This design comes from an exercise in tuning for small area on the open sky130 flow, not from production work.
The RTL was checked by simulation tests, not by an equivalence proof against the original design.
The series may have gaps, and a smaller design here may also do less where the tests do not look.
The clock port is modelled as an ideal driver; clocking choices that lean on that would not hold on a real chip.

**Run 1: clock routing**

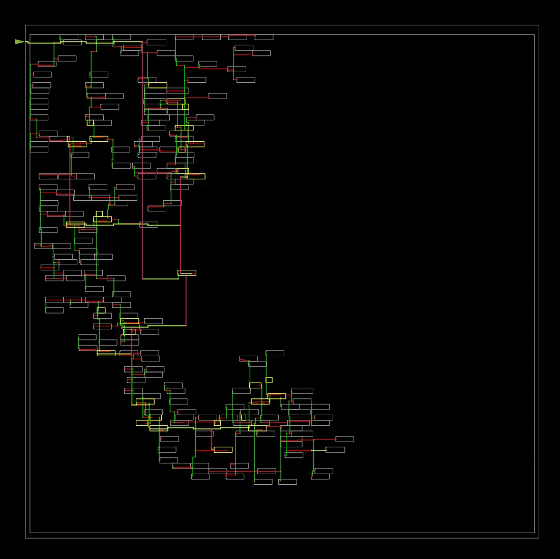
**Run 1: floorplan with the power grid**

Scale: 2 px per um. Pins as bars on the die edge.
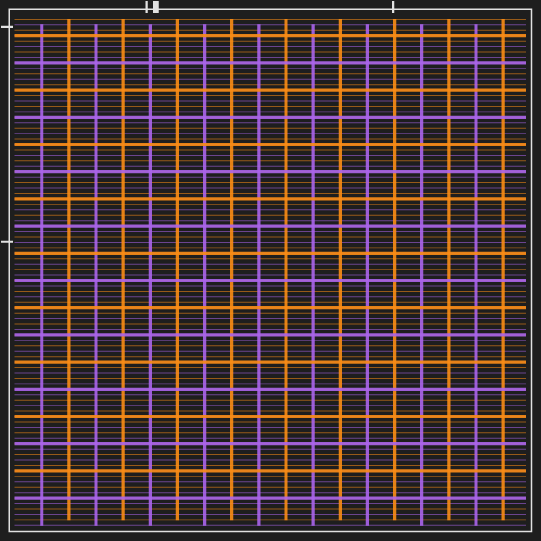
**Run 1: zoomed window**

Region (120, 120) to (140, 140) um. Cells in gray, sequential cells in the stronger gray; small squares are vias.
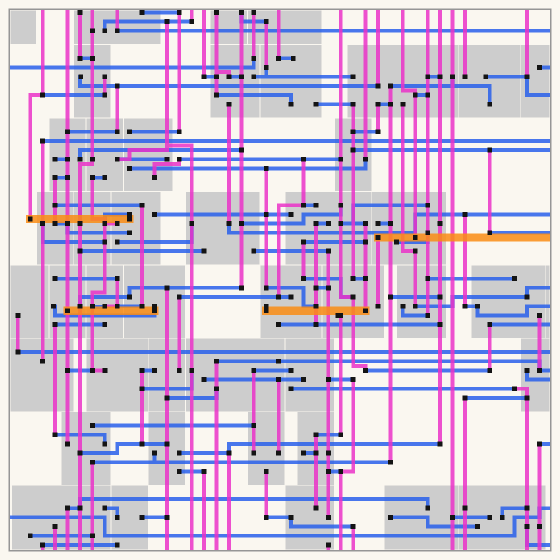
==> flow/design.v <==
`timescale 1ns / 1ps
module SPI(
input wire clk,
input wire reset,
    output reg spi_sck,
    output reg spi_mosi,
    input wire spi_miso,
    output reg spi_cs,
   input wire [7:0] tx0,tx1,tx2,tx3,tx4,tx5,tx6,  
   output reg [7:0] rx0,rx1,rx2,rx3,rx4,rx5,rx6,  
   input wire spi_go,
   input wire [2:0] spi_n,  
   output reg spi_ok,  
   output wire [3:0] ss_state  
       );
    wire reset1;
    assign reset1 = ~reset; 
    reg [3:0] ss;  
    reg [7:0] sc;  
    reg [3:0] sb;  
    reg [3:0] si;  
    reg [7:0] st;  
    assign ss_state =ss;
    always @(posedge clk or negedge reset1) begin
        if(!reset1) begin
            ss<=0; spi_cs<=1; spi_sck<=0; spi_mosi<=0; spi_ok<=0; sc<=0; sb<=0; si<=0;
            rx0<=0; rx1<=0; rx2<=0; rx3<=0; rx4<=0; rx5<=0; rx6<=0; 
        end
        else begin
            spi_ok<=0;
            case(ss)
                0: begin 
                spi_cs<=1; 
                spi_sck<=0; 
                    if(spi_go) begin 
                    si<=0; 
                    ss<=1; 
                    end 
                end
                1: begin 
                spi_cs<=0; 
                sb<=7; 
                    case(si) 
                    0:st<=tx0; 
                    1:st<=tx1; 
                    2:st<=tx2; 
                    3:st<=tx3; 
                    4:st<=tx4; 
                    5:st<=tx5; 
                    6:st<=tx6; 
                    endcase 
                sc<=0; 
                ss<=2; 
                end
                2: begin spi_mosi<=st[sb]; 
                sc<=0; 
                ss<=3; 
                end
                3: begin 
                    if(sc<12) 
                    sc<=sc+1; 
                        else begin 
                        spi_sck<=1; 
                            case(si) 
                            0:rx0<={rx0[6:0],spi_miso}; 
                            1:rx1<={rx1[6:0],spi_miso}; 
                            2:rx2<={rx2[6:0],spi_miso}; 
                            3:rx3<={rx3[6:0],spi_miso}; 
                            4:rx4<={rx4[6:0],spi_miso}; 
                            5:rx5<={rx5[6:0],spi_miso}; 
                            6:rx6<={rx6[6:0],spi_miso}; 
                            endcase 
                            sc<=0; 
                            ss<=4; 
                            end 
                        end
                4: begin 
                    if(sc<12) 
                    sc<=sc+1; 
                        else begin 
                        spi_sck<=0; 
                            if(sb==0) 
                            ss<=5; 
                            else begin 
                            sb<=sb-1; 
                            ss<=2; 
                            end 
                        end 
                end
                5: begin 
                    if(si==spi_n-1) 
                    ss<=6; 
                        else begin 
                        si<=si+1; 
                        ss<=1;
                        end 
                end
                6: begin 
                spi_cs<=1; 
                spi_sck<=0; 
                spi_ok<=1; 
                ss<=0; 
                end
            endcase
        end
    end
    endmodule
`timescale 1ns / 1ps
module Uart_tx(
    input wire clk,
    input wire reset,
    input wire uart_start,         
    input wire [7:0] uart_data,    
    output wire uart_tx,
    output wire [2:0] ust_state  
);
    wire reset1;
    assign reset1 = ~reset;
    reg uart_tx_reg;
    assign uart_tx = uart_tx_reg;
    reg [2:0] ust;       
    reg [15:0] ucnt;     
    reg [3:0] ubit;      
    reg [7:0] ubuf;      
    assign ust_state =ust;  
    always @(posedge clk or negedge reset1) begin
        if (!reset1) begin
            ust <= 0;     
            uart_tx_reg <= 1; 
            ucnt <= 0; 
            ubit <= 0;
        end 
        else case(ust)
            0: begin 
                uart_tx_reg <= 1; 
                if(uart_start) begin 
                    ubuf <= uart_data; 
                    ucnt <= 0; 
                    ust <= 1; 
                end 
            end
            1: begin 
                uart_tx_reg <= 0; 
                if(ucnt < 103) 
                    ucnt <= ucnt + 1; 
                else begin 
                    ucnt <= 0; 
                    ubit <= 0; 
                    ust <= 2; 
                end 
            end
            2: begin 
                uart_tx_reg <= ubuf[ubit]; 
                if(ucnt < 103) 
                    ucnt <= ucnt + 1; 
                else begin 
                    ucnt <= 0; 
                    if(ubit == 7) 
                        ust <= 3; 
                    else 
                        ubit <= ubit + 1; 
                end 
            end
            3: begin 
                uart_tx_reg <= 1; 
                if(ucnt < 103) 
                    ucnt <= ucnt + 1; 
                else 
                    ust <= 0; 
            end
        endcase
    end  
endmodule
`timescale 1ns / 1ps
module FSM_main(
    input wire clk,
    input wire reset,
    output reg [7:0] tx0, tx1, tx2, tx3, tx4, tx5, tx6,
    input wire [7:0] rx0, rx1, rx2, rx3, rx4, rx5, rx6,
    output reg spi_go,
    output reg [2:0] spi_n,
    input wire spi_ok,
    input wire [3:0] ss_state,   
    output reg uart_start,
    output reg [7:0] uart_data,
    input wire [2:0] ust_state,   
    output reg temp_ok
);
    wire reset1;
    assign reset1 = ~reset;
    reg [7:0] ms;
    reg [31:0] dly;
    reg [23:0] temp;
    always @(posedge clk or negedge reset1) begin
        if(!reset1) begin
            ms<=0; 
            dly<=0;
            temp<=0; 
            temp_ok<=0; 
            spi_go<=0; 
            spi_n<=0;
            tx0<=0; tx1<=0; tx2<=0; tx3<=0; tx4<=0; tx5<=0; tx6<=0;
        end else begin
            temp_ok<=0; 
            spi_go<=0;
            case(ms)
                0: begin 
                    dly<=0; 
                    ms<=1; 
                end
                1: if(dly<1200) 
                    dly<=dly+1; 
                   else begin 
                    dly<=0; 
                    ms<=2; 
                   end
                2: if(ss_state==0) begin   
                    tx0<=8'h02;
                    tx1<=8'h02; 
                    tx2<=8'h18;
                    tx3<=8'hE8; 
                    tx4<=8'h17; 
                    tx5<=8'h70; 
                    tx6<=8'h00;
                    spi_n<=7; 
                    spi_go<=1; 
                    ms<=3;
                end
                3: if(spi_ok) 
                    ms<=4;
                4: if(ss_state==0) begin
                    tx0<=8'h02; 
                    tx1<=8'h02; 
                    tx2<=8'h20;
                    tx3<=8'h79; 
                    tx4<=8'hC6; 
                    tx5<=8'h00; 
                    tx6<=8'h00;
                    spi_n<=7; 
                    spi_go<=1; 
                    ms<=5;
                end
                5: if(spi_ok) 
                    ms<=6;
                6: if(ss_state==0) begin
                    tx0<=8'h02; 
                    tx1<=8'h00; 
                    tx2<=8'h00; 
                    tx3<=8'h89;
                    spi_n<=4; 
                    spi_go<=1; 
                    dly<=0; 
                    ms<=7;
                end
                7: if(spi_ok) 
                    ms<=8;
                8: if(dly<3000) 
                    dly<=dly+1; 
                   else begin 
                    dly<=0; 
                    ms<=9; 
                   end
                9: if(ss_state==0) begin
                    tx0<=8'h03; 
                    tx1<=8'h00; 
                    tx2<=8'h00; 
                    tx3<=8'h00;
                    spi_n<=4; 
                    spi_go<=1; 
                    ms<=10;
                end
                10: if(spi_ok) begin
                    if(rx3[6]) 
                        ms<=11;
                    else begin 
                        dly<=0; 
                        ms<=8; 
                    end
                end
                11: if(ss_state==0) begin
                    tx0<=8'h03; 
                    tx1<=8'h00; 
                    tx2<=8'h30;
                    tx3<=8'h00; 
                    tx4<=8'h00; 
                    tx5<=8'h00; 
                    tx6<=8'h00;
                    spi_n<=7; 
                    spi_go<=1; 
                    ms<=12;
                end
                12: if(spi_ok) begin
                    temp <= {rx4, rx5, rx6};  
                    temp_ok <= 1;
                    dly<=0; 
                    ms<=13;
                end
                13: if(dly<12000) 
                    dly<=dly+1; 
                    else begin 
                    dly<=0; 
                    ms<=6; 
                    end
                default: ms<=0;
            endcase
        end
    end
    reg [23:0] temp_scaled;  
    reg [3:0] hundreds, tens, ones;
    reg [3:0] dec1, dec2, dec3, dec4;  
    always @(*) begin
        temp_scaled = (temp * 10000) >> 12;  
        hundreds = temp_scaled / 1000000;                    
        tens = (temp_scaled % 1000000) / 100000;             
        ones = (temp_scaled % 100000) / 10000;               
        dec1 = (temp_scaled % 10000) / 1000;                 
        dec2 = (temp_scaled % 1000) / 100;                   
        dec3 = (temp_scaled % 100) / 10;                    
        dec4 = temp_scaled % 10;                             
    end
    reg [3:0] ufmt;
    reg [4:0] uidx;
    always @(posedge clk or negedge reset1) begin
        if(!reset1) begin
            ufmt<=0; 
            uidx<=0; 
            uart_start<=0; 
            uart_data<=0;
        end else begin
            case(ufmt)
                0: begin
                    uart_start<=0;
                    if(temp_ok) begin
                        uidx<=0; 
                        ufmt<=1;
                    end
                end
                1: begin
                    if(ust_state==0) begin   
                        case(uidx)
                            0:  uart_data <= 8'h54;  
                            1:  uart_data <= 8'h3A;  
                            2:  uart_data <= 8'h20;  
                            3:  if (hundreds == 0) 
                                    uart_data <= 8'h20;
                                else 
                                    uart_data <= hundreds + 8'h30;
                            4:  if (hundreds == 0 && tens == 0) 
                                    uart_data <= 8'h20;
                                else 
                                    uart_data <= tens + 8'h30;
                            5:  uart_data <= ones + 8'h30;
                            6:  uart_data <= 8'h2E; 
                            7:  uart_data <= dec1 + 8'h30;  
                            8:  uart_data <= dec2 + 8'h30;  
                            9:  uart_data <= dec3 + 8'h30;  
                            10: uart_data <= dec4 + 8'h30;  
                            11: uart_data <= 8'h20; 
                            12: uart_data <= 8'h43; 
                            13: uart_data <= 8'h0D; 
                            14: uart_data <= 8'h0A; 
                            default: ufmt<=0;
                        endcase
                        if(uidx<15) begin 
                            uart_start<=1; 
                            uidx<=uidx+1; 
                        end
                    end
                end
                default: ufmt<=0;
            endcase
        end
    end
endmodule
`timescale 1ns / 1ps
module Top_module(
    input wire clk,
    input wire reset,
    input wire spi_miso,
    output wire spi_mosi,
    output wire spi_sck,
    output wire spi_cs,
    output wire uart_tx
);
    wire [7:0] tx0, tx1, tx2, tx3, tx4, tx5, tx6;
    wire [7:0] rx0, rx1, rx2, rx3, rx4, rx5, rx6;
    wire spi_go;
    wire [2:0] spi_n;
    wire spi_ok;
    wire [3:0] ss_state;
    wire uart_start;
    wire [7:0] uart_data;
    wire [2:0] ust_state;
    wire temp_ok;
    SPI spi_inst (
        .clk(clk),
        .reset(reset),
        .spi_sck(spi_sck),
        .spi_mosi(spi_mosi),
        .spi_miso(spi_miso),
        .spi_cs(spi_cs),
        .tx0(tx0), 
        .tx1(tx1), 
        .tx2(tx2), 
        .tx3(tx3), 
        .tx4(tx4), 
        .tx5(tx5), 
        .tx6(tx6),
        .rx0(rx0), 
        .rx1(rx1), 
        .rx2(rx2), 
        .rx3(rx3), 
        .rx4(rx4),  
        .rx5(rx5),  
        .rx6(rx6),  
        .spi_go(spi_go),
        .spi_n(spi_n),
        .spi_ok(spi_ok),
        .ss_state(ss_state)
    );
    Uart_tx uart_inst (
        .clk(clk),
        .reset(reset),
        .uart_start(uart_start),
        .uart_data(uart_data),
        .uart_tx(uart_tx),
        .ust_state(ust_state)
    );
    FSM_main fsm_inst (
        .clk(clk),
        .reset(reset),
        .tx0(tx0), 
        .tx1(tx1), 
        .tx2(tx2), 
        .tx3(tx3), 
        .tx4(tx4), 
        .tx5(tx5), 
        .tx6(tx6),
        .rx0(rx0), 
        .rx1(rx1), 
        .rx2(rx2), 
        .rx3(rx3), 
        .rx4(rx4), 
        .rx5(rx5), 
        .rx6(rx6),
        .spi_go(spi_go),
        .spi_n(spi_n),
        .spi_ok(spi_ok),
        .ss_state(ss_state),
        .uart_start(uart_start),
        .uart_data(uart_data),
        .ust_state(ust_state),
        .temp_ok(temp_ok)
    );
endmodule
==> flow/run.sh <==
#!/bin/bash
# synth_recipe.tcl (not shown) runs the flow's synth.tcl, then flattens the netlist and writes it again
# the make line also repeats each setting of config.mk as NAME=value (left out here)
make -C /OpenROAD-flow-scripts/flow DESIGN_CONFIG=/design/flow/config.mk WORK_HOME=/design/flow/orfs CLKGATE_MAP_FILE= SYNTH_SCRIPT=/design/flow/synth_recipe.tcl finish
==> flow/config.mk <==
export PLATFORM = sky130hd
export DESIGN_NAME = Top_module
export DESIGN_NICKNAME = Top_module
export VERILOG_FILES = /design/flow/design.v
export SDC_FILE = /design/flow/constraint.sdc
export NUM_CORES = 4
export LEC_CHECK = 0
export CAP_MARGIN = 20
export CORE_MARGIN = 2
export CORE_UTILIZATION = 40
export SLEW_MARGIN = 20
==> flow/constraint.sdc <==
create_clock -name core_clock -period 125.0 [get_ports {clk}]
set_input_delay 25.0000 -clock core_clock [delete_from_list [all_inputs] [get_ports {clk}]]
set_output_delay 25.0000 -clock core_clock [all_outputs]
set_load 0.01 [all_outputs]
==> notes.md, run 1 <==
Outcome:
- The flow ran to the end and the layout has no timing, DRC or antenna violations.

Setup path:
- The family with the most delay on the worst path is buffers and inverters.
- The arrival time of data at the critical path endpoint is 1.76 ns.
- Data on the critical path is required at its endpoint by 100.00 ns.
- Counting both buffers and inverters, the worst setup path holds a total of 1.
- Walking the worst path, the cells encountered are clkdlybuf4s50_1.
- The critical path in this run is classified as register to primary output.
- The maximum fanout along the worst path is 2.
- STA classifies the critical path startpoint as a register.
- The slowest stage cell on the critical path is clkdlybuf4s50_1.
- The category of the worst setup path capture point is a primary output.

Synth:
- The count of flip-flops with a built-in enable after synthesis is 15.
- Summed over all instances, the cell type with the most area after synthesis is dfrtp_1.
- Counting every net in the synthesized netlist gives 3707.
- The fraction of synthesized cell area taken by the top area cell type is 0.160.
- By count the netlist is led by nor2_1, nand2_1, a21oi_1, o21ai_0, inv_1.
- Among all flip-flop cells after synthesis, the most frequent one is dfrtp_1.
- By instance count, the leading cell after synthesis is nor2_1.
- Ranked by total cell area, the synthesized netlist is headed by dfrtp_1, a21oi_1, nor2_1.
- Synthesis produced a netlist whose cell count is 3560.
- For this run, the number of Yosys warnings is 3.
- The combined area of all synthesized cells is 26300 um2.
- The portion of the post-synthesis area used by sequential elements is 0.179.
- The average instance in the mapped netlist occupies 7.39 um2.

Worst hold path:
- The min-delay analysis places its worst path in the category register to register.

Cells and area:
- In the final layout, the multi-input gates occupy 20300 um2.
- The count of inserted antenna diode cells is 0.
- The sequential cells in the finished layout cover a total of 4710 um2.
- In the layout the commonest cells are nor2_1, nand2_1, a21oi_1.
- The area of all placed cells without fillers is 27800 um2.
- The post-layout utilization of the core is 0.429.
- Fill cells in the final layout number 6706.
- The count of cells in the finished layout, fillers not included, comes to 4319.
- The register with the most flip-flops in the layout has 32 of them.
- fsm_inst.dly holds more flip-flops than any other register.
- In the final layout, the share of cells above drive strength 1 is 0.0791.
- The largest registers in the layout are fsm_inst.dly (32), fsm_inst.temp (24), uart_inst.ucnt (16).
- The layout overhead on the synthesized area is 5.67%.
- The net count reported at finish is 3598.
- The most frequent standard cell in the layout excluding fill and tap cells is nor2_1.

CTS:
- Clock-pin slew was measured on the worst setup and hold paths at 0.08 ns.
- The later pin in the worst-skew pair is clocked with a latency of 0.45 ns.
- The cts-stage hold buffer count is 0.
- After clock tree synthesis, the repair step resized 0 gates.
- In this run, CTS created clock tree buffers numbering 17.
- The root buffer cell chosen for the clock tree is clkbuf_16.
- The clock tree from TritonCTS is built.
- The total number of H-tree levels is 4.

Timing:
- The final count of pins violating max slew is 0.
- Dividing the final minimum period by the clock period gives 0.214.
- The slew at the pin closest to its max-slew limit is 1.14 ns.
- In the post-route analysis, the smallest setup slack over all paths is 98.24 ns.
- Across the routed clock network, the largest skew measured is 0.0169 ns.
- The fmax is 0.0374 GHz.
- Setup repair after global routing left no endpoint under its margin.
- The relative max-transition margin is 0.233.
- On the final layout, the worst hold slack is 0.453 ns.
- The smallest clock period supported by the final layout is computed as 26.76 ns.
- The hold violation total from the final report is 0.
- The setup TNS is 0 ns.

Floorplanning:
- The floorplan step set the die width to 260 um.
- The initialized floorplan defines 93 standard-cell rows.
- The vertical die dimension is 260 um.
- The area inside the core boundary is 64700 um2.
- For this design the top-level I/O count stands at 7.
- The die covers 67800 um2.

Placed design:
- At the end of routability-driven placement, the weighted congestion stood at 0.930.
- The placement-stage worst setup slack is 98.24 ns.
- In this run the cell area measured after placement is 27200 um2.
- The wire-length estimate of the detail-placed layout is 58600 um.

Drt:
- The average wire length per cell after detail routing is 18.1 um.
- The total met2 wirelength after detailed routing is 35600 um.
- The detailed router placed 26898 vias in this run.
- The wire length reported by the detailed router is 78100 um.
- In the detailed route, the total length drawn on met3 is 4220 um.
- The count of routing violations after the opening detailed-route iteration is 2278.
- The number of iterations in the first detailed-routing pass is 9.
- After detailed routing, the number of remaining DRC violations is 0.
- Routed signal wires occupy layers up through met4.
- The number of routed nets with antenna violations is 0.
- The average via count per standard cell is 6.23.

Global route:
- The number of antenna violations at the first check in global routing is 0.
- The first global-routing pass estimated 127000 um of wire.
- The pin count of the biggest net entering global routing is 121.
- The met3 global-route usage is 0.0200.
- In the global route stage, met1 resource usage came out at 0.319.
- For met2 alone, demand over resource in global routing was 0.363.
- The global routing stage identified its most utilized layer as met2.
- The number of global-route vias before repair is 24556.

Flow run:
- The number of maximum-capacitance violations is 0.
About 'clock routing':
num sequential: 185
TritonCTS sink count: 185
clock tree buffer count of the final layout: 19

About 'floorplan with the power grid':
Key: orange = VDD; purple = VSS
94 met1 rails follow the rows. 18 straps on met5.

About 'zoomed window':
Key: magenta = met2; blue = met1; orange = met3
Sequential cells in the window: 0. 39 logic cells have their middle in the window. Most frequent: nor2_1 (8), nand2_1 (7), buf_4 (3).

[run 1: worst paths after layout]
check	from	end	slack (ns)	cells after the start
setup / recovery	uart_inst.uart_tx_reg	uart_tx	98.24	1
setup reg to reg	fsm_inst.temp[4]	fsm_inst.uart_data[0]	108.15	52
hold / removal	fsm_inst.uart_data[5]	uart_inst.ubuf[5]	0.45	0
max in group asynchronous	reset	fsm_inst.dly[31]	98.92	3
hold reg to reg	fsm_inst.uart_data[5]	uart_inst.ubuf[5]	0.45	0
min in group asynchronous	reset	spi_inst.spi_mosi	25.00	2
[run 1: cell families after synthesis]
family                   Yosys count  synth area share
AO/OA/AOI/OAI                   1305             0.344
XOR/XNOR                         173            0.0591
adder cells (fa/ha/maj)          156            0.0886
buffers and inverters            372            0.0571
flip-flops                       185             0.179
multiplexers                      92            0.0394
AND/OR/NAND/NOR                 1277             0.233
[run 1: layout make-up]
class / count / share of cell area
inverter: 191 / 0.0260
multi-input combinational: 3003 / 0.729
timing repair buffer: 53 / 0.0153
clock inverter: 13 / 0.00545
clock buffer: 19 / 0.0163
sequential: 185 / 0.169
tap: 855 / 0.0385
--- run 2 (changed files replaced; the others as in run 1) ---
==> flow/design.v <==
`timescale 1ns / 1ps
module Top_module(
    input wire clk,
    input wire reset,
    input wire spi_miso,
    output wire spi_mosi,
    output wire spi_sck,
    output wire spi_cs,
    output wire uart_tx
);
    localparam GAP = 3'd0, PRE = 3'd1, BIT = 3'd2, POST = 3'd3, FIN = 3'd4;
    localparam K_INIT = 3'd0, K_CFG1 = 3'd1, K_CFG2 = 3'd2, K_START = 3'd3,
               K_POLL = 3'd4, K_READ = 3'd5;
    reg [2:0] sp;        
    reg [2:0] kind;      
    reg [13:0] c;        
    reg mosi_r;
    reg status;
    wire in_gap = (sp == GAP);
    wire in_bit = (sp == BIT);
    wire [2:0] byte_i = c[10:8];
    wire [2:0] bit_i  = c[7:5];
    wire [4:0] k      = c[4:0];
    wire wrap = c[4] & c[3] & c[1] & (c[0] | in_bit);
    wire [13:0] c_inc = wrap ? {c[13:5] + 9'd1, 5'd0} : c + 14'd1;
    reg gap_end;
    always @(*) begin
        case (kind)
            K_INIT:  gap_end = &(c | ~14'd1371);    
            K_START: gap_end = &(c | ~14'd3431);    
            K_POLL:  gap_end = status ? c[1] : &(c | ~14'd3431);
            K_READ:  gap_end = &(c | ~14'd13715);   
            default: gap_end = c[1];                
        endcase
    end
    reg [2:0] kind_next;
    always @(*) begin
        case (kind)
            K_INIT:  kind_next = K_CFG1;
            K_CFG1:  kind_next = K_CFG2;
            K_CFG2:  kind_next = K_START;
            K_START: kind_next = K_POLL;
            K_POLL:  kind_next = status ? K_READ : K_POLL;
            default: kind_next = K_START;
        endcase
    end
    wire seven = (kind == K_CFG1) | (kind == K_CFG2) | (kind == K_READ);
    wire last_byte = c[10] & (~seven | (c[9] & c[8]));
    reg [7:0] txb;
    always @(*) begin
        txb = 8'h00;
        case (kind)
            K_CFG1: case (byte_i)
                3'd0: txb = 8'h02; 3'd1: txb = 8'h02; 3'd2: txb = 8'h18;
                3'd3: txb = 8'hE8; 3'd4: txb = 8'h17; 3'd5: txb = 8'h70;
                default: txb = 8'h00;
            endcase
            K_CFG2: case (byte_i)
                3'd0: txb = 8'h02; 3'd1: txb = 8'h02; 3'd2: txb = 8'h20;
                3'd3: txb = 8'h79; 3'd4: txb = 8'hC6;
                default: txb = 8'h00;
            endcase
            K_START: case (byte_i)
                3'd0: txb = 8'h02; 3'd3: txb = 8'h89;
                default: txb = 8'h00;
            endcase
            K_POLL: txb = (byte_i == 3'd0) ? 8'h03 : 8'h00;
            default: case (byte_i)
                3'd0: txb = 8'h03; 3'd2: txb = 8'h30;
                default: txb = 8'h00;
            endcase
        endcase
    end
    wire tx_bit = txb[~bit_i];
    wire k0  = (k == 5'd0);
    wire k13 = c[3] & c[2] & ~c[1] & c[0];
    wire sample = in_bit & k13;
    always @(posedge clk or posedge reset) begin
        if (reset) begin
            sp <= GAP;
            kind <= K_INIT;
            c <= 14'd0;
            mosi_r <= 1'b0;
        end else begin
            case (sp)
                GAP: if (gap_end) begin
                        sp <= PRE;
                        kind <= kind_next;
                        c <= 14'd0;
                     end else
                        c <= c_inc;
                PRE: sp <= BIT;
                BIT: begin
                        if (k0) mosi_r <= tx_bit;
                        if (wrap & (&bit_i)) sp <= POST;
                        c <= c_inc;
                     end
                POST: sp <= last_byte ? FIN : PRE;
                default: begin
                        sp <= GAP;
                        c <= 14'd0;
                     end
            endcase
        end
    end
    always @(posedge clk)
        if (sample & (byte_i == 3'd3) & (bit_i == 3'd1))
            status <= spi_miso;
    assign spi_sck  = in_bit & (c[4] | (c[3] & c[2] & c[1]));
    assign spi_cs   = in_gap | ((sp == PRE) & (byte_i == 3'd0));
    assign spi_mosi = mosi_r;
    reg [27:0] r;
    reg e1, e2, cy;
    reg s;               
    reg zf;              
    reg [3:0] dg;        
    reg [1:0] dst;       
    localparam D_IDLE = 2'd0, D_RUN = 2'd1, D_DONE = 2'd2;
    wire rd_gap = in_gap & (kind == K_READ);
    wire mulact = rd_gap & (c[13:7] == 7'd0);    
    wire run = (dst == D_RUN);
    reg act;
    reg [6:0] uc;
    reg [3:0] slot;
    reg [3:0] ch;
    reg [19:0] wv;
    always @(*) begin
        case (ch)
            4'd2: wv = 20'd1000000;
            4'd3: wv = 20'd100000;
            4'd4: wv = 20'd10000;
            4'd6: wv = 20'd1000;
            4'd7: wv = 20'd100;
            4'd8: wv = 20'd10;
            default: wv = 20'd1;
        endcase
    end
    wire [4:0] kw = k - 5'd8;
    wire wbit = (k >= 5'd8) & wv[kw];
    wire sub = ~s;
    wire first = k0;
    wire opx = r[0];
    wire opy = mulact ? (e2 & (k[4:1] != 4'd0)) : (wbit ^ sub);
    wire cin = first ? (sub & ~mulact) : cy;
    wire sum = opx ^ opy ^ cin;
    wire cout = (opx & opy) | (opx & cin) | (opy & cin);
    wire active = mulact | run;
    wire pend = (k == 5'd27);
    wire flip = sub ^ cout;
    wire wr3 = sample & (byte_i == 3'd3) & bit_i[2];
    wire wr4 = sample & (byte_i == 3'd4);
    wire wr5 = sample & (byte_i == 3'd5);
    wire wr6 = sample & (byte_i == 3'd6);
    always @(posedge clk) begin
        r <= {active ? sum : r[0], r[27:1]};
        if (wr3) r[21] <= 1'b0;
        if (wr4) r[19] <= spi_miso;
        if (wr5) r[17] <= spi_miso;
        if (wr6) r[15] <= spi_miso;
        e1 <= r[0];
        e2 <= e1;
        cy <= cout;
    end
    wire digch_prev = (ch == 4'd2) | (ch == 4'd3) | (ch == 4'd4) | (ch == 4'd6) |
                      (ch == 4'd7) | (ch == 4'd8) | (ch == 4'd9);
    wire window = act & digch_prev & (slot >= 4'd6);
    always @(posedge clk) begin
        if (mulact) begin
            s <= 1'b0;
            zf <= 1'b1;
        end else if (run & pend) begin
            if (flip) begin
                s <= ~s;
                zf <= zf & (dg == 4'd0);
            end else
                dg <= sub ? dg + 4'd1 : dg - 4'd1;
        end else if ((dst == D_IDLE) & window & pend)
            dg <= {s, 2'b00, s};
    end
    always @(posedge clk or posedge reset) begin
        if (reset)
            dst <= D_IDLE;
        else case (dst)
            D_IDLE: if (window & pend) dst <= D_RUN;
            D_RUN:  if (pend & flip) dst <= D_DONE;
            default: if (~window) dst <= D_IDLE;
        endcase
    end
    wire ustart = rd_gap & c[2] & ~act;
    wire slot_end = (slot == 4'd9) ? (uc[6] & uc[5] & uc[3]) :
                                     (uc[6] & uc[5] & uc[2] & uc[1] & uc[0]);
    always @(posedge clk or posedge reset) begin
        if (reset)
            act <= 1'b0;
        else if (ustart)
            act <= 1'b1;
        else if (slot_end & (slot == 4'd9) & (ch == 4'd14))
            act <= 1'b0;
    end
    always @(posedge clk) begin
        if (ustart) begin
            uc <= 7'd0;
            slot <= 4'd0;
            ch <= 4'd0;
        end else if (slot_end) begin
            uc <= 7'd0;
            if (slot == 4'd9) begin
                slot <= 4'd0;
                ch <= ch + 4'd1;
            end else
                slot <= slot + 4'd1;
        end else
            uc <= uc + 7'd1;
    end
    wire [2:0] db = slot[2:0] - 3'd1;
    wire digch = (ch == 4'd3) | (ch == 4'd4) | (ch == 4'd5) | (ch == 4'd7) |
                 (ch == 4'd8) | (ch == 4'd9) | (ch == 4'd10);
    reg [7:0] cb;
    always @(*) begin
        case (ch)
            4'd0: cb = 8'h54;
            4'd1: cb = 8'h3A;
            4'd6: cb = 8'h2E;
            4'd12: cb = 8'h43;
            4'd13: cb = 8'h0D;
            4'd14: cb = 8'h0A;
            default: cb = 8'h20;
        endcase
    end
    wire blank = zf & ((ch == 4'd3) | (ch == 4'd4));
    wire [7:0] dchar = {3'b001, ~blank, dg};
    wire [7:0] chr = digch ? dchar : cb;
    reg dbit;
    always @(*) begin
        if (slot == 4'd0) dbit = 1'b0;
        else if (slot == 4'd9) dbit = 1'b1;
        else dbit = chr[db];
    end
    assign uart_tx = ~act | dbit;
endmodule
**Run 2: placed cells, one color a class**

Scale: 4 px per um. Fill, decap, tap and diode cells in gray.
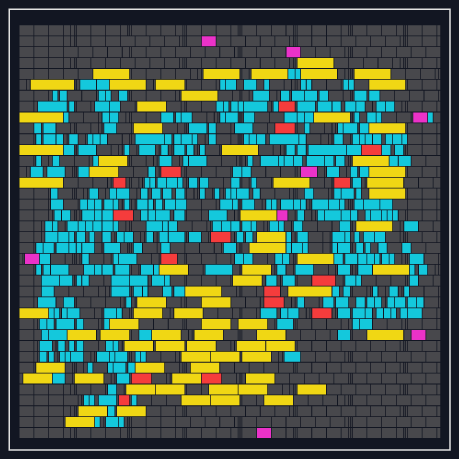
Key: yellow = flops [cells 77]; magenta = other buffers and delay cells [cells 8]; cyan = all other logic [cells 397]; red = clock drivers and dummy loads [cells 16]

**Run 2: logic cells by family**

Scale: 4 px per um.
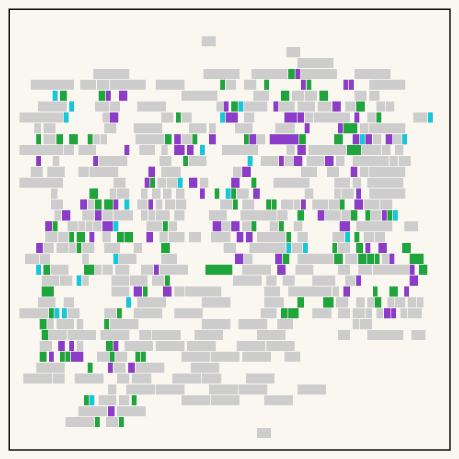
Key: cyan = inverters [cells 25]; green = NOR gates [cells 91]; purple = NAND gates [cells 84]

==> run 2 against run 1 <==
Effect of this change:
- fmax decreased by 4.6%
- final cell count decreased by 85%
- still clean
- synthesized cell count shrank 86%
- wire length decreased by 87%
- critical endpoint unchanged
- worst hold slack worse by 0.12 ns
- global-route usage is 3.8 points lower
- utilization rose by 0.91 points
- sequential share of layout area rose by 19 points
- design area decreased by 83%
- first-iteration DRC count down 89%
- clock skew down 0.0020 ns
==> notes.md, run 2 <==
Synth:
- The count of flip-flops with a built-in enable after synthesis is 5 (-10).
- The combined area of all synthesized cells was 4480 um2 (-83%).
- The share of synthesized cell area in full adder, half adder and majority cells is 0.0648 (-0.0238).
- The largest total area in the synthesized netlist belongs to dfxtp_1.
- The fraction of synthesized cell area taken by the top area cell type is 0.215 (+0.0546).
- The total nets after synthesis is 532 (-86%).
- The fraction of synthesized area in multiplexers came to 0.0246 (-0.0148).
- The portion of the post-synthesis area used by sequential elements is 0.382 (+0.203).
- The area fraction in compound gates after synthesis is 0.190 (-0.154).
- The XOR/XNOR share of the synthesized area is 0.0391 (-0.0199).
- The most used standard cell by instance count after synthesis is dfxtp_1.
- After synthesis, the largest family of logic cells by area is simple AND/OR/NAND/NOR gates.
- The simple-gate share of the synthesized area came to 0.242 (+0.00957).
- The average cell area after synthesis came to 8.83 um2 (+20%).
- In the synthesized netlist, the cells that appear most often are dfxtp_1, nor2_1, nand2_1, inv_1, nand3_1.
- Among all flip-flop cells after synthesis, the most frequent one is dfxtp_1.
- Sorting the synthesized cells by area gives the leading types as dfxtp_1, dfrtp_1, ha_1.
- The count of mapped cells out of synthesis was 507 (-86%).
- The number of warning messages in the yosys log is 1 (-2).

Drt:
- The via count is 3660 (-86%).
- The highest routing layer actually used is met4.
- The final routed DRC violation total is 0 (unchanged).
- The average wire length per cell after detail routing is 15.8 um (-12%).
- The number of iterations in the first detailed-routing pass is 5 (-4).
- The average via count per standard cell is 5.74 (-7.9%).
- The detailed-routed wire length on met3 came to 473 um (-89%).
- The number of routed nets with antenna violations is 0 (unchanged).
- The wire length reported by the detailed router is 10100 um (-87%).
- The count of routing violations after the opening detailed-route iteration is 255 (-89%).
- The total met2 wirelength after detailed routing came to 4640 um (-87%).

Floorplanning:
- The die span in x is 110 um (-58%).
- The top-level I/O count was 7 (unchanged).
- The vertical die dimension is 110 um (-58%).
- The overall die area is 12100 um2 (-82%).
- The number of standard-cell rows in the floorplan was 38 (-59%).
- The area inside the core boundary came to 10900 um2 (-83%).

Setup path:
- The worst register-to-register path begins at sp[0].
- The worst setup path is captured at a primary output.
- Among all stages on the critical path, the largest delay is contributed by clkdlybuf4s50_1.
- The family with the most delay on the worst path is compound AO/OA/AOI/OAI gates.
- The worst setup path is of the register to primary output kind.
- STA classifies the critical path startpoint as a register.
- The number of cell instances on the worst register-to-register path is 9 (-83%).
- The reg2reg setup slack came to 121.47 ns (+13.32 ns).
- Walking the worst path, the cells encountered are inv_1 > ha_1 > nor3_1 > o221a_2 > o31ai_1 > a2111oi_0 > o211ai_1 > nand3_1 > clkdlybuf4s50_1.
- Tracing the worst setup path back leads to its startpoint at ch[0].
- The arrival time of data at the critical path endpoint is 3.05 ns (+1.29 ns).
- The number of cells on the critical path is 9 (+8).
- The termination of the worst setup path is uart_tx.
- The total buffers and inverters traversed by the critical path is 2 (+1).
- The required time of the worst setup path is 100.00 ns (about the same).
- The maximum fanout along the worst path is 13 (+11).

Worst hold path:
- The start point of the worst min-delay path is r[12].
- In this run the worst hold path is classified as register to register.
- The number of cells on the worst hold path is 0 (unchanged).
- For hold timing, the worst endpoint is r[11].

Cells and area:
- The library cell used most frequently in the layout, excluding fill and tap cells, is dfxtp_1.
- The most flop-heavy register is r.
- The non-filler instance count after layout is 638 (-85%).
- The largest registers in the layout are r (28), c (14), uc (7).
- The fraction of layout cells with a size suffix above 1 came to 0.0863 (+0.00725).
- The post-layout utilization of the core was 0.439 (+0.00907).
- The number of flip-flops in the largest register came to 28 (-13%).
- The net count reported at finish is 518 (-86%).
- The fill cell instance count of the final layout came to 1041 (-84%).
- In the layout the commonest cells are dfxtp_1, nor2_1, nand2_1.
- The count of inserted antenna diode cells was 0 (unchanged).
- The layout overhead on the synthesized area is 6.59%.

Timing:
- The clock skew is 0.0149 ns (-0.00199 ns).
- The fmax is 0.0357 GHz (-4.6%).
- The share of the clock period used by the worst path is 0.224 (+0.0103).
- The slew at the pin closest to its max-slew limit is 0.947 ns (-0.188 ns).
- The worst hold slack across all endpoints came to 0.333 ns (-0.120 ns).
- The final count of pins violating max slew is 0 (unchanged).
- The hold violation total from the final report is 0 (unchanged).
- Setup repair after global routing left no endpoint under its margin.
- The setup TNS is 0 ns (unchanged).
- The relative max-transition margin is 0.364 (+0.131).

CTS:
- The count of instances resized after the clock tree is built was 0 (unchanged).
- The root buffer selected by CTS is clkbuf_8.
- TritonCTS built the clock tree.
- The cts-stage hold buffer count was 0 (unchanged).
- The clock input transition at the sequential cells of the worst setup and hold paths was 0.09 ns (about the same).
- The clock buffer count from CTS is 9 (-8).
- The total number of H-tree levels is 3 (-1).

Placed design:
- The final weighted congestion in routability-driven placement is 0.882 (-5.2%).
- The estimated wirelength of the detail-placed design is 6800 um (-88%).

Global route:
- After global routing, the most crowded layer is met2.
- The met3 global-route usage came to 0.0456 (+0.0256).
- The met2 layer usage reported by global route is 0.276 (-0.0870).
- The global routing met1 resource utilization is 0.253 (-0.0660).
- The number of antenna violations at the first check in global routing was 0 (unchanged).
- The pin count of the biggest net entering global routing is 28 (-77%).
- The wire length of the first global-routing pass is 17500 um (-86%).
- The number of global-route vias before repair is 3513 (-86%).

Flow run:
- The number of maximum-capacitance violations is 0 (unchanged).

Outcome:
- The run finished with no timing, DRC or antenna violations.
**Run 2: clock routing**

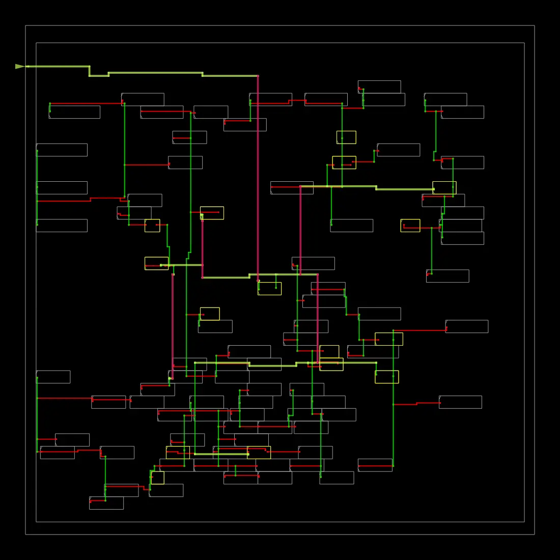
TritonCTS sink count: 77
insertion delay to the later sink of the worst-skew pair: 0.38 ns

## run 2: changes by cell type in the layout (fill, tap and decap cells not counted), sizes merged, moves of 49 or more
cell	before	now
nand2	347	33
dfrtp	168	24
inv	197	29
ha	90	20
nor2	368	46
nand3	115	25
fa	54	2
nor3	112	23
a21oi	307	22
a31oi	75	21
a211oi	70	4
o211ai	56	7
o21ai	276	16
xnor2	127	11
## run 2: logic make-up after synthesis
kind of cell,after synthesis
compound gates,120
xor+xnor,20
fa+ha+maj,22
mux,10
simple gates,200
flops,77
buf+inv,58
## run 2: stage by stage
stage | worst slack [ns] | area (um2)
floorplan | 98.09 | 4480
global placement | 97.47 | 4560
detailed placement | 97.43 | 4560
CTS | 96.97 | 4760
global route | 96.77 | 4770
finish | 96.95 | 4770
## run 2: area by class of cell
cell class                 count  area [um2]  share of cell area
tap                          140         175              0.0367
sequential                    77        1710               0.358
inverter                      25        93.8              0.0197
clock buffer                   9         124              0.0259
timing repair buffer           8        78.8              0.0165
multi-input combinational    372        2510               0.526
clock inverter                 7        77.6              0.0162
--- run 3 (changed files replaced; the others as in run 2) ---
==> flow/design.v <==
`timescale 1ns / 1ps
module Top_module(
    input wire clk,
    input wire reset,
    input wire spi_miso,
    output wire spi_mosi,
    output wire spi_sck,
    output wire spi_cs,
    output wire uart_tx
);
    localparam K_INIT = 3'd0, K_CFG1 = 3'd1, K_CFG2 = 3'd2, K_START = 3'd3,
               K_POLL = 3'd4, K_READ = 3'd5;
    reg in_bit;
    reg [2:0] kind;      
    reg [13:0] c;
    reg mosi_r;
    reg status;
    wire in_gap = ~in_bit;
    wire [2:0] byte_i = c[10:8];
    wire [2:0] bit_i  = c[7:5];
    wire [4:0] k      = c[4:0];
    wire b7 = &bit_i;
    wire wrap = in_bit ? (b7 ? (c[4] & c[3] & c[2]) : (c[4] & c[3] & c[1]))
                       : (c[4] & c[3] & c[1] & c[0]);
    wire [13:0] c_inc = wrap ? {c[13:5] + 9'd1, 5'd0} : c + 14'd1;
    reg gap_end;
    always @(*) begin
        case (kind)
            K_INIT:  gap_end = &(c | ~14'd1376);    
            K_START: gap_end = &(c | ~14'd3432);    
            K_POLL:  gap_end = status ? (c[1] & c[0]) : &(c | ~14'd3432);
            K_READ:  gap_end = &(c | ~14'd13716);   
            default: gap_end = c[1] & c[0];         
        endcase
    end
    reg [2:0] kind_next;
    always @(*) begin
        case (kind)
            K_INIT:  kind_next = K_CFG1;
            K_CFG1:  kind_next = K_CFG2;
            K_CFG2:  kind_next = K_START;
            K_START: kind_next = K_POLL;
            K_POLL:  kind_next = status ? K_READ : K_POLL;
            default: kind_next = K_START;
        endcase
    end
    wire seven = (kind == K_CFG1) | (kind == K_CFG2) | (kind == K_READ);
    wire last_byte = seven ? (byte_i == 3'd6) : (byte_i == 3'd3);
    wire xfer_end = in_bit & wrap & b7 & last_byte;
    reg [7:0] txb;
    always @(*) begin
        txb = 8'h00;
        case (kind)
            K_CFG1: case (byte_i)
                3'd0: txb = 8'h02; 3'd1: txb = 8'h02; 3'd2: txb = 8'h18;
                3'd3: txb = 8'hE8; 3'd4: txb = 8'h17; 3'd5: txb = 8'h70;
                default: txb = 8'h00;
            endcase
            K_CFG2: case (byte_i)
                3'd0: txb = 8'h02; 3'd1: txb = 8'h02; 3'd2: txb = 8'h20;
                3'd3: txb = 8'h79; 3'd4: txb = 8'hC6;
                default: txb = 8'h00;
            endcase
            K_START: case (byte_i)
                3'd0: txb = 8'h02; 3'd3: txb = 8'h89;
                default: txb = 8'h00;
            endcase
            K_POLL: txb = (byte_i == 3'd0) ? 8'h03 : 8'h00;
            default: case (byte_i)
                3'd0: txb = 8'h03; 3'd2: txb = 8'h30;
                default: txb = 8'h00;
            endcase
        endcase
    end
    wire tx_bit = txb[~bit_i];
    wire k0  = (k == 5'd0);
    wire k13 = c[3] & c[2] & ~c[1] & c[0];
    wire sample = in_bit & k13;
    always @(posedge clk or posedge reset) begin
        if (reset) begin
            in_bit <= 1'b0;
            kind <= K_INIT;
            c <= 14'd0;
            mosi_r <= 1'b0;
        end else begin
            if (in_bit & k0) mosi_r <= tx_bit;
            if (in_gap & gap_end) begin
                in_bit <= 1'b1;
                kind <= kind_next;
                c <= 14'd0;
            end else if (xfer_end) begin
                in_bit <= 1'b0;
                c <= 14'd0;
            end else
                c <= c_inc;
        end
    end
    always @(posedge clk)
        if (sample & (byte_i == 3'd3) & (bit_i == 3'd1))
            status <= spi_miso;
    assign spi_sck  = in_bit & (k >= 5'd14) & (k <= 5'd26);
    assign spi_cs   = in_gap;
    assign spi_mosi = mosi_r;
    reg [27:0] r;
    reg e1, e2, cy;
    reg s;               
    reg zf;              
    reg [3:0] dg;        
    reg run;             
    wire rd_gap = in_gap & (kind == K_READ);
    wire mulact = rd_gap & (c[13:7] == 7'd0);    
    reg act;
    reg [6:0] uc;
    reg [3:0] slot;
    reg [3:0] ch;
    reg [19:0] wv;
    always @(*) begin
        case (ch)
            4'd2: wv = 20'd1000000;
            4'd3: wv = 20'd100000;
            4'd4: wv = 20'd10000;
            4'd6: wv = 20'd1000;
            4'd7: wv = 20'd100;
            4'd8: wv = 20'd10;
            default: wv = 20'd1;
        endcase
    end
    wire [4:0] kw = k - 5'd8;
    wire wbit = (k >= 5'd8) & wv[kw];
    wire sub = ~s;
    wire first = k0;
    wire opx = r[0];
    wire opy = mulact ? (e2 & (k[4:1] != 4'd0)) : (wbit ^ sub);
    wire cin = first ? (sub & ~mulact) : cy;
    wire sum = opx ^ opy ^ cin;
    wire cout = (opx & opy) | (opx & cin) | (opy & cin);
    wire active = mulact | run;
    wire pend = (k == 5'd27);
    wire flip = sub ^ cout;
    wire wr3 = sample & (byte_i == 3'd3) & bit_i[2];
    wire wr4 = sample & (byte_i == 3'd4);
    wire wr5 = sample & (byte_i == 3'd5);
    wire wr6 = sample & (byte_i == 3'd6);
    always @(posedge clk) begin
        r <= {active ? sum : r[0], r[27:1]};
        if (wr3) r[21] <= 1'b0;
        if (wr4) r[19] <= spi_miso;
        if (wr5) r[17] <= spi_miso;
        if (wr6) r[15] <= spi_miso;
        e1 <= r[0];
        e2 <= e1;
        cy <= cout;
    end
    wire digch_prev = (ch == 4'd2) | (ch == 4'd3) | (ch == 4'd4) | (ch == 4'd6) |
                      (ch == 4'd7) | (ch == 4'd8) | (ch == 4'd9);
    wire window = act & digch_prev & (slot >= 4'd6) & (slot <= 4'd8);
    always @(posedge clk) begin
        if (mulact) begin
            s <= 1'b0;
            zf <= 1'b1;
            dg <= 4'd0;
        end else if (pend) begin
            if (run) begin
                if (flip)
                    s <= ~s;
                else
                    dg <= sub ? dg + 4'd1 : dg - 4'd1;
            end else if (window) begin
                dg <= {s, 2'b00, s};
                zf <= zf & (dg == 4'd0);
            end
        end
    end
    always @(posedge clk)
        if (pend) run <= window;
    wire ustart = rd_gap & c[2] & ~act;
    wire slot_end = (slot == 4'd9) ? (uc[6] & uc[5] & uc[3]) :
                                     (uc[6] & uc[5] & uc[2] & uc[1] & uc[0]);
    always @(posedge clk or posedge reset) begin
        if (reset)
            act <= 1'b0;
        else if (ustart)
            act <= 1'b1;
        else if (slot_end & (slot == 4'd9) & (ch == 4'd14))
            act <= 1'b0;
    end
    always @(posedge clk) begin
        if (ustart) begin
            uc <= 7'd0;
            slot <= 4'd0;
            ch <= 4'd0;
        end else if (slot_end) begin
            uc <= 7'd0;
            if (slot == 4'd9) begin
                slot <= 4'd0;
                ch <= ch + 4'd1;
            end else
                slot <= slot + 4'd1;
        end else
            uc <= uc + 7'd1;
    end
    wire [2:0] db = slot[2:0] - 3'd1;
    wire digch = (ch == 4'd3) | (ch == 4'd4) | (ch == 4'd5) | (ch == 4'd7) |
                 (ch == 4'd8) | (ch == 4'd9) | (ch == 4'd10);
    reg [7:0] cb;
    always @(*) begin
        case (ch)
            4'd0: cb = 8'h54;
            4'd1: cb = 8'h3A;
            4'd6: cb = 8'h2E;
            4'd12: cb = 8'h43;
            4'd13: cb = 8'h0D;
            4'd14: cb = 8'h0A;
            default: cb = 8'h20;
        endcase
    end
    wire blank = zf & (dg == 4'd0) & ((ch == 4'd3) | (ch == 4'd4));
    wire [7:0] dchar = {3'b001, ~blank, dg};
    wire [7:0] chr = digch ? dchar : cb;
    reg dbit;
    always @(*) begin
        if (slot == 4'd0) dbit = 1'b0;
        else if (slot == 4'd9) dbit = 1'b1;
        else dbit = chr[db];
    end
    assign uart_tx = ~act | dbit;
endmodule
**Run 3: placed cells, one color a class**

Scale: 6 px per um. Fill, decap, tap and diode cells in gray.
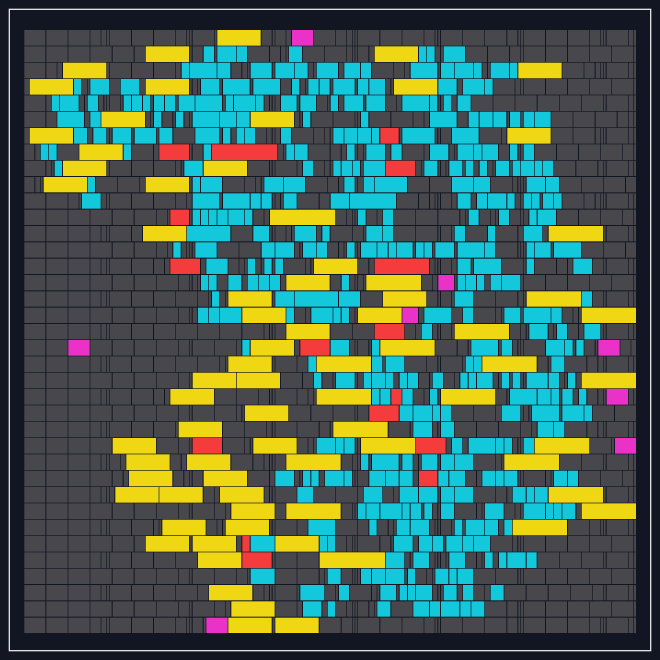
Key: yellow = flops [cells 74]; cyan = all other logic [cells 383]; magenta = other buffers and delay cells [cells 8]; red = clock drivers and dummy loads [cells 16]

**Run 3: clock routing**

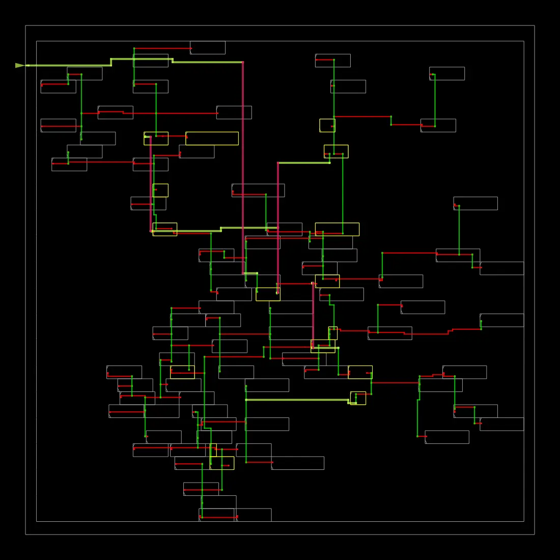
Fin Clk Skew: 0.0101 ns
TritonCTS sink count: 74

==> run 3 against run 2 <==
Effect of this change:
- largest cell class unchanged
- setup slack worse by 0.20 ns
- first-iteration DRC count is 15% lower
- global-route usage is 1.2 points lower
- die area down 5.7%
- sequential share of layout area is 0.59 points lower
- area after synthesis decreased by 5.9%
- clock skew down 0.0048 ns
- design area decreased by 4.9%
- non-clock buffer count is the same
- critical path depth decreased by 1
- wire length fell by 8.1%
- worst hold slack got worse by 0.014 ns
==> notes.md, run 3 <==
Cells and area:
- The net count reported at finish is 502 (-3.1%).
- The multi-input gate area in the final layout came to 2390 um2 (-5.0%).
- Compared with the post-synthesis result, the final layout area differs by 7.78%.
- The fill cell instance count of the final layout came to 1028 (-1.2%).
- Ranked by flip-flop count, first place goes to r.
- The total area of sequential cells was 1600 um2 (-6.4%).
- The area of all placed cells without fillers came to 4540 um2 (-4.9%).
- The library cell used most frequently in the layout, excluding fill and tap cells, is nor2_1.
- The count of inserted antenna diode cells is 0 (unchanged).
- The post-layout utilization of the core is 0.442 (+0.00341).
- The non-filler instance count after layout is 617 (-3.3%).

Global route:
- The met2 layer usage reported by global route came to 0.248 (-0.0277).
- The global routing met1 resource utilization is 0.255 (+0.00167).
- The most used routing layer is met1.
- The pin count of the biggest net entering global routing is 23 (-18%).

Placed design:
- The placement-stage worst setup slack was 97.14 ns (-0.287 ns).
- The final weighted congestion in routability-driven placement is 0.939 (+6.4%).
- The estimated wirelength of the detail-placed design was 6490 um (-4.6%).
- The total placed instance area came to 4330 um2 (-5.1%).

Outcome:
- The run finished with no timing, DRC or antenna violations.

Setup path:
- The nature of the critical path startpoint is a register.
- The category of the worst setup path capture point is a primary output.
- The worst setup path is of the register to primary output kind.
- The arrival time of data at the critical path endpoint came to 3.24 ns (+0.19 ns).

Drt:
- The wire length reported by the detailed router is 9280 um (-8.1%).
- The highest routing layer actually used is met4.
- The average wire length per cell after detail routing came to 15.0 um (-4.9%).
- The total met2 wirelength after detailed routing came to 4020 um (-13%).
- The detailed-routed wire length on met3 is 378 um (-20%).
- The average via count per standard cell came to 5.62 (-2.1%).
- The count of routing violations after the opening detailed-route iteration came to 216 (-15%).

Synth:
- The portion of the post-synthesis area used by sequential elements is 0.380 (-0.00208).
- The most used flip-flop cell after synthesis is dfxtp_1.
- The fraction of synthesized cell area taken by the top area cell type is 0.247 (+0.0325).
- The area fraction in compound gates after synthesis is 0.161 (-0.0290).
- The count of flip-flops with a built-in enable after synthesis is 2 (-3).
- The simple-gate share of the synthesized area is 0.240 (-0.00226).
- The cell type with the largest total area after synthesis is dfxtp_1.
- The number of warning messages in the yosys log is 1 (unchanged).
- The count of mapped cells out of synthesis is 484 (-4.5%).
- The total nets after synthesis is 510 (-4.1%).
- The average cell area after synthesis was 8.71 um2 (-1.5%).

Timing:
- The final worst setup slack is 96.76 ns (-0.196 ns).
- The worst hold slack across all endpoints was 0.319 ns (-0.0137 ns).
- The hold violation total from the final report was 0 (unchanged).
- The final count of pins violating max slew is 0 (unchanged).

CTS:
- The total number of H-tree levels is 3 (unchanged).
- The clock tree from TritonCTS is built.
- The clock insertion delay at the later pin of the skew report is 0.35 ns (-0.03 ns).
- The cts-stage hold buffer count is 0 (unchanged).
- The clock input transition at the sequential cells of the worst setup and hold paths is 0.09 ns (about the same).
- Clock tree synthesis selected as its root buffer the cell clkbuf_8.

Flow run:
- The number of maximum-capacitance violations is 0 (unchanged).

Worst hold path:
- In this run the worst hold path is classified as register to register.

Floorplanning:
- The vertical die dimension is 107 um (-2.9%).
- The overall die area is 11400 um2 (-5.7%).
**Run 3: floorplan with the power grid**

Scale: 4 px per um. Pins as bars on the die edge.
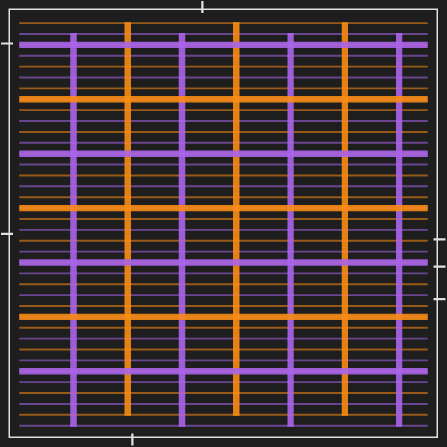
Key: orange = VDD; purple = VSS
7 straps on met4. 7 signal pins sit on the boundary.

[run 3: cell count changes in the layout (fill, tap and decap cells not counted), moves of 7 or more]
cell     delta
a31oi_1    -16
mux2i_1    +10
nand3_1     -8
nor2_1      +8
nand2_1     +7
[run 3: final cells by class]
cell class	count	share of cell area
Inverter	25	0.0207
Clock buffer	11	0.0336
Tap cell	136	0.0375
Clock inverter	5	0.0135
Timing Repair Buffer	8	0.0165
Sequential cell	74	0.353
Multi-Input combinational cell	358	0.526
[run 3: critical path, stage by stage, from the launching register on]
cell	delay, ns
dfxtp_1	0.36
inv_1	0.10
ha_1	0.52
nor4b_2	0.15
nor4_4	0.42
a211oi_1	0.13
or4_1	0.48
a31oi_1	0.18
clkdlybuf4s50_1	0.55
[run 3: path summary, 6_finish.rpt]
check | slack [ns] | cells after the start | end | start
max | 96.76 | 8 | uart_tx | ch[0]
min | 0.32 | 0 | r[0] | r[1]
max reg2reg | 121.22 | 14 | dg[2] | ch[0]
min reg2reg | 0.32 | 0 | r[0] | r[1]
max in group asynchronous | 99.35 | 2 | c[6] | reset
min in group asynchronous | 25.13 | 2 | c[9] | reset
--- run 4 (diff from run 3) ---
==> flow/flow/run.sh (new file) <==
#!/bin/bash
# Standard synthesis, then the combinational logic is re-mapped by ABC with an
# area-oriented script (registers kept as the standard synthesis made them),
# then the standard layout from that netlist.
set -euo pipefail
R=orfs/results/${FLOW_PLATFORM}/Top_module/base
bash standard.sh synth > synth_standard.log 2>&1
cp $R/1_2_yosys.v standard_1_2_yosys.v
LIB=$(ls ${FLOW_HOME}/platforms/${FLOW_PLATFORM}/lib/sky130_fd_sc_hd__tt_025C_1v80.lib)
export RS_LIB=$LIB RS_IN=standard_1_2_yosys.v RS_OUT=resynth_1_2_yosys.v RS_ABC=flow/area.abc
yosys -c flow/resynth.tcl > resynth.log 2>&1
cp resynth_1_2_yosys.v $R/1_2_yosys.v
rm -f $R/1_synth.odb $R/1_synth.sdc
bash standard.sh synth > synth_odb.log 2>&1
bash standard.sh finish > finish.log 2>&1
==> flow/flow/area.abc (new file) <==
strash; dc2; &get -n; &dch -f; &nf -a -R 1000; &put; topo
==> flow/flow/resynth.tcl (new file) <==
# Re-map the combinational logic of the standard synthesis netlist with an
# area-oriented ABC script. Flip-flops and tie cells stay as they are.
yosys -import
set lib $::env(RS_LIB)
read_liberty -ignore_miss_func $lib
blackbox sky130_fd_sc_hd__df* sky130_fd_sc_hd__edf* sky130_fd_sc_hd__sdf* sky130_fd_sc_hd__sedf* sky130_fd_sc_hd__dl* sky130_fd_sc_hd__conb_1
read_verilog $::env(RS_IN)
hierarchy -top Top_module
flatten
opt_clean -purge
tee -o resynth_before.stat stat
# the platform's DONT_USE_CELLS
set dont_use {-dont_use sky130_fd_sc_hd__lpflow_bleeder_1 -dont_use sky130_fd_sc_hd__lpflow_clkbufkapwr_1 -dont_use sky130_fd_sc_hd__lpflow_clkbufkapwr_16 -dont_use sky130_fd_sc_hd__lpflow_clkbufkapwr_2 -dont_use sky130_fd_sc_hd__lpflow_clkbufkapwr_4 -dont_use sky130_fd_sc_hd__lpflow_clkbufkapwr_8 -dont_use sky130_fd_sc_hd__lpflow_clkinvkapwr_1 -dont_use sky130_fd_sc_hd__lpflow_clkinvkapwr_16 -dont_use sky130_fd_sc_hd__lpflow_clkinvkapwr_2 -dont_use sky130_fd_sc_hd__lpflow_clkinvkapwr_4 -dont_use sky130_fd_sc_hd__lpflow_clkinvkapwr_8 -dont_use sky130_fd_sc_hd__lpflow_decapkapwr_12 -dont_use sky130_fd_sc_hd__lpflow_decapkapwr_3 -dont_use sky130_fd_sc_hd__lpflow_decapkapwr_4 -dont_use sky130_fd_sc_hd__lpflow_decapkapwr_6 -dont_use sky130_fd_sc_hd__lpflow_decapkapwr_8 -dont_use sky130_fd_sc_hd__lpflow_inputiso0n_1 -dont_use sky130_fd_sc_hd__lpflow_inputiso0p_1 -dont_use sky130_fd_sc_hd__lpflow_inputiso1n_1 -dont_use sky130_fd_sc_hd__lpflow_inputiso1p_1 -dont_use sky130_fd_sc_hd__lpflow_inputisolatch_1 -dont_use sky130_fd_sc_hd__lpflow_isobufsrc_1 -dont_use sky130_fd_sc_hd__lpflow_isobufsrc_16 -dont_use sky130_fd_sc_hd__lpflow_isobufsrc_2 -dont_use sky130_fd_sc_hd__lpflow_isobufsrc_4 -dont_use sky130_fd_sc_hd__lpflow_isobufsrc_8 -dont_use sky130_fd_sc_hd__lpflow_isobufsrckapwr_16 -dont_use sky130_fd_sc_hd__lpflow_lsbuf_lh_hl_isowell_tap_1 -dont_use sky130_fd_sc_hd__lpflow_lsbuf_lh_hl_isowell_tap_2 -dont_use sky130_fd_sc_hd__lpflow_lsbuf_lh_hl_isowell_tap_4 -dont_use sky130_fd_sc_hd__lpflow_lsbuf_lh_isowell_4 -dont_use sky130_fd_sc_hd__lpflow_lsbuf_lh_isowell_tap_1 -dont_use sky130_fd_sc_hd__lpflow_lsbuf_lh_isowell_tap_2 -dont_use sky130_fd_sc_hd__lpflow_lsbuf_lh_isowell_tap_4 -dont_use sky130_fd_sc_hd__probe_p_8 -dont_use sky130_fd_sc_hd__probec_p_8}
abc -liberty $lib {*}$dont_use -script $::env(RS_ABC)
read_liberty -lib -overwrite $lib
hierarchy -top Top_module
splitnets
opt_clean -purge
hilomap -singleton -hicell sky130_fd_sc_hd__conb_1 HI -locell sky130_fd_sc_hd__conb_1 LO
insbuf -buf sky130_fd_sc_hd__buf_4 A X
opt_clean -purge
tee -o resynth_after.stat stat -liberty $lib
check -assert
write_verilog -noattr -nohex -nodec $::env(RS_OUT)
==> flow/standard.sh (new file) <==
#!/bin/bash
# synth_recipe.tcl (not shown) runs the flow's synth.tcl, then flattens the netlist and writes it again
# the make line also repeats each setting of config.mk as NAME=value (left out here)
make -C /OpenROAD-flow-scripts/flow DESIGN_CONFIG=/design/flow/config.mk WORK_HOME=/design/flow/orfs CLKGATE_MAP_FILE= SYNTH_SCRIPT=/design/flow/synth_recipe.tcl "${@:-finish}"
removed: flow/run.sh
**Run 4: clock routing**

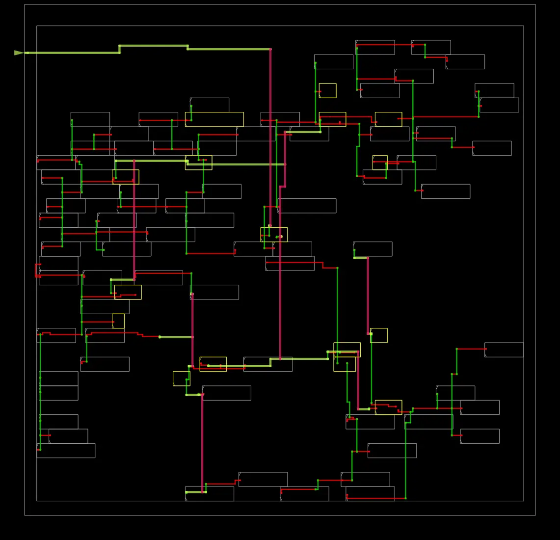
num sequential: 74
number of buffers created by CTS: 9
Fin Clk Skew: 0.0127 ns

**Run 4: logic cells by family**

Scale: 6 px per um.
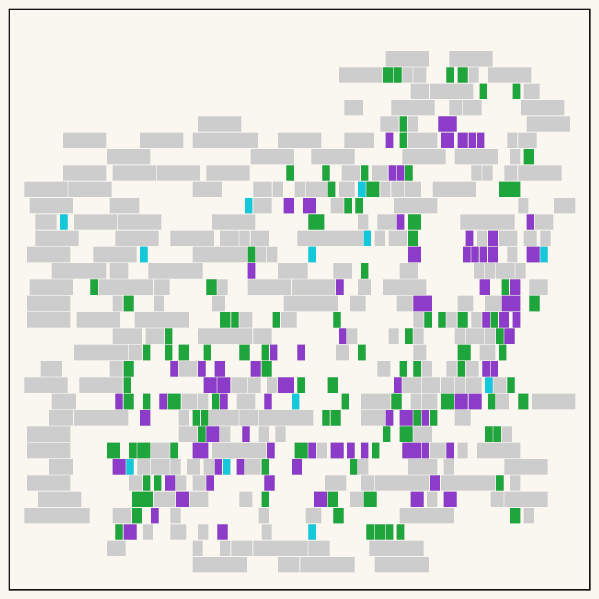
Key: green = NOR gates [cells 100]; purple = NAND gates [cells 79]; cyan = inverters [cells 12]

==> run 4 against run 3 <==
Effect of this change:
- setup slack improved by 0.61 ns
- wire length decreased by 13%
- highest routed layer unchanged
- final cell count decreased by 13%
- largest cell class unchanged
==> notes.md, run 4 <==
Outcome:
- The flow ran to the end and the layout has no timing, DRC or antenna violations.

Setup path:
- Traced cell by cell, the critical path runs through a21oi_1 > nor3_1 > a21o_1 > a21oi_1 > a311oi_1 > o21ai_0 > nand4_1 > clkdlybuf4s50_1.
- The family with the most delay on the worst path is compound AO/OA/AOI/OAI gates.
- The delay of the slowest cell on the worst path came to 0.68 ns (+0.13 ns).
- STA classifies the critical path endpoint as a primary output.
- The number of cell instances on the worst register-to-register path came to 17 (+3).
- The reg2reg setup slack is 121.60 ns (+0.38 ns).
- The slowest stage cell on the critical path is dfxtp_1.
- The startpoint identified for the worst register-to-register timing path is ch[3].
- The arrival time of data at the critical path endpoint is 2.64 ns (-0.60 ns).
- The endpoint identified for the worst register-to-register timing path is dg[3].
- The worst setup path is of the register to primary output kind.
- The most frequent cell on the critical path is a21oi_1.
- The total buffers and inverters traversed by the critical path is 1 (-1).
- STA classifies the critical path startpoint as a register.

Cells and area:
- The fraction of layout cells with a size suffix above 1 is 0.0372.
- The post-layout utilization of the core came to 0.463 (+0.0208).
- Ranked by flip-flop count, first place goes to r.
- The count of inserted antenna diode cells was 0 (unchanged).
- The register with the most flip-flops in the layout has 28 of them.
- The layout overhead on the synthesized area is 11.6%.
- The net count reported at finish is 428 (-15%).
- The most frequent standard cell in the layout excluding fill and tap cells is nor2_1.

CTS:
- The clock tree from TritonCTS is built.
- The clock input transition at the sequential cells of the worst setup and hold paths is 0.09 ns (about the same).
- The cts-stage hold buffer count is 0 (unchanged).
- The root buffer selected by CTS is clkbuf_8.
- The clock insertion delay at the later pin of the skew report is 0.36 ns (about the same).
- The post-CTS setup repair buffer count is 0.
- The number of sinks driven by the clock tree is 74 (unchanged).
- The total number of H-tree levels was 3 (unchanged).

Timing:
- In the final timing run, aggregate negative setup slack is 0 ns.
- The shortest period the worst path allows is 27.64 ns.
- The worst hold slack across all endpoints is 0.328 ns (+0.00923 ns).
- The fmax is 0.0362 GHz.
- The final worst setup slack is 97.36 ns (+0.606 ns).
- The final count of pins violating max slew came to 0 (unchanged).
- The hold violation total from the final report came to 0 (unchanged).

Synth:
- The total nets after synthesis is 411 (-19%).
- The combined area of all synthesized cells is 3420 um2.
- The average cell area after synthesis is 8.39 um2 (-3.6%).
- The count of mapped cells out of synthesis was 408 (-16%).
- The number of warning messages in the yosys log is 1 (unchanged).

Placed design:
- The final weighted congestion in routability-driven placement is 0.930 (-0.97%).
- The estimated wirelength of the detail-placed design was 5630 um (-13%).
- The placement-stage worst setup slack is 97.77 ns (+0.630 ns).

Flow run:
- The number of maximum-capacitance violations was 0 (unchanged).

Global route:
- The most used routing layer is met2.
- The number of antenna violations at the first check in global routing came to 0.
- The pin count of the biggest net entering global routing is 21 (-8.7%).
- The met2 layer usage reported by global route was 0.298 (+0.0496).
- The number of global-route vias before repair is 2923.
- The global routing met1 resource utilization is 0.244 (-0.0110).

Floorplanning:
- The vertical die dimension is 96.5 um (-9.5%).
- The floorplan has 33 rows.
- The overall die area is 9320 um2 (-18%).

Drt:
- The wire length reported by the detailed router came to 8060 um (-13%).
- The average wire length per cell after detail routing was 15.1 um (about the same).
- The count of routing violations after the opening detailed-route iteration came to 133 (-38%).
- The average via count per standard cell is 5.75 (+2.4%).

Worst hold path:
- The start point of the worst min-delay path is e1.
- The number of cells on the worst hold path is 0 (unchanged).
- The class of the worst hold path is register to register.
- For hold timing, the worst endpoint is e2.
**Run 4: placed cells, one color a class**

Scale: 6 px per um. Fill, decap, tap and diode cells in gray.
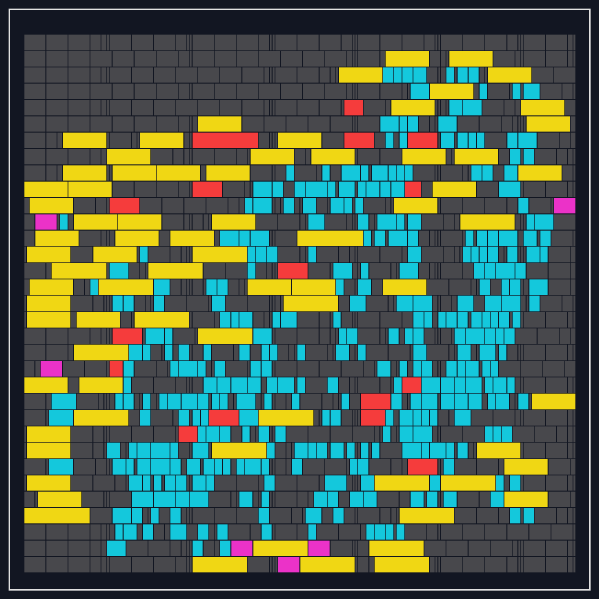
Key: yellow = flops [cells 74]; red = clock drivers and dummy loads [cells 16]; magenta = other buffers and delay cells [cells 6]; cyan = all other logic [cells 334]

==> run 4: cell type report <==
class / instances / area (um2)
sequential: 74 / 1600
timing repair buffer: 6 / 60.1
clock inverter: 7 / 81.3
multi-input combinational: 322 / 1780
inverter: 12 / 45.0
clock buffer: 9 / 124
tap: 105 / 131
fill: 816 / 4440
==> run 4: how the worst max path moves through the flow <==
stage	start	to	slack (ns)	cells past startpoint
3_3_place_gp	ch[2]	uart_tx	97.80	8
4_1_cts	ch[2]	uart_tx	97.37	8
2_1_floorplan	ch[1]	uart_tx	98.48	7
5_1_grt	ch[2]	uart_tx	97.12	8
3_5_place_dp	ch[2]	uart_tx	97.77	8
6_report	ch[2]	uart_tx	97.36	8
==> run 4: metal layers <==
metal,part of all wire,vias to the layer above
li1,-,1544
met1,0.47,1429
met2,0.45,80
met3,0.047,25
met4,0.027,0
met5,0,-
==> run 4: stage by stage <==
stage | cell area, um2 | instances
after floorplan | 3420 | 408
after global placement | 3620 | 519
after detailed placement | 3620 | 519
after CTS | 3820 | 535
after global routing | 3820 | 535
final | 3820 | 535
--- run 5 (diff from run 4) ---
--- a/flow/design.v
+++ b/flow/design.v
@@ -11,8 +11,12 @@
     localparam K_INIT = 3'd0, K_CFG1 = 3'd1, K_CFG2 = 3'd2, K_START = 3'd3,
                K_POLL = 3'd4, K_READ = 3'd5;
     reg in_bit;
+    reg act;
+    reg [6:0] uc;
+    reg [3:0] slot;
+    reg [3:0] ch;
     reg [2:0] kind;      
-    reg [13:0] c;
+    reg [11:0] c;
     reg mosi_r;
     reg status;
     wire in_gap = ~in_bit;
@@ -22,14 +26,14 @@
     wire b7 = &bit_i;
     wire wrap = in_bit ? (b7 ? (c[4] & c[3] & c[2]) : (c[4] & c[3] & c[1]))
                        : (c[4] & c[3] & c[1] & c[0]);
-    wire [13:0] c_inc = wrap ? {c[13:5] + 9'd1, 5'd0} : c + 14'd1;
+    wire [11:0] c_inc = wrap ? {c[11:5] + 7'd1, 5'd0} : c + 12'd1;
     reg gap_end;
     always @(*) begin
         case (kind)
-            K_INIT:  gap_end = &(c | ~14'd1376);    
-            K_START: gap_end = &(c | ~14'd3432);    
-            K_POLL:  gap_end = status ? (c[1] & c[0]) : &(c | ~14'd3432);
-            K_READ:  gap_end = &(c | ~14'd13716);   
+            K_INIT:  gap_end = &(c | ~12'd1376);    
+            K_START: gap_end = &(c | ~12'd3432);    
+            K_POLL:  gap_end = status ? (c[1] & c[0]) : &(c | ~12'd3432);
+            K_READ:  gap_end = (ch == 4'd11) & (slot == 4'd5) & (uc == 7'd28);  
             default: gap_end = c[1] & c[0];         
         endcase
     end
@@ -80,17 +84,17 @@
         if (reset) begin
             in_bit <= 1'b0;
             kind <= K_INIT;
-            c <= 14'd0;
+            c <= 12'd0;
             mosi_r <= 1'b0;
         end else begin
             if (in_bit & k0) mosi_r <= tx_bit;
             if (in_gap & gap_end) begin
                 in_bit <= 1'b1;
                 kind <= kind_next;
-                c <= 14'd0;
+                c <= 12'd0;
             end else if (xfer_end) begin
                 in_bit <= 1'b0;
-                c <= 14'd0;
+                c <= 12'd0;
             end else
                 c <= c_inc;
         end
@@ -108,11 +112,7 @@
     reg [3:0] dg;        
     reg run;             
     wire rd_gap = in_gap & (kind == K_READ);
-    wire mulact = rd_gap & (c[13:7] == 7'd0);    
-    reg act;
-    reg [6:0] uc;
-    reg [3:0] slot;
-    reg [3:0] ch;
+    wire mulact = rd_gap & (c[11:7] == 5'd0) & (~act | (ch == 4'd0));    
     reg [19:0] wv;
     always @(*) begin
         case (ch)
--- a/flow/flow/run.sh
+++ b/flow/flow/run.sh
@@ -12,4 +12,8 @@
 cp resynth_1_2_yosys.v $R/1_2_yosys.v
 rm -f $R/1_synth.odb $R/1_synth.sdc
 bash standard.sh synth > synth_odb.log 2>&1
-bash standard.sh finish > finish.log 2>&1
+# Port buffers of the smallest buffer; a small clock tree without dummy loads.
+bash standard.sh \
+  "BUFFER_PORTS_ARGS=-buffer_cell sky130_fd_sc_hd__buf_1" \
+  "CTS_ARGS=-sink_clustering_enable -buf_list sky130_fd_sc_hd__clkbuf_4 -root_buf sky130_fd_sc_hd__clkbuf_4 -dont_use_dummy_load -repair_clock_nets" \
+  finish > finish.log 2>&1
==> flow/flow/area.abc (replaced) <==
strash; &get -n; &deepsyn -T 60; &put; dc2; &get -n; &dch -f; &nf -a -R 1000; &put; topo
--- a/flow/config.mk
+++ b/flow/config.mk
@@ -7,5 +7,6 @@
 export LEC_CHECK = 0
 export CAP_MARGIN = 20
 export CORE_MARGIN = 2
-export CORE_UTILIZATION = 40
+export CORE_UTILIZATION = 75
+export PLACE_DENSITY = 0.85
 export SLEW_MARGIN = 20
**Run 5: logic cells by family**

Scale: 8 px per um.
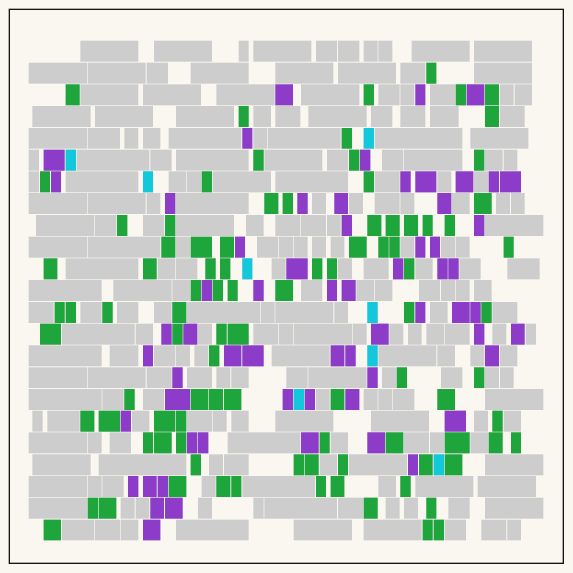
Key: green = NOR gates [cells 93]; purple = NAND gates [cells 62]; cyan = inverters [cells 8]

**Run 5: placed cells, one color a class**

Scale: 8 px per um. Fill, decap, tap and diode cells in gray.
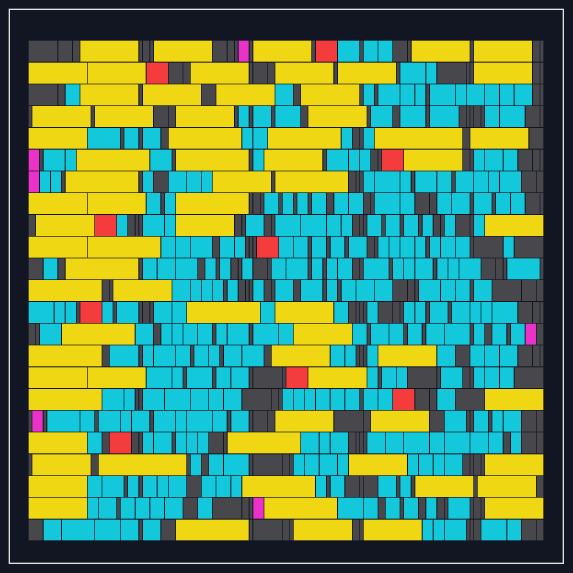
Key: magenta = other buffers and delay cells [cells 6]; cyan = all other logic [cells 297]; red = cells driving clock nets [cells 9]; yellow = flops [cells 72]

==> run 5 against run 4 <==
Effect of this change:
- flip-flop and latch count down 2
- design area decreased by 13%
- first-iteration DRC count increased by 110%
- utilization rose by 36 points
- sequential share of layout area rose by 4.7 points
- fmax up 0.83%
- still clean on timing, DRC and antenna
- critical endpoint unchanged
- global-route usage rose by 13 points
- setup slack gained 0.23 ns
- clock skew is 0.030 ns higher
==> notes.md, run 5 <==
Setup path:
- The required time of the worst setup path is 100.00 ns.
- STA classifies the critical path startpoint as a register.
- The capturing point of the worst reg2reg path is dg[3].
- The critical path starts at ch[3].
- The maximum fanout along the worst path is 12.
- Following the worst setup path forward leads to its endpoint at uart_tx.
- The start-to-end type of the worst setup path is register to primary output.
- The worst register-to-register path begins at ch[2].
- The reg2reg setup slack is 121.58 ns (-0.02 ns).
- The number of cell instances on the worst register-to-register path came to 17 (unchanged).
- The signal on the critical path passes through or3_1 > or2_0 > a32oi_1 > nand2_1 > a31oi_1 > o21ai_0 > nand3_1 > buf_1.
- The slowest stage cell on the critical path is or3_1.
- The number of cells on the critical path is 8 (unchanged).
- The category of the worst setup path capture point is a primary output.
- The total buffers and inverters traversed by the critical path is 1 (unchanged).
- The delay of the slowest cell on the worst path came to 0.47 ns (-0.21 ns).
- The arrival time of data at the critical path endpoint is 2.41 ns (-0.23 ns).
- The kind of cell with the highest combined delay along the critical path is simple AND/OR/NAND/NOR gates.

Timing:
- The final count of pins violating max slew was 0 (unchanged).
- The share of the clock period used by the worst path is 0.219.
- The clock skew is 0.0423 ns (+0.0296 ns).
- At the pin with the least slew margin, the transition time is 0.719 ns.
- The fmax is 0.0365 GHz (+0.83%).
- The setup TNS is 0 ns (unchanged).
- Headroom to the max-slew limit came out at 0.515.
- The shortest period the worst path allows is 27.41 ns (-0.227 ns).
- The count of endpoints failing setup in the final report is 0.
- Setup repair after global routing left no endpoint under its margin.
- The hold violation total from the final report is 0 (unchanged).

Cells and area:
- Compared with the post-synthesis result, the final layout area differs by 4.80%.
- The count of inserted antenna diode cells is 0 (unchanged).
- In the layout the commonest cells are nor2_1, dfxtp_1, a21oi_1.
- The fraction of layout cells with a size suffix above 1 is 0.0234 (-0.0138).
- The most frequent standard cell in the layout excluding fill and tap cells is nor2_1.
- The most flop-heavy register is r.
- The post-layout utilization of the core is 0.826 (+0.364).
- The net count reported at finish is 389 (-9.1%).
- The non-filler instance count after layout is 434 (-19%).
- The number of flip-flops in the largest register is 28 (unchanged).
- The largest registers in the layout are r (28), c (12), uc (7).

Flow run:
- The number of maximum-capacitance violations is 0 (unchanged).

CTS:
- The count of instances resized after the clock tree is built is 0.
- The buffer depth of the longest clock path is 2.
- The clock tree from TritonCTS is built.
- The clock input transition at the sequential cells of the worst setup and hold paths is 0.12 ns (+0.03 ns).
- The number of sinks driven by the clock tree is 72 (-2.7%).
- The cts-stage hold buffer count is 0 (unchanged).
- The post-CTS setup repair buffer count is 0 (unchanged).
- The tree is rooted in a clkbuf_4.
- The clock buffer count from CTS is 9 (unchanged).
- The total number of H-tree levels is 3 (unchanged).

Synth:
- The number of warning messages in the yosys log came to 1 (unchanged).
- The count of mapped cells out of synthesis is 369 (-9.6%).
- The average cell area after synthesis is 8.61 um2 (+2.6%).
- The total nets after synthesis is 372 (-9.5%).
- The combined area of all synthesized cells is 3180 um2 (-7.2%).

Drt:
- The routed layout has 2785 vias.
- The wire length reported by the detailed router was 6890 um (-14%).
- The number of routed nets with antenna violations is 0.
- The number of iterations in the first detailed-routing pass is 4.
- For this run, design rule violations remaining after detail routing come to 0.
- The average wire length per cell after detail routing is 15.9 um (+5.5%).
- The count of routing violations after the opening detailed-route iteration is 283 (+110%).
- The average via count per standard cell is 6.42 (+12%).

Placed design:
- Buffers placed on the I/O ports in this run total 6.
- The final weighted congestion in routability-driven placement is 0.980 (+5.4%).
- The count of placed standard cells including taps is 425 (-18%).
- The estimated wirelength of the detail-placed design is 4860 um (-14%).

Worst hold path:
- The class of the worst hold path is register to register.
- The endpoint with the worst hold slack is e2.
- The number of cells on the worst hold path is 0 (unchanged).
- The start point of the worst min-delay path is e1.

Floorplanning:
- The area inside the core boundary is 4030 um2.
- In this run the count of I/O pins placed on the die edge is 7.
- The number of standard-cell rows in the floorplan was 23 (-30%).
- The vertical die dimension is 69.1 um (-28%).
- The die is 69.1 um wide.
- For this configuration, the core starts out at a cell density of 0.789.
- The overall die area is 4770 um2 (-49%).

Global route:
- The number of antenna violations at the first check in global routing came to 0 (unchanged).
- The number of global-route vias before repair is 2606 (-11%).
- For this run, the total global-route usage over all layers was measured as 0.315.
- The leftover overflow at the end of global routing is 0.
- The pin count of the biggest net entering global routing is 19 (-9.5%).
- The first global-routing pass estimated 12000 um of wire.

Outcome:
- The flow ran to the end and the layout has no timing, DRC or antenna violations.
**Run 5: clock routing**

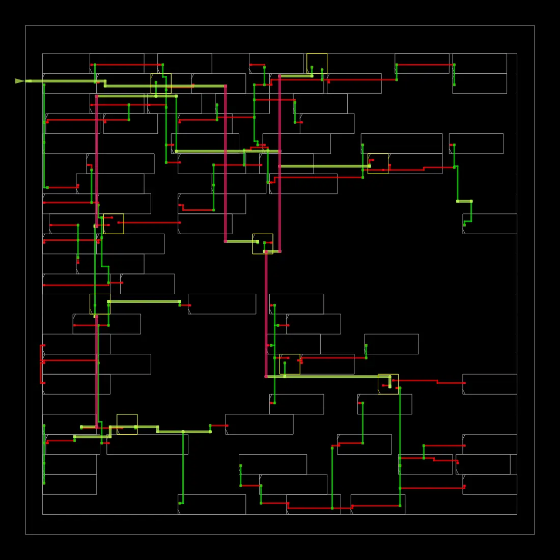
clock tree buffer count of the final layout: 9
insertion delay to the later sink of the worst-skew pair: 0.42 ns

[run 5: metal layers]
| metal | routed length [um] | global-route usage | vias to the layer above |
|---|---|---|---|
| li1 | - | - | 1371 |
| met1 | 2910 | 0.402 | 1280 |
| met2 | 3340 | 0.504 | 104 |
| met3 | 372 | 0.0599 | 30 |
| met4 | 270 | 0.176 | 0 |
| met5 | 0 | 0 | - |
[run 5: stage by stage]
stage	setup WS, ns	area [um2]	hold WS (ns)
6_report	97.59	3330	0.330
5_1_grt	97.36	3330	0.323
4_1_cts	97.61	3330	0.322
3_5_place_dp	98.04	3260	0.312
3_3_place_gp	98.11	3260	0.311
2_1_floorplan	98.32	3180	0.310
[run 5: area by class of cell]
cell class | count | area, um2
inverter | 8 | 30.0
tap | 50 | 62.6
clock buffer | 9 | 67.6
timing repair buffer | 6 | 22.5
fill | 260 | 699
multi-input combinational | 289 | 1600
sequential | 72 | 1550
## Run 6: files that changed since run 5, shown whole
==> flow/design.v <==
`timescale 1ns / 1ps
module Top_module(
    input wire clk,
    input wire reset,
    input wire spi_miso,
    output wire spi_mosi,
    output wire spi_sck,
    output wire spi_cs,
    output wire uart_tx
);
    localparam K_INIT = 3'd0, K_CFG1 = 3'd1, K_CFG2 = 3'd2, K_START = 3'd3,
               K_POLL = 3'd4, K_READ = 3'd5, K_POLLOK = 3'd6;
    reg in_bit;
    wire act;
    reg [6:0] uc;
    reg [3:0] slot;
    reg [3:0] ch;
    reg [2:0] kind;      
    reg [11:0] c;
    reg mosi_r;
    wire in_gap = ~in_bit;
    wire [2:0] byte_i = c[10:8];
    wire [2:0] bit_i  = c[7:5];
    wire [4:0] k      = c[4:0];
    wire b7 = &bit_i;
    wire wrap = in_bit ? (b7 ? (c[4] & c[3] & c[2]) : (c[4] & c[3] & c[1]))
                       : (c[4] & c[3] & c[1] & c[0]);
    wire [11:0] c_inc = wrap ? {c[11:5] + 7'd1, 5'd0} : c + 12'd1;
    reg gap_end;
    always @(*) begin
        case (kind)
            K_INIT:  gap_end = &(c | ~12'd1376);    
            K_START: gap_end = &(c | ~12'd3432);    
            K_POLL:  gap_end = &(c | ~12'd3432);
            K_READ:  gap_end = (ch == 4'd12) & (slot == 4'd5) & (uc == 7'd28);  
            default: gap_end = c[1] & c[0];         
        endcase
    end
    reg [2:0] kind_next;
    always @(*) begin
        case (kind)
            K_INIT:  kind_next = K_CFG1;
            K_CFG1:  kind_next = K_CFG2;
            K_CFG2:  kind_next = K_START;
            K_START: kind_next = K_POLL;
            K_POLL:  kind_next = K_POLL;
            K_POLLOK: kind_next = K_READ;
            default: kind_next = K_START;
        endcase
    end
    wire seven = (kind == K_CFG1) | (kind == K_CFG2) | (kind == K_READ);
    wire last_byte = seven ? (byte_i == 3'd6) : (byte_i == 3'd3);
    wire xfer_end = in_bit & wrap & b7 & last_byte;
    reg [7:0] txb;
    always @(*) begin
        txb = 8'h00;
        case (kind)
            K_CFG1: case (byte_i)
                3'd0: txb = 8'h02; 3'd1: txb = 8'h02; 3'd2: txb = 8'h18;
                3'd3: txb = 8'hE8; 3'd4: txb = 8'h17; 3'd5: txb = 8'h70;
                default: txb = 8'h00;
            endcase
            K_CFG2: case (byte_i)
                3'd0: txb = 8'h02; 3'd1: txb = 8'h02; 3'd2: txb = 8'h20;
                3'd3: txb = 8'h79; 3'd4: txb = 8'hC6;
                default: txb = 8'h00;
            endcase
            K_START: case (byte_i)
                3'd0: txb = 8'h02; 3'd3: txb = 8'h89;
                default: txb = 8'h00;
            endcase
            K_POLL, K_POLLOK: txb = (byte_i == 3'd0) ? 8'h03 : 8'h00;
            default: case (byte_i)
                3'd0: txb = 8'h03; 3'd2: txb = 8'h30;
                default: txb = 8'h00;
            endcase
        endcase
    end
    wire tx_bit = txb[~bit_i];
    wire k0  = (k == 5'd0);
    wire k13 = c[3] & c[2] & ~c[1] & c[0];
    wire sample = in_bit & k13;
    always @(posedge clk or posedge reset) begin
        if (reset) begin
            in_bit <= 1'b0;
            kind <= K_INIT;
            c <= 12'd0;
            mosi_r <= 1'b0;
        end else begin
            if (in_bit & k0) mosi_r <= tx_bit;
            if ((kind == K_POLL) & sample & (byte_i == 3'd3) & (bit_i == 3'd1) & spi_miso)
                kind <= K_POLLOK;
            if (in_gap & gap_end) begin
                in_bit <= 1'b1;
                kind <= kind_next;
                c <= 12'd0;
            end else if (xfer_end) begin
                in_bit <= 1'b0;
                c <= 12'd0;
            end else
                c <= c_inc;
        end
    end
    assign spi_sck  = in_bit & (k >= 5'd14) & (k <= 5'd26);
    assign spi_cs   = in_gap;
    assign spi_mosi = mosi_r;
    reg [27:0] r;
    reg e1, e2, cy;
    reg s;               
    reg zf;              
    reg [3:0] dg;        
    reg run;             
    wire rd_gap = in_gap & (kind == K_READ);
    wire mulact = rd_gap & (c[11:7] == 5'd0) & (~act | (ch == 4'd1));    
    reg [19:0] wv;
    always @(*) begin
        case (ch)
            4'd3: wv = 20'd1000000;
            4'd4: wv = 20'd100000;
            4'd5: wv = 20'd10000;
            4'd7: wv = 20'd1000;
            4'd8: wv = 20'd100;
            4'd9: wv = 20'd10;
            default: wv = 20'd1;
        endcase
    end
    wire [4:0] kw = k - 5'd8;
    wire wbit = (k >= 5'd8) & wv[kw];
    wire sub = ~s;
    wire first = k0;
    wire opx = r[0];
    wire opy = mulact ? (e2 & (k[4:1] != 4'd0)) : (wbit ^ sub);
    wire cin = first ? (sub & ~mulact) : cy;
    wire sum = opx ^ opy ^ cin;
    wire cout = (opx & opy) | (opx & cin) | (opy & cin);
    wire active = mulact | run;
    wire pend = (k == 5'd27);
    wire flip = sub ^ cout;
    wire wr3 = sample & (byte_i == 3'd3) & bit_i[2];
    wire wr4 = sample & (byte_i == 3'd4);
    wire wr5 = sample & (byte_i == 3'd5);
    wire wr6 = sample & (byte_i == 3'd6);
    always @(posedge clk) begin
        r <= {active ? sum : r[0], r[27:1]};
        if (wr3) r[21] <= 1'b0;
        if (wr4) r[19] <= spi_miso;
        if (wr5) r[17] <= spi_miso;
        if (wr6) r[15] <= spi_miso;
        e1 <= r[0];
        e2 <= e1;
        cy <= cout;
    end
    wire digch_prev = (ch == 4'd3) | (ch == 4'd4) | (ch == 4'd5) | (ch == 4'd7) |
                      (ch == 4'd8) | (ch == 4'd9) | (ch == 4'd10);
    wire window = act & digch_prev & (slot >= 4'd6) & (slot <= 4'd8);
    always @(posedge clk) begin
        if (mulact) begin
            s <= 1'b0;
            zf <= 1'b1;
            dg <= 4'd0;
        end else if (pend) begin
            if (run) begin
                if (flip)
                    s <= ~s;
                else
                    dg <= dg + 4'd1;
            end else if (window) begin
                dg <= 4'd0;
                zf <= zf & (dg == 4'd0);
            end
        end
    end
    always @(posedge clk)
        if (pend) run <= window | (act & run & (s ^ flip));
    wire ustart = rd_gap & c[2] & ~act;
    wire slot_end = (slot == 4'd9) ? (uc[6] & uc[5] & uc[3]) :
                                     (uc[6] & uc[5] & uc[2] & uc[1] & uc[0]);
    assign act = (ch != 4'd0);
    always @(posedge clk or posedge reset) begin
        if (reset)
            ch <= 4'd0;
        else if (ustart | (act & slot_end & (slot == 4'd9)))
            ch <= ch + 4'd1;
    end
    always @(posedge clk) begin
        if (ustart) begin
            uc <= 7'd0;
            slot <= 4'd0;
        end else if (slot_end) begin
            uc <= 7'd0;
            slot <= (slot == 4'd9) ? 4'd0 : slot + 4'd1;
        end else
            uc <= uc + 7'd1;
    end
    wire [2:0] db = slot[2:0] - 3'd1;
    wire digch = (ch == 4'd4) | (ch == 4'd5) | (ch == 4'd6) | (ch == 4'd8) |
                 (ch == 4'd9) | (ch == 4'd10) | (ch == 4'd11);
    reg [7:0] cb;
    always @(*) begin
        case (ch)
            4'd1: cb = 8'h54;
            4'd2: cb = 8'h3A;
            4'd7: cb = 8'h2E;
            4'd13: cb = 8'h43;
            4'd14: cb = 8'h0D;
            4'd15: cb = 8'h0A;
            default: cb = 8'h20;
        endcase
    end
    wire blank = zf & (dg == 4'd0) & ((ch == 4'd4) | (ch == 4'd5));
    wire [7:0] dchar = {3'b001, ~blank, dg};
    wire [7:0] chr = digch ? dchar : cb;
    reg dbit;
    always @(*) begin
        if (slot == 4'd0) dbit = 1'b0;
        else if (slot == 4'd9) dbit = 1'b1;
        else dbit = chr[db];
    end
    assign uart_tx = ~act | dbit;
endmodule
==> flow/flow/run.sh <==
#!/bin/bash
# Standard synthesis, then the combinational logic is re-mapped by ABC with
# area-oriented scripts (registers kept as the standard synthesis made them;
# four seeds, the smallest netlist is kept), then the standard layout from
# that netlist with the smallest port buffers and a small clock tree.
set -euo pipefail
R=orfs/results/${FLOW_PLATFORM}/Top_module/base
bash standard.sh synth > synth_standard.log 2>&1
cp $R/1_2_yosys.v standard_1_2_yosys.v
export RS_LIB=${FLOW_HOME}/platforms/${FLOW_PLATFORM}/lib/sky130_fd_sc_hd__tt_025C_1v80.lib
export RS_IN=standard_1_2_yosys.v
for i in 1 2 3 4; do
  sed "s/&deepsyn -T 60/&deepsyn -T 60 -S $i/" flow/area.abc > area_$i.abc
  RS_ABC=area_$i.abc RS_OUT=resynth_$i.v RS_TAG=resynth_$i \
    yosys -c flow/resynth.tcl > resynth_$i.log 2>&1 &
done
wait
best=""; besta=""
for i in 1 2 3 4; do
  if [[ -s resynth_$i.v ]]; then
    a=$(awk '/Chip area/ {print $NF}' resynth_${i}_after.stat)
    echo "seed $i: $a" >> resynth_pick.log
    if [[ -z "$besta" ]] || awk -v a="$a" -v b="$besta" 'BEGIN{exit !(a<b)}'; then best=$i; besta=$a; fi
  fi
done
echo "picked seed $best ($besta)" >> resynth_pick.log
cp resynth_$best.v $R/1_2_yosys.v
rm -f $R/1_synth.odb $R/1_synth.sdc
bash standard.sh synth > synth_odb.log 2>&1
bash standard.sh \
  "BUFFER_PORTS_ARGS=-buffer_cell sky130_fd_sc_hd__buf_1" \
  "CTS_ARGS=-sink_clustering_enable -buf_list sky130_fd_sc_hd__clkbuf_4 -root_buf sky130_fd_sc_hd__clkbuf_4 -dont_use_dummy_load -repair_clock_nets" \
  finish > finish.log 2>&1
==> flow/flow/resynth.tcl <==
# Re-map the combinational logic of the standard synthesis netlist with an
# area-oriented ABC script. Flip-flops and tie cells stay as they are.
yosys -import
set lib $::env(RS_LIB)
read_liberty -ignore_miss_func $lib
blackbox sky130_fd_sc_hd__df* sky130_fd_sc_hd__edf* sky130_fd_sc_hd__sdf* sky130_fd_sc_hd__sedf* sky130_fd_sc_hd__dl* sky130_fd_sc_hd__conb_1
read_verilog $::env(RS_IN)
hierarchy -top Top_module
flatten
opt_clean -purge
tee -o $::env(RS_TAG)_before.stat stat
# the platform's DONT_USE_CELLS
set dont_use {-dont_use sky130_fd_sc_hd__lpflow_bleeder_1 -dont_use sky130_fd_sc_hd__lpflow_clkbufkapwr_1 -dont_use sky130_fd_sc_hd__lpflow_clkbufkapwr_16 -dont_use sky130_fd_sc_hd__lpflow_clkbufkapwr_2 -dont_use sky130_fd_sc_hd__lpflow_clkbufkapwr_4 -dont_use sky130_fd_sc_hd__lpflow_clkbufkapwr_8 -dont_use sky130_fd_sc_hd__lpflow_clkinvkapwr_1 -dont_use sky130_fd_sc_hd__lpflow_clkinvkapwr_16 -dont_use sky130_fd_sc_hd__lpflow_clkinvkapwr_2 -dont_use sky130_fd_sc_hd__lpflow_clkinvkapwr_4 -dont_use sky130_fd_sc_hd__lpflow_clkinvkapwr_8 -dont_use sky130_fd_sc_hd__lpflow_decapkapwr_12 -dont_use sky130_fd_sc_hd__lpflow_decapkapwr_3 -dont_use sky130_fd_sc_hd__lpflow_decapkapwr_4 -dont_use sky130_fd_sc_hd__lpflow_decapkapwr_6 -dont_use sky130_fd_sc_hd__lpflow_decapkapwr_8 -dont_use sky130_fd_sc_hd__lpflow_inputiso0n_1 -dont_use sky130_fd_sc_hd__lpflow_inputiso0p_1 -dont_use sky130_fd_sc_hd__lpflow_inputiso1n_1 -dont_use sky130_fd_sc_hd__lpflow_inputiso1p_1 -dont_use sky130_fd_sc_hd__lpflow_inputisolatch_1 -dont_use sky130_fd_sc_hd__lpflow_isobufsrc_1 -dont_use sky130_fd_sc_hd__lpflow_isobufsrc_16 -dont_use sky130_fd_sc_hd__lpflow_isobufsrc_2 -dont_use sky130_fd_sc_hd__lpflow_isobufsrc_4 -dont_use sky130_fd_sc_hd__lpflow_isobufsrc_8 -dont_use sky130_fd_sc_hd__lpflow_isobufsrckapwr_16 -dont_use sky130_fd_sc_hd__lpflow_lsbuf_lh_hl_isowell_tap_1 -dont_use sky130_fd_sc_hd__lpflow_lsbuf_lh_hl_isowell_tap_2 -dont_use sky130_fd_sc_hd__lpflow_lsbuf_lh_hl_isowell_tap_4 -dont_use sky130_fd_sc_hd__lpflow_lsbuf_lh_isowell_4 -dont_use sky130_fd_sc_hd__lpflow_lsbuf_lh_isowell_tap_1 -dont_use sky130_fd_sc_hd__lpflow_lsbuf_lh_isowell_tap_2 -dont_use sky130_fd_sc_hd__lpflow_lsbuf_lh_isowell_tap_4 -dont_use sky130_fd_sc_hd__probe_p_8 -dont_use sky130_fd_sc_hd__probec_p_8}
abc -liberty $lib {*}$dont_use -script $::env(RS_ABC)
read_liberty -lib -overwrite $lib
hierarchy -top Top_module
splitnets
opt_clean -purge
hilomap -singleton -hicell sky130_fd_sc_hd__conb_1 HI -locell sky130_fd_sc_hd__conb_1 LO
insbuf -buf sky130_fd_sc_hd__buf_4 A X
opt_clean -purge
tee -o $::env(RS_TAG)_after.stat stat -liberty $lib
check -assert
write_verilog -noattr -nohex -nodec $::env(RS_OUT)
**Run 6: clock routing**

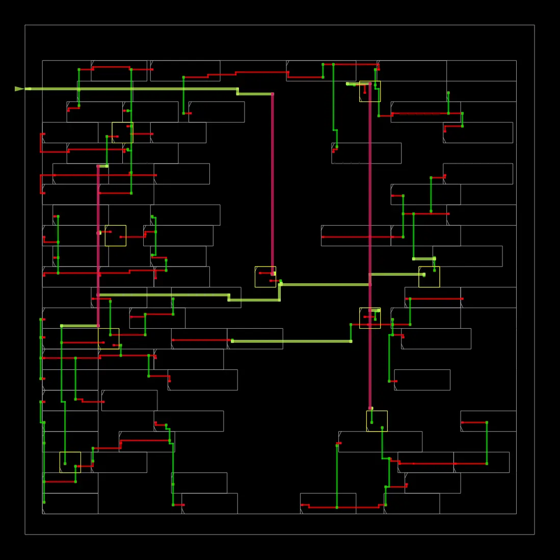
insertion delay to the later sink of the worst-skew pair: 0.41 ns
num sequential: 70

**Run 6: placed cells, one color a class**

Scale: 8 px per um. Fill, decap, tap and diode cells in gray.
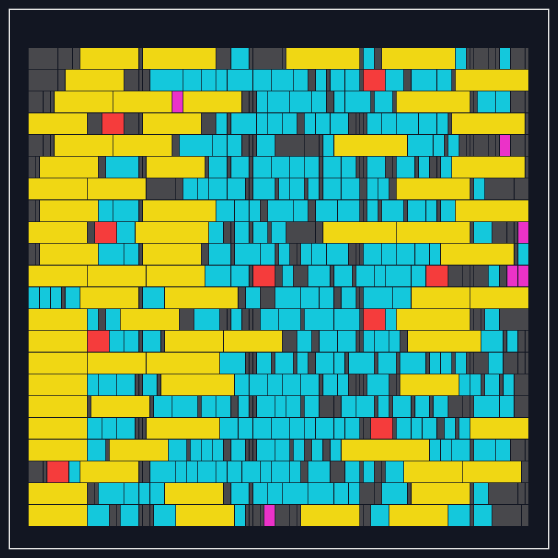
Key: yellow = flops [cells 70]; cyan = all other logic [cells 266]; magenta = other buffers and delay cells [cells 6]; red = cells driving clock nets [cells 9]

==> run 6 against run 5 <==
Effect of this change:
- sequential share of layout area up 1.5 points
- non-clock buffer count unchanged
- utilization up 1.5 points
- critical path type unchanged
==> notes.md, run 6 <==
Synth:
- The total nets after synthesis was 339 (-8.9%).
- The average cell area after synthesis is 8.93 um2 (+3.7%).
- The number of warning messages in the yosys log was 1 (unchanged).
- The count of mapped cells out of synthesis is 336 (-8.9%).

Drt:
- The number of iterations in the first detailed-routing pass is 6 (+2).
- The wire length reported by the detailed router was 7400 um (+7.4%).
- The via count came to 2655 (-4.7%).
- The final routed DRC violation total is 0 (unchanged).

Setup path:
- The critical path goes through nand2_1 > nor3_1 > nor4_1 > o21ai_0 > a31oi_1 > buf_1.
- The slowest stage of the critical path belongs to the cell dfrtp_1.
- STA classifies the critical path startpoint as a register.
- The kind of cell with the highest combined delay along the critical path is simple AND/OR/NAND/NOR gates.
- The arrival time of data at the critical path endpoint is 2.28 ns (-0.13 ns).
- The required time of the worst setup path came to 100.00 ns (about the same).

Cells and area:
- The fraction of layout cells with a size suffix above 1 was 0.0256 (+0.00220).
- The area of all placed cells without fillers is 3150 um2 (-5.4%).
- The fraction of area in clock buffers and inverters is 0.0214 (+0.00115).
- The area growth from synthesis to layout is 5.00%.
- The most frequent standard cell in the layout excluding fill and tap cells is nor2_1.
- The fill cell instance count of the final layout was 231 (-11%).
- The largest registers in the layout are r (28), c (12), uc (7).
- The multi-input gate area in the final layout is 1470 um2 (-7.7%).
- The number of combinational gates with multiple inputs is 263 (-9.0%).
- The net count reported at finish came to 356 (-8.5%).
- The fraction of area in registers is 0.481 (+0.0153).
- The count of inserted antenna diode cells was 0 (unchanged).
- The library cells used most frequently in the layout, excluding fill and tap cells, are nor2_1, dfxtp_1, a21oi_1.
- The multi-input logic portion of the cell area is 0.467 (-0.0117).
- The clock tree buffer count of the final layout is 9 (unchanged).
- The post-layout utilization of the core is 0.842 (+0.0152).
- The number of flip-flops in the largest register is 28 (unchanged).

Timing:
- The hold violation total from the final report is 0 (unchanged).
- The fmax is 0.0367 GHz (+0.49%).
- The clock skew came to 0.0350 ns (-0.00727 ns).
- The relative max-transition margin was 0.473 (-0.0421).
- Setup repair after global routing left no endpoint under its margin.
- The setup TNS is 0 ns (unchanged).
- The count of endpoints failing setup in the final report is 0 (unchanged).
- The share of the clock period used by the worst path was 0.218 (-0.00107).
- The final worst setup slack was 97.72 ns (+0.133 ns).

Global route:
- The pin count of the biggest net entering global routing is 22 (+3).
- The leftover overflow at the end of global routing is 0 (unchanged).
- The wire length of the first global-routing pass is 11900 um (-0.97%).
- The total track usage is 0.366 (+0.0507).
- The number of global-route vias before repair was 2406 (-7.7%).

Floorplanning:
- The overall die area was 4520 um2 (-5.2%).
- The top-level I/O count is 7 (unchanged).
- The area inside the core boundary was 3740 um2 (-7.1%).
- The vertical die dimension is 67.3 um (-2.6%).

CTS:
- The clock buffer count from CTS is 9 (unchanged).
- The cts-stage hold buffer count is 0 (unchanged).
- The count of instances resized after the clock tree is built is 0 (unchanged).
- The number of sinks driven by the clock tree came to 70 (-2.8%).
- The buffer depth of the longest clock path is 2 (unchanged).
- The root buffer selected by CTS is clkbuf_4.

Placed design:
- The count of placed standard cells including taps came to 390 (-8.2%).
- The quantity of I/O buffers inserted on ports is 6 (unchanged).
- The final weighted congestion in routability-driven placement is 1.03 (+5.2%).
- The estimated wirelength of the detail-placed design is 5210 um (+7.3%).

Flow run:
- The number of maximum-capacitance violations is 0 (unchanged).

Worst hold path:
- The class of the worst hold path is register to register.

Outcome:
- The run finished with no timing, DRC or antenna violations.
**Run 6: zoomed window**

Region (24, 24) to (44, 44) um. Cells in gray, sequential cells in the stronger gray; small squares are vias.
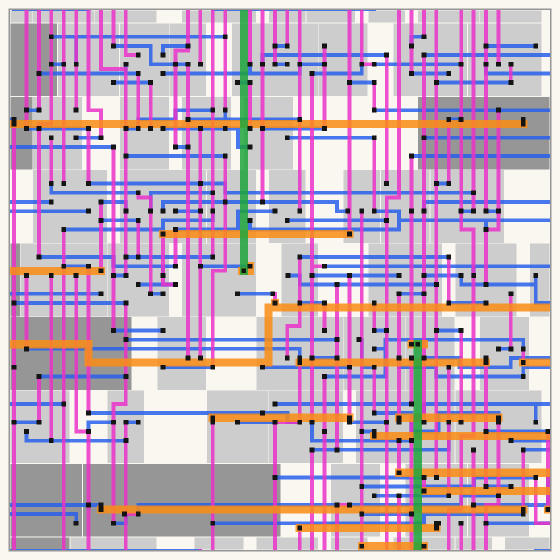
Key: green = met4; blue = met1; magenta = met2; orange = met3
Sequential cells in the window: 2. Netlist names of flops here include in_bit (1), r (1). 40 logic cells have their middle in the window. Most frequent: a21oi_1 (5), o21ai_0 (4).

[run 6: cell count changes in the layout (fill, tap and decap cells not counted), moves of 3 or more]
cell	before	now
nand2_1	35	19
a21oi_1	36	27
o21ai_0	24	15
nand2b_1	5	12
clkinv_1	8	3
dfxtp_1	52	48
o22a_1	0	4
o22ai_1	1	5
a32oi_1	3	0
and2_0	5	8
dfrtp_1	18	21
[run 6: final timing paths]
check                          end  start  depth (start not counted)  slack, ns
hold / removal               r[13]  r[14]                          0       0.32
max in group asynchronous   in_bit  reset                          2      99.99
min in group asynchronous  kind[1]  reset                          2      24.60
setup reg to reg             dg[3]  ch[1]                         18     121.33
hold reg to reg              r[13]  r[14]                          0       0.32
setup / recovery           uart_tx  ch[2]                          6      97.72
[run 6: metal layers]
metal	vias to the layer above	wire length, um	GRT usage
li1	1251	-	-
met2	168	3470	0.601
met5	-	0	0
met3	38	624	0.0717
met1	1198	2970	0.463
met4	0	333	0.179
--- run 7 (diff from run 6) ---
--- a/flow/design.v
+++ b/flow/design.v
@@ -9,7 +9,7 @@
     output wire uart_tx
 );
     localparam K_INIT = 3'd0, K_CFG1 = 3'd1, K_CFG2 = 3'd2, K_START = 3'd3,
-               K_POLL = 3'd4, K_READ = 3'd5, K_POLLOK = 3'd6;
+               K_POLL = 3'd4, K_READ = 3'd5, K_POLLOK = 3'd6, K_RST = 3'd7;
     reg in_bit;
     wire act;
     reg [6:0] uc;
@@ -29,7 +29,8 @@
     reg gap_end;
     always @(*) begin
         case (kind)
-            K_INIT:  gap_end = &(c | ~12'd1376);    
+            K_INIT:  gap_end = &(c | ~12'd1371);    
+            K_RST:   gap_end = 1'b0;
             K_START: gap_end = &(c | ~12'd3432);    
             K_POLL:  gap_end = &(c | ~12'd3432);
             K_READ:  gap_end = (ch == 4'd12) & (slot == 4'd5) & (uc == 7'd28);  
@@ -83,24 +84,26 @@
     always @(posedge clk or posedge reset) begin
         if (reset) begin
             in_bit <= 1'b0;
-            kind <= K_INIT;
-            c <= 12'd0;
+            kind <= K_RST;
             mosi_r <= 1'b0;
         end else begin
             if (in_bit & k0) mosi_r <= tx_bit;
             if ((kind == K_POLL) & sample & (byte_i == 3'd3) & (bit_i == 3'd1) & spi_miso)
                 kind <= K_POLLOK;
+            if (kind == K_RST)
+                kind <= K_INIT;
             if (in_gap & gap_end) begin
                 in_bit <= 1'b1;
                 kind <= kind_next;
-                c <= 12'd0;
-            end else if (xfer_end) begin
+            end else if (xfer_end)
                 in_bit <= 1'b0;
-                c <= 12'd0;
-            end else
-                c <= c_inc;
         end
     end
+    always @(posedge clk)
+        if ((kind == K_RST) | (in_gap & gap_end) | xfer_end)
+            c <= 12'd0;
+        else
+            c <= c_inc;
     assign spi_sck  = in_bit & (k >= 5'd14) & (k <= 5'd26);
     assign spi_cs   = in_gap;
     assign spi_mosi = mosi_r;
==> flow/flow/run.sh (replaced) <==
#!/bin/bash
# Standard synthesis, then the combinational logic is re-mapped by ABC with
# area-oriented scripts (registers kept as the standard synthesis made them;
# eight variants, the smallest netlist is kept), then the standard layout from
# that netlist with the smallest port buffers and a small clock tree.
set -euo pipefail
R=orfs/results/${FLOW_PLATFORM}/Top_module/base
bash standard.sh synth > synth_standard.log 2>&1
cp $R/1_2_yosys.v standard_1_2_yosys.v
export RS_LIB=${FLOW_HOME}/platforms/${FLOW_PLATFORM}/lib/sky130_fd_sc_hd__tt_025C_1v80.lib
export RS_IN=standard_1_2_yosys.v
# eight variants: four deepsyn seeds, each mapped two ways; four at a time
variant() {
  local i=$1 seed=$(( ($1 - 1) % 4 + 1 ))
  if (( i <= 4 )); then
    echo "strash; &get -n; &deepsyn -T 60 -S $seed; &put; dc2; &get -n; &dch -f; &nf -a -R 1000; &put; topo" > area_$i.abc
  else
    echo "strash; &get -n; &deepsyn -T 60 -S $seed; &put; dch -f; amap; topo" > area_$i.abc
  fi
  RS_ABC=area_$i.abc RS_OUT=resynth_$i.v RS_TAG=resynth_$i \
    yosys -c flow/resynth.tcl > resynth_$i.log 2>&1 || true
}
for i in 1 2 3 4; do variant $i & done
wait
for i in 5 6 7 8; do variant $i & done
wait
best=""; besta=""
for i in 1 2 3 4 5 6 7 8; do
  if [[ -s resynth_$i.v && -s resynth_${i}_after.stat ]]; then
    a=$(awk '/Chip area/ {print $NF}' resynth_${i}_after.stat)
    echo "variant $i: $a" >> resynth_pick.log
    if [[ -z "$besta" ]] || awk -v a="$a" -v b="$besta" 'BEGIN{exit !(a<b)}'; then best=$i; besta=$a; fi
  fi
done
echo "picked variant $best ($besta)" >> resynth_pick.log
cp resynth_$best.v $R/1_2_yosys.v
rm -f $R/1_synth.odb $R/1_synth.sdc
bash standard.sh synth > synth_odb.log 2>&1
bash standard.sh \
  "BUFFER_PORTS_ARGS=-buffer_cell sky130_fd_sc_hd__buf_1" \
  "CTS_ARGS=-sink_clustering_enable -buf_list sky130_fd_sc_hd__clkbuf_4 -root_buf sky130_fd_sc_hd__clkbuf_4 -dont_use_dummy_load -repair_clock_nets" \
  finish > finish.log 2>&1
removed: flow/flow/area.abc
**Run 7: zoomed window**

Region (23, 23) to (43, 43) um. Cells in gray, sequential cells in the stronger gray; small squares are vias.
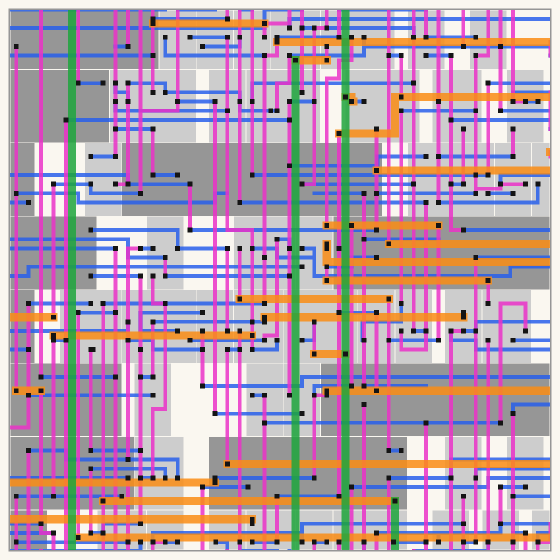
Key: green = met4; magenta = met2; orange = met3; blue = met1
49 logic cells have their middle in the window. Netlist names of flops here include ch (2), r (2). Sequential cells in the window: 7. Most frequent: nor2_1 (14), clkinv_1 (7), nand2_1 (4).

**Run 7: placed cells, one color a class**

Scale: 8 px per um. Fill, decap, tap and diode cells in gray.
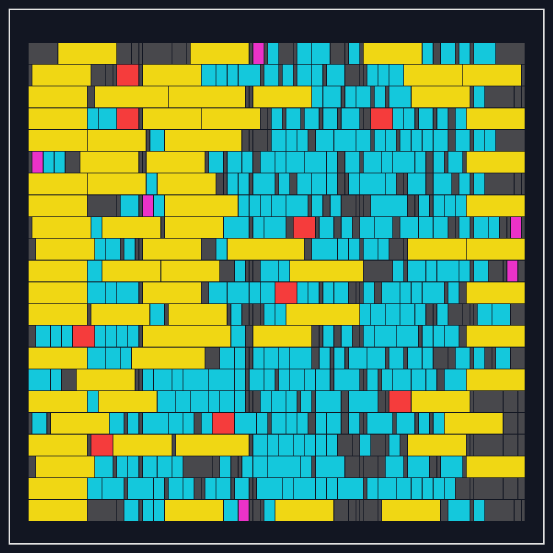
Key: cyan = all other logic [cells 304]; red = cells driving clock nets [cells 9]; yellow = flops [cells 70]; magenta = other buffers and delay cells [cells 6]

==> run 7 against run 6 <==
Effect of this change:
- still clean
- design area is 1.7% lower
- critical path depth is 4 higher
- critical path type unchanged
- largest cell class unchanged
==> notes.md, run 7 <==
Timing:
- The hold violation total from the final report is 0 (unchanged).
- The setup TNS is 0 ns (unchanged).
- The slew at the pin closest to its max-slew limit is 0.795 ns.
- The relative max-transition margin is 0.466 (-0.00764).
- The share of the clock period used by the worst path is 0.219 (+0.00121).
- The fmax is 0.0365 GHz (-0.55%).
- Setup repair after global routing left no endpoint under its margin.
- The count of endpoints failing setup in the final report is 0 (unchanged).

Cells and area:
- The fraction of layout cells with a size suffix above 1 is 0.0334 (+0.00778).
- The fill cell instance count of the final layout is 231 (unchanged).
- The count of inserted antenna diode cells is 0 (unchanged).
- The layout overhead on the synthesized area is 5.32%.
- The net count reported at finish is 394 (+11%).
- The largest registers in the layout are r (28), c (12), uc (7).
- The number of flip-flops in the largest register was 28 (unchanged).
- Leaving out fill and tap cells, the most frequent cell in the layout is nor2_1.
- Leaving out fill and tap cells, the most frequent cells in the layout are nor2_1, dfxtp_1, clkinv_1.
- The post-layout utilization of the core is 0.834 (-0.00791).

Floorplanning:
- The area inside the core boundary is 3720 um2 (-0.74%).
- The top-level I/O count is 7 (unchanged).
- The overall die area came to 4440 um2 (-1.9%).
- The vertical die dimension is 66.6 um (-0.93%).

Setup path:
- The arrival time of data at the critical path endpoint is 2.43 ns (+0.15 ns).
- The nature of the critical path startpoint is a register.
- Traced cell by cell, the critical path runs through clkinv_1 > nor2_1 > nand2_1 > nand2_1 > a22oi_1 > o2111a_1 > nor3_1 > nor3_1 > o21ai_0 > buf_1.
- The number of cell instances on the worst register-to-register path was 17 (-1).
- In this design, the largest share of critical-path delay is due to simple AND/OR/NAND/NOR gates.
- The startpoint of the most critical register-to-register path is kind[2].
- The required time of the worst setup path is 100.00 ns (about the same).
- On the critical path, the stage with the largest delay is an instance of dfrtp_1.
- In this run the critical register-to-register path is captured at dg[3].
- The reg2reg setup slack was 120.66 ns (-0.67 ns).
- The number of cells on the critical path came to 10 (+4).

CTS:
- The clock buffer count from CTS was 9 (unchanged).
- Clock-pin slew was measured on the worst setup and hold paths at 0.13 ns.
- The cts-stage hold buffer count is 0 (unchanged).
- The clock insertion delay at the later pin of the skew report is 0.42 ns (about the same).
- The buffer depth of the longest clock path came to 2 (unchanged).
- The tree is rooted in a clkbuf_4.
- The count of instances resized after the clock tree is built is 0 (unchanged).

Synth:
- The total nets after synthesis is 377 (+11%).
- The count of mapped cells out of synthesis is 374 (+11%).
- The number of warning messages in the yosys log is 1 (unchanged).
- The average cell area after synthesis came to 7.87 um2 (-12%).

Drt:
- The wire length reported by the detailed router is 7590 um (+2.5%).
- The number of iterations in the first detailed-routing pass was 7 (+1).
- The count of routing violations after the opening detailed-route iteration is 430.
- The via count is 2894 (+9.0%).
- The final routed DRC violation total is 0 (unchanged).
- In this run the remaining antenna-violating nets after routing total 0.

Worst hold path:
- The number of cells on the worst hold path is 0 (unchanged).
- The start point of the worst min-delay path is r[24].
- The path with the worst hold slack has its endpoint at r[23].
- The class of the worst hold path is register to register.

Global route:
- The pin count of the biggest net entering global routing came to 15 (-32%).
- The leftover overflow at the end of global routing is 0 (unchanged).
- The wire length of the first global-routing pass is 12300 um (+3.4%).
- The number of global-route vias before repair is 2595 (+7.9%).
- The total track usage is 0.374 (+0.00843).

Placed design:
- The quantity of I/O buffers inserted on ports is 6 (unchanged).
- The final weighted congestion in routability-driven placement is 0.987 (-4.2%).
- The estimated wirelength of the detail-placed design is 5470 um (+4.9%).
- The count of placed standard cells including taps is 428 (+9.7%).

Outcome:
- The flow ran to the end and the layout has no timing, DRC or antenna violations.

Flow run:
- The number of maximum-capacitance violations is 0 (unchanged).
**Run 7: clock routing**

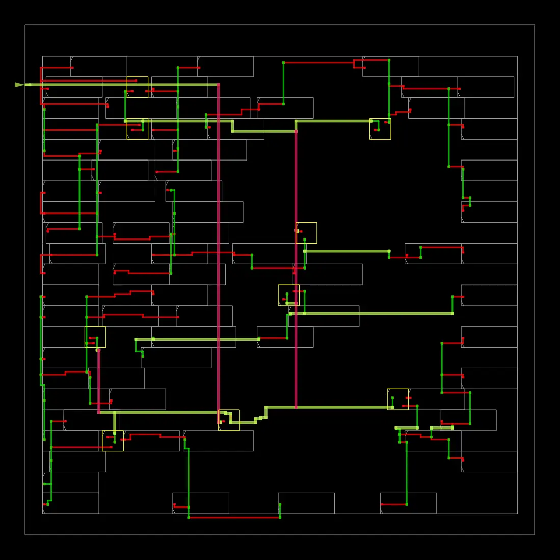
TritonCTS sink count: 70

## run 7: worst max path at each step
| stage | start | to | slack [ns] |
|---|---|---|---|
| floorplan | ch[1] | uart_tx | 98.28 |
| global placement | ch[1] | uart_tx | 98.11 |
| detailed placement | ch[1] | uart_tx | 98.08 |
| CTS | ch[1] | uart_tx | 97.64 |
| global route | ch[1] | uart_tx | 97.38 |
| finish | ch[1] | uart_tx | 97.57 |
## run 7: per-layer routing
metal,GRT usage,vias to the layer above,share of wire
met5,0,-,0
met4,0.163,0,0.036
met3,0.0878,39,0.098
met2,0.596,221,0.46
met1,0.486,1285,0.40
li1,-,1349,-
## run 7: cell type report
type	count	area share
multi-input combinational	264	0.432
sequential	70	0.471
timing repair buffer	6	0.00727
clock buffer	9	0.0218
inverter	40	0.0485
tap	48	0.0194
--- run 8 (diff from run 7) ---
--- a/flow/design.v
+++ b/flow/design.v
@@ -8,8 +8,8 @@
     output wire spi_cs,
     output wire uart_tx
 );
-    localparam K_INIT = 3'd0, K_CFG1 = 3'd1, K_CFG2 = 3'd2, K_START = 3'd3,
-               K_POLL = 3'd4, K_READ = 3'd5, K_POLLOK = 3'd6, K_RST = 3'd7;
+    localparam K_RST = 3'd0, K_INIT = 3'd1, K_CFG1 = 3'd2, K_CFG2 = 3'd3,
+               K_START = 3'd4, K_POLL = 3'd5, K_READ = 3'd6, K_POLLOK = 3'd7;
     reg in_bit;
     wire act;
     reg [6:0] uc;
@@ -33,7 +33,7 @@
             K_RST:   gap_end = 1'b0;
             K_START: gap_end = &(c | ~12'd3432);    
             K_POLL:  gap_end = &(c | ~12'd3432);
-            K_READ:  gap_end = (ch == 4'd12) & (slot == 4'd5) & (uc == 7'd28);  
+            K_READ:  gap_end = ch[3] & ch[2] & slot[2] & slot[0] & uc[4] & uc[3] & uc[2];
             default: gap_end = c[1] & c[0];         
         endcase
     end
@@ -50,7 +50,7 @@
         endcase
     end
     wire seven = (kind == K_CFG1) | (kind == K_CFG2) | (kind == K_READ);
-    wire last_byte = seven ? (byte_i == 3'd6) : (byte_i == 3'd3);
+    wire last_byte = seven ? (byte_i[2] & byte_i[1]) : (byte_i[1] & byte_i[0]);
     wire xfer_end = in_bit & wrap & b7 & last_byte;
     reg [7:0] txb;
     always @(*) begin
@@ -88,7 +88,7 @@
             mosi_r <= 1'b0;
         end else begin
             if (in_bit & k0) mosi_r <= tx_bit;
-            if ((kind == K_POLL) & sample & (byte_i == 3'd3) & (bit_i == 3'd1) & spi_miso)
+            if ((kind == K_POLL) & sample & byte_i[1] & byte_i[0] & (bit_i == 3'd1) & spi_miso)
                 kind <= K_POLLOK;
             if (kind == K_RST)
                 kind <= K_INIT;
@@ -104,7 +104,7 @@
             c <= 12'd0;
         else
             c <= c_inc;
-    assign spi_sck  = in_bit & (k >= 5'd14) & (k <= 5'd26);
+    assign spi_sck  = in_bit & (k[4] ? ~(k[3] & (k[2] | (k[1] & k[0]))) : (k[3] & k[2] & k[1]));
     assign spi_cs   = in_gap;
     assign spi_mosi = mosi_r;
     reg [27:0] r;
@@ -114,7 +114,7 @@
     reg [3:0] dg;        
     reg run;             
     wire rd_gap = in_gap & (kind == K_READ);
-    wire mulact = rd_gap & (c[11:7] == 5'd0) & (~act | (ch == 4'd1));    
+    wire mulact = rd_gap & (c[11:7] == 5'd0) & (ch[3:1] == 3'd0);    
     reg [19:0] wv;
     always @(*) begin
         case (ch)
@@ -137,12 +137,12 @@
     wire sum = opx ^ opy ^ cin;
     wire cout = (opx & opy) | (opx & cin) | (opy & cin);
     wire active = mulact | run;
-    wire pend = (k == 5'd27);
+    wire pend = k[4] & k[3] & k[1] & k[0];    
     wire flip = sub ^ cout;
     wire wr3 = sample & (byte_i == 3'd3) & bit_i[2];
-    wire wr4 = sample & (byte_i == 3'd4);
-    wire wr5 = sample & (byte_i == 3'd5);
-    wire wr6 = sample & (byte_i == 3'd6);
+    wire wr4 = sample & byte_i[2] & ~byte_i[1] & ~byte_i[0];
+    wire wr5 = sample & byte_i[2] & byte_i[0];
+    wire wr6 = sample & byte_i[2] & byte_i[1];
     always @(posedge clk) begin
         r <= {active ? sum : r[0], r[27:1]};
         if (wr3) r[21] <= 1'b0;
@@ -155,7 +155,8 @@
     end
     wire digch_prev = (ch == 4'd3) | (ch == 4'd4) | (ch == 4'd5) | (ch == 4'd7) |
                       (ch == 4'd8) | (ch == 4'd9) | (ch == 4'd10);
-    wire window = act & digch_prev & (slot >= 4'd6) & (slot <= 4'd8);
+    wire slot9 = slot[3] & slot[0];
+    wire window = digch_prev & ((slot[2] & slot[1]) | (slot[3] & ~slot[0]));
     always @(posedge clk) begin
         if (mulact) begin
             s <= 1'b0;
@@ -176,13 +177,13 @@
     always @(posedge clk)
         if (pend) run <= window | (act & run & (s ^ flip));
     wire ustart = rd_gap & c[2] & ~act;
-    wire slot_end = (slot == 4'd9) ? (uc[6] & uc[5] & uc[3]) :
+    wire slot_end = slot9 ? (uc[6] & uc[5] & uc[3]) :
                                      (uc[6] & uc[5] & uc[2] & uc[1] & uc[0]);
     assign act = (ch != 4'd0);
     always @(posedge clk or posedge reset) begin
         if (reset)
             ch <= 4'd0;
-        else if (ustart | (act & slot_end & (slot == 4'd9)))
+        else if (ustart | (act & slot_end & slot9))
             ch <= ch + 4'd1;
     end
     always @(posedge clk) begin
@@ -191,7 +192,7 @@
             slot <= 4'd0;
         end else if (slot_end) begin
             uc <= 7'd0;
-            slot <= (slot == 4'd9) ? 4'd0 : slot + 4'd1;
+            slot <= slot9 ? 4'd0 : slot + 4'd1;
         end else
             uc <= uc + 7'd1;
     end
@@ -216,7 +217,7 @@
     reg dbit;
     always @(*) begin
         if (slot == 4'd0) dbit = 1'b0;
-        else if (slot == 4'd9) dbit = 1'b1;
+        else if (slot9) dbit = 1'b1;
         else dbit = chr[db];
     end
     assign uart_tx = ~act | dbit;
--- a/flow/flow/run.sh
+++ b/flow/flow/run.sh
@@ -36,7 +36,11 @@
 cp resynth_$best.v $R/1_2_yosys.v
 rm -f $R/1_synth.odb $R/1_synth.sdc
 bash standard.sh synth > synth_odb.log 2>&1
-bash standard.sh \
-  "BUFFER_PORTS_ARGS=-buffer_cell sky130_fd_sc_hd__buf_1" \
-  "CTS_ARGS=-sink_clustering_enable -buf_list sky130_fd_sc_hd__clkbuf_4 -root_buf sky130_fd_sc_hd__clkbuf_4 -dont_use_dummy_load -repair_clock_nets" \
-  finish > finish.log 2>&1
+KNOBS=("BUFFER_PORTS_ARGS=-buffer_cell sky130_fd_sc_hd__buf_1"
+       "CTS_ARGS=-sink_clustering_enable -buf_list sky130_fd_sc_hd__clkbuf_4 -root_buf sky130_fd_sc_hd__clkbuf_4 -dont_use_dummy_load -repair_clock_nets")
+bash standard.sh "${KNOBS[@]}" cts > cts.log 2>&1
+# upsize the clock buffers whose flip-flops would see a slow clock edge
+CLKFIX_RESULTS=$R CLKFIX_LIB=$RS_LIB CLKFIX_PLATFORM=${FLOW_HOME}/platforms/${FLOW_PLATFORM} \
+  CLKFIX_CELL=sky130_fd_sc_hd__clkbuf_8 CLKFIX_LIMIT=0.112 \
+  openroad -no_init -exit flow/clkfix.tcl > clkfix.log 2>&1
+bash standard.sh "${KNOBS[@]}" finish > finish.log 2>&1
==> flow/flow/clkfix.tcl (new file) <==
# After CTS: a clock buffer whose flip-flops see a clock slew over
# CLKFIX_LIMIT (ns, estimated from placement) is swapped for CLKFIX_CELL.
set R $::env(CLKFIX_RESULTS)
read_db $R/4_cts.odb
read_liberty $::env(CLKFIX_LIB)
read_sdc $R/4_cts.sdc
source $::env(CLKFIX_PLATFORM)/setRC.tcl
set_propagated_clock [all_clocks]
estimate_parasitics -placement
set db [ord::get_db]
set block [ord::get_db_block]
set big [$db findMaster $::env(CLKFIX_CELL)]
proc worst_sink_slew {} {
  set worst [dict create]
  foreach p [get_pins -hierarchical */CLK] {
    set s [get_property $p slew_max]
    set net [get_nets -of_objects $p]
    set drv [get_pins -of_objects $net -filter "direction == output"]
    if { [llength $drv] == 0 } { continue }
    set inst [get_property [get_cells -of_objects $drv] name]
    if { ![dict exists $worst $inst] || [dict get $worst $inst] < $s } { dict set worst $inst $s }
  }
  return $worst
}
set worst [worst_sink_slew]
dict for {inst s} $worst {
  puts [format "clock driver %s: worst flip-flop clock slew %.4f" $inst $s]
  if { $s > $::env(CLKFIX_LIMIT) } {
    set i [$block findInst $inst]
    if { $i != "NULL" && [string match *clkbuf* [[$i getMaster] getName]] } {
      $i swapMaster $big
      puts "  swapped $inst to $::env(CLKFIX_CELL)"
    }
  }
}
detailed_placement
check_placement
estimate_parasitics -placement
dict for {inst s} [worst_sink_slew] { puts [format "after: %s %.4f" $inst $s] }
write_db $R/4_cts.odb
**Run 8: placed cells, one color a class**

Scale: 8 px per um. Fill, decap, tap and diode cells in gray.
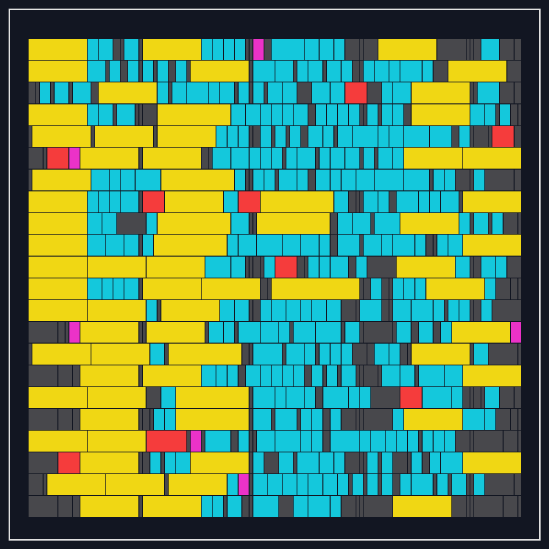
Key: red = cells driving clock nets [cells 9]; magenta = other buffers and delay cells [cells 6]; cyan = all other logic [cells 293]; yellow = flops [cells 70]

**Run 8: logic cells by family**

Scale: 8 px per um.
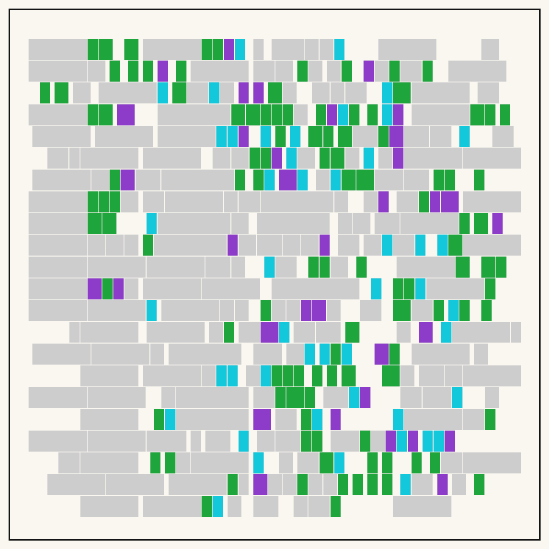
Key: cyan = inverters [cells 47]; purple = NAND gates [cells 35]; green = NOR gates [cells 109, where spread over the die]

==> run 8 against run 7 <==
Effect of this change:
- synthesized cell count is 2.9% lower
- clock skew is 0.017 ns lower
- via count is 6.4% lower
- non-clock buffer count stayed put
- final cell count is 2.5% lower
- critical endpoint unchanged
- largest cell class unchanged
- highest routed layer unchanged
==> notes.md, run 8 <==
Outcome:
- The flow ran to the end and the layout has no timing, DRC or antenna violations.

Setup path:
- The nature of the critical path startpoint is a register.
- The required time of the worst setup path was 100.00 ns (about the same).
- The critical path starts at ch[2].
- The number of cells on the critical path came to 10 (unchanged).
- The family with the most delay on the worst path is simple AND/OR/NAND/NOR gates.
- The reg2reg setup slack is 120.69 ns (+0.03 ns).
- The largest individual stage delay along the critical path comes from the cell dfrtp_1.
- In this run the worst setup path terminates at uart_tx.
- The capturing point of the worst reg2reg path is dg[3].
- The number of cell instances on the worst register-to-register path is 20 (+3).

Cells and area:
- The fraction of layout cells with a size suffix above 1 is 0.0238 (-0.00961).
- The number of flip-flops in the largest register came to 28 (unchanged).
- In the layout the commonest cells are nor2_1, dfxtp_1, clkinv_1.
- The count of inserted antenna diode cells came to 0 (unchanged).
- The largest registers in the layout are r (28), c (12), uc (7).
- The net count reported at finish is 383 (-2.8%).

CTS:
- The buffer depth of the longest clock path is 2 (unchanged).
- The clock insertion delay at the later pin of the skew report was 0.41 ns (about the same).
- The root buffer selected by CTS is clkbuf_4.
- The number of sinks driven by the clock tree is 70 (unchanged).
- The count of instances resized after the clock tree is built is 0 (unchanged).
- The cts-stage hold buffer count is 0 (unchanged).

Timing:
- The share of the clock period used by the worst path was 0.221 (+0.00182).
- The slew at the pin closest to its max-slew limit was 0.607 ns (-0.188 ns).
- The setup TNS is 0 ns (unchanged).
- The fmax is 0.0362 GHz (-0.82%).
- Setup repair after global routing left no endpoint under its margin.
- The count of endpoints failing setup in the final report is 0 (unchanged).

Global route:
- The global routing met1 resource utilization was 0.451 (-0.0348).
- The number of global-route vias before repair is 2494 (-3.9%).
- The pin count of the biggest net entering global routing is 13 (-2).
- The met2 layer usage reported by global route is 0.556 (-0.0400).
- The met3 global-route usage is 0.119 (+0.0314).

Worst hold path:
- For hold timing, the worst endpoint is r[13].
- In this run the most critical hold path is launched from r[14].
- The worst hold path belongs to the class register to register.

Synth:
- The number of warning messages in the yosys log is 1 (unchanged).
- The count of mapped cells out of synthesis is 363 (-2.9%).
- The total nets after synthesis is 366 (-2.9%).

Drt:
- The final routed DRC violation total is 0 (unchanged).
- The via count is 2709 (-6.4%).
- The count of routing violations after the opening detailed-route iteration is 387 (-10%).

Floorplanning:
- The overall die area is 4370 um2 (-1.5%).

Placed design:
- The final weighted congestion in routability-driven placement is 1.00 (+1.6%).
**Run 8: zoomed window**

Region (23, 23) to (43, 43) um. Cells in gray, sequential cells in the stronger gray; small squares are vias.
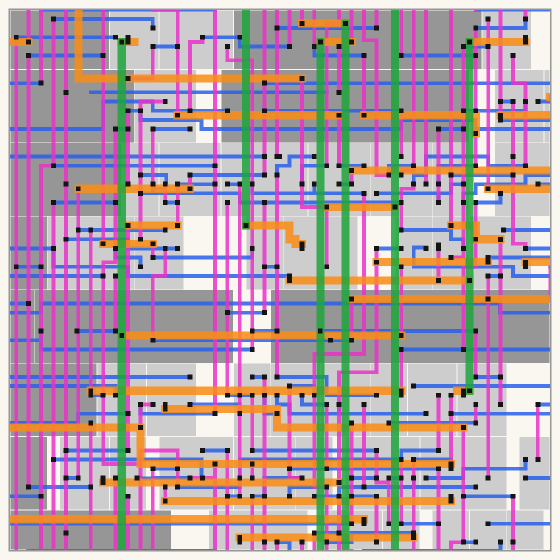
Key: blue = met1; magenta = met2; green = met4; orange = met3
Netlist names of flops here include ch (2), kind (2). Sequential cells in the window: 7. 48 logic cells have their middle in the window.

run 8: routing by layer:
metal  vias up  share of wire
li1       1294              -
met1      1219           0.42
met2       166           0.46
met3        30          0.089
met4         0          0.034
met5         -              0
run 8: final cells by class:
| type | count | share of cell area |
|---|---|---|
| repair buffers | 6 | 0.00738 |
| multi-input cells | 246 | 0.414 |
| clock buffers | 9 | 0.0242 |
| well taps | 48 | 0.0197 |
| flip-flops and latches | 70 | 0.477 |
| inverters | 47 | 0.0578 |
run 8: metrics by stage:
| step | util | hold WS, ns | instances | instance area [um2] |
|---|---|---|---|---|
| 2_1_floorplan | - | 0.310 | 363 | 2900 |
| 3_3_place_gp | 0.807 | 0.310 | 417 | 2980 |
| 3_5_place_dp | 0.807 | 0.312 | 417 | 2980 |
| 4_1_cts | 0.826 | 0.320 | 426 | 3050 |
| 5_1_grt | 0.827 | 0.331 | 426 | 3050 |
| 6_report | 0.827 | 0.313 | 426 | 3050 |

-- afterwards: timing with drivers on the ports --
Ports are ideal in the flow. The routed layouts listed here were re-timed in OpenROAD. Step 1 (the two cells are an assumption about what drives the block):
set clk [get_ports {clk}]
set_driving_cell -lib_cell sky130_fd_sc_hd__clkbuf_16 $clk
set_driving_cell -lib_cell sky130_fd_sc_hd__buf_2 [delete_from_list [all_inputs] $clk]
Step 2 moves the port delays by t, midway between the first and last clock arrival at a register: inputs arrive t later, outputs are due t later. That takes back most of the time a late clock gives input paths. a / b / c = ideal / step 1 / step 2; a / b = the first two.
run | shift t [ns] | slack for setup (ns) | worst slew at a driven data input, ns | pins driven straight from the clock port
run 1 | 0.502 | 98.239 / 98.181 / 98.290 | 0.04 | 1
run 2 | 0.405 | 96.954 / 96.921 / 97.327 | 0.03 | 1
run 3 | 0.380 | 96.758 / 96.722 / 97.102 | 0.03 | 1
run 4 | 0.382 | 97.364 / 97.334 / 97.716 | 0.03 | 1
run 5 | 0.422 | 97.591 / 97.567 / 97.989 | 0.03 | 1
run 6 | 0.423 | 97.724 / 97.698 / 98.121 | 0.03 | 1
run 7 | 0.427 | 97.573 / 97.544 / 97.971 | 0.03 | 1
run 8 | 0.427 | 97.346 / 97.319 / 97.747 | 0.03 | 1
After both steps setup and hold are still met in every run listed.
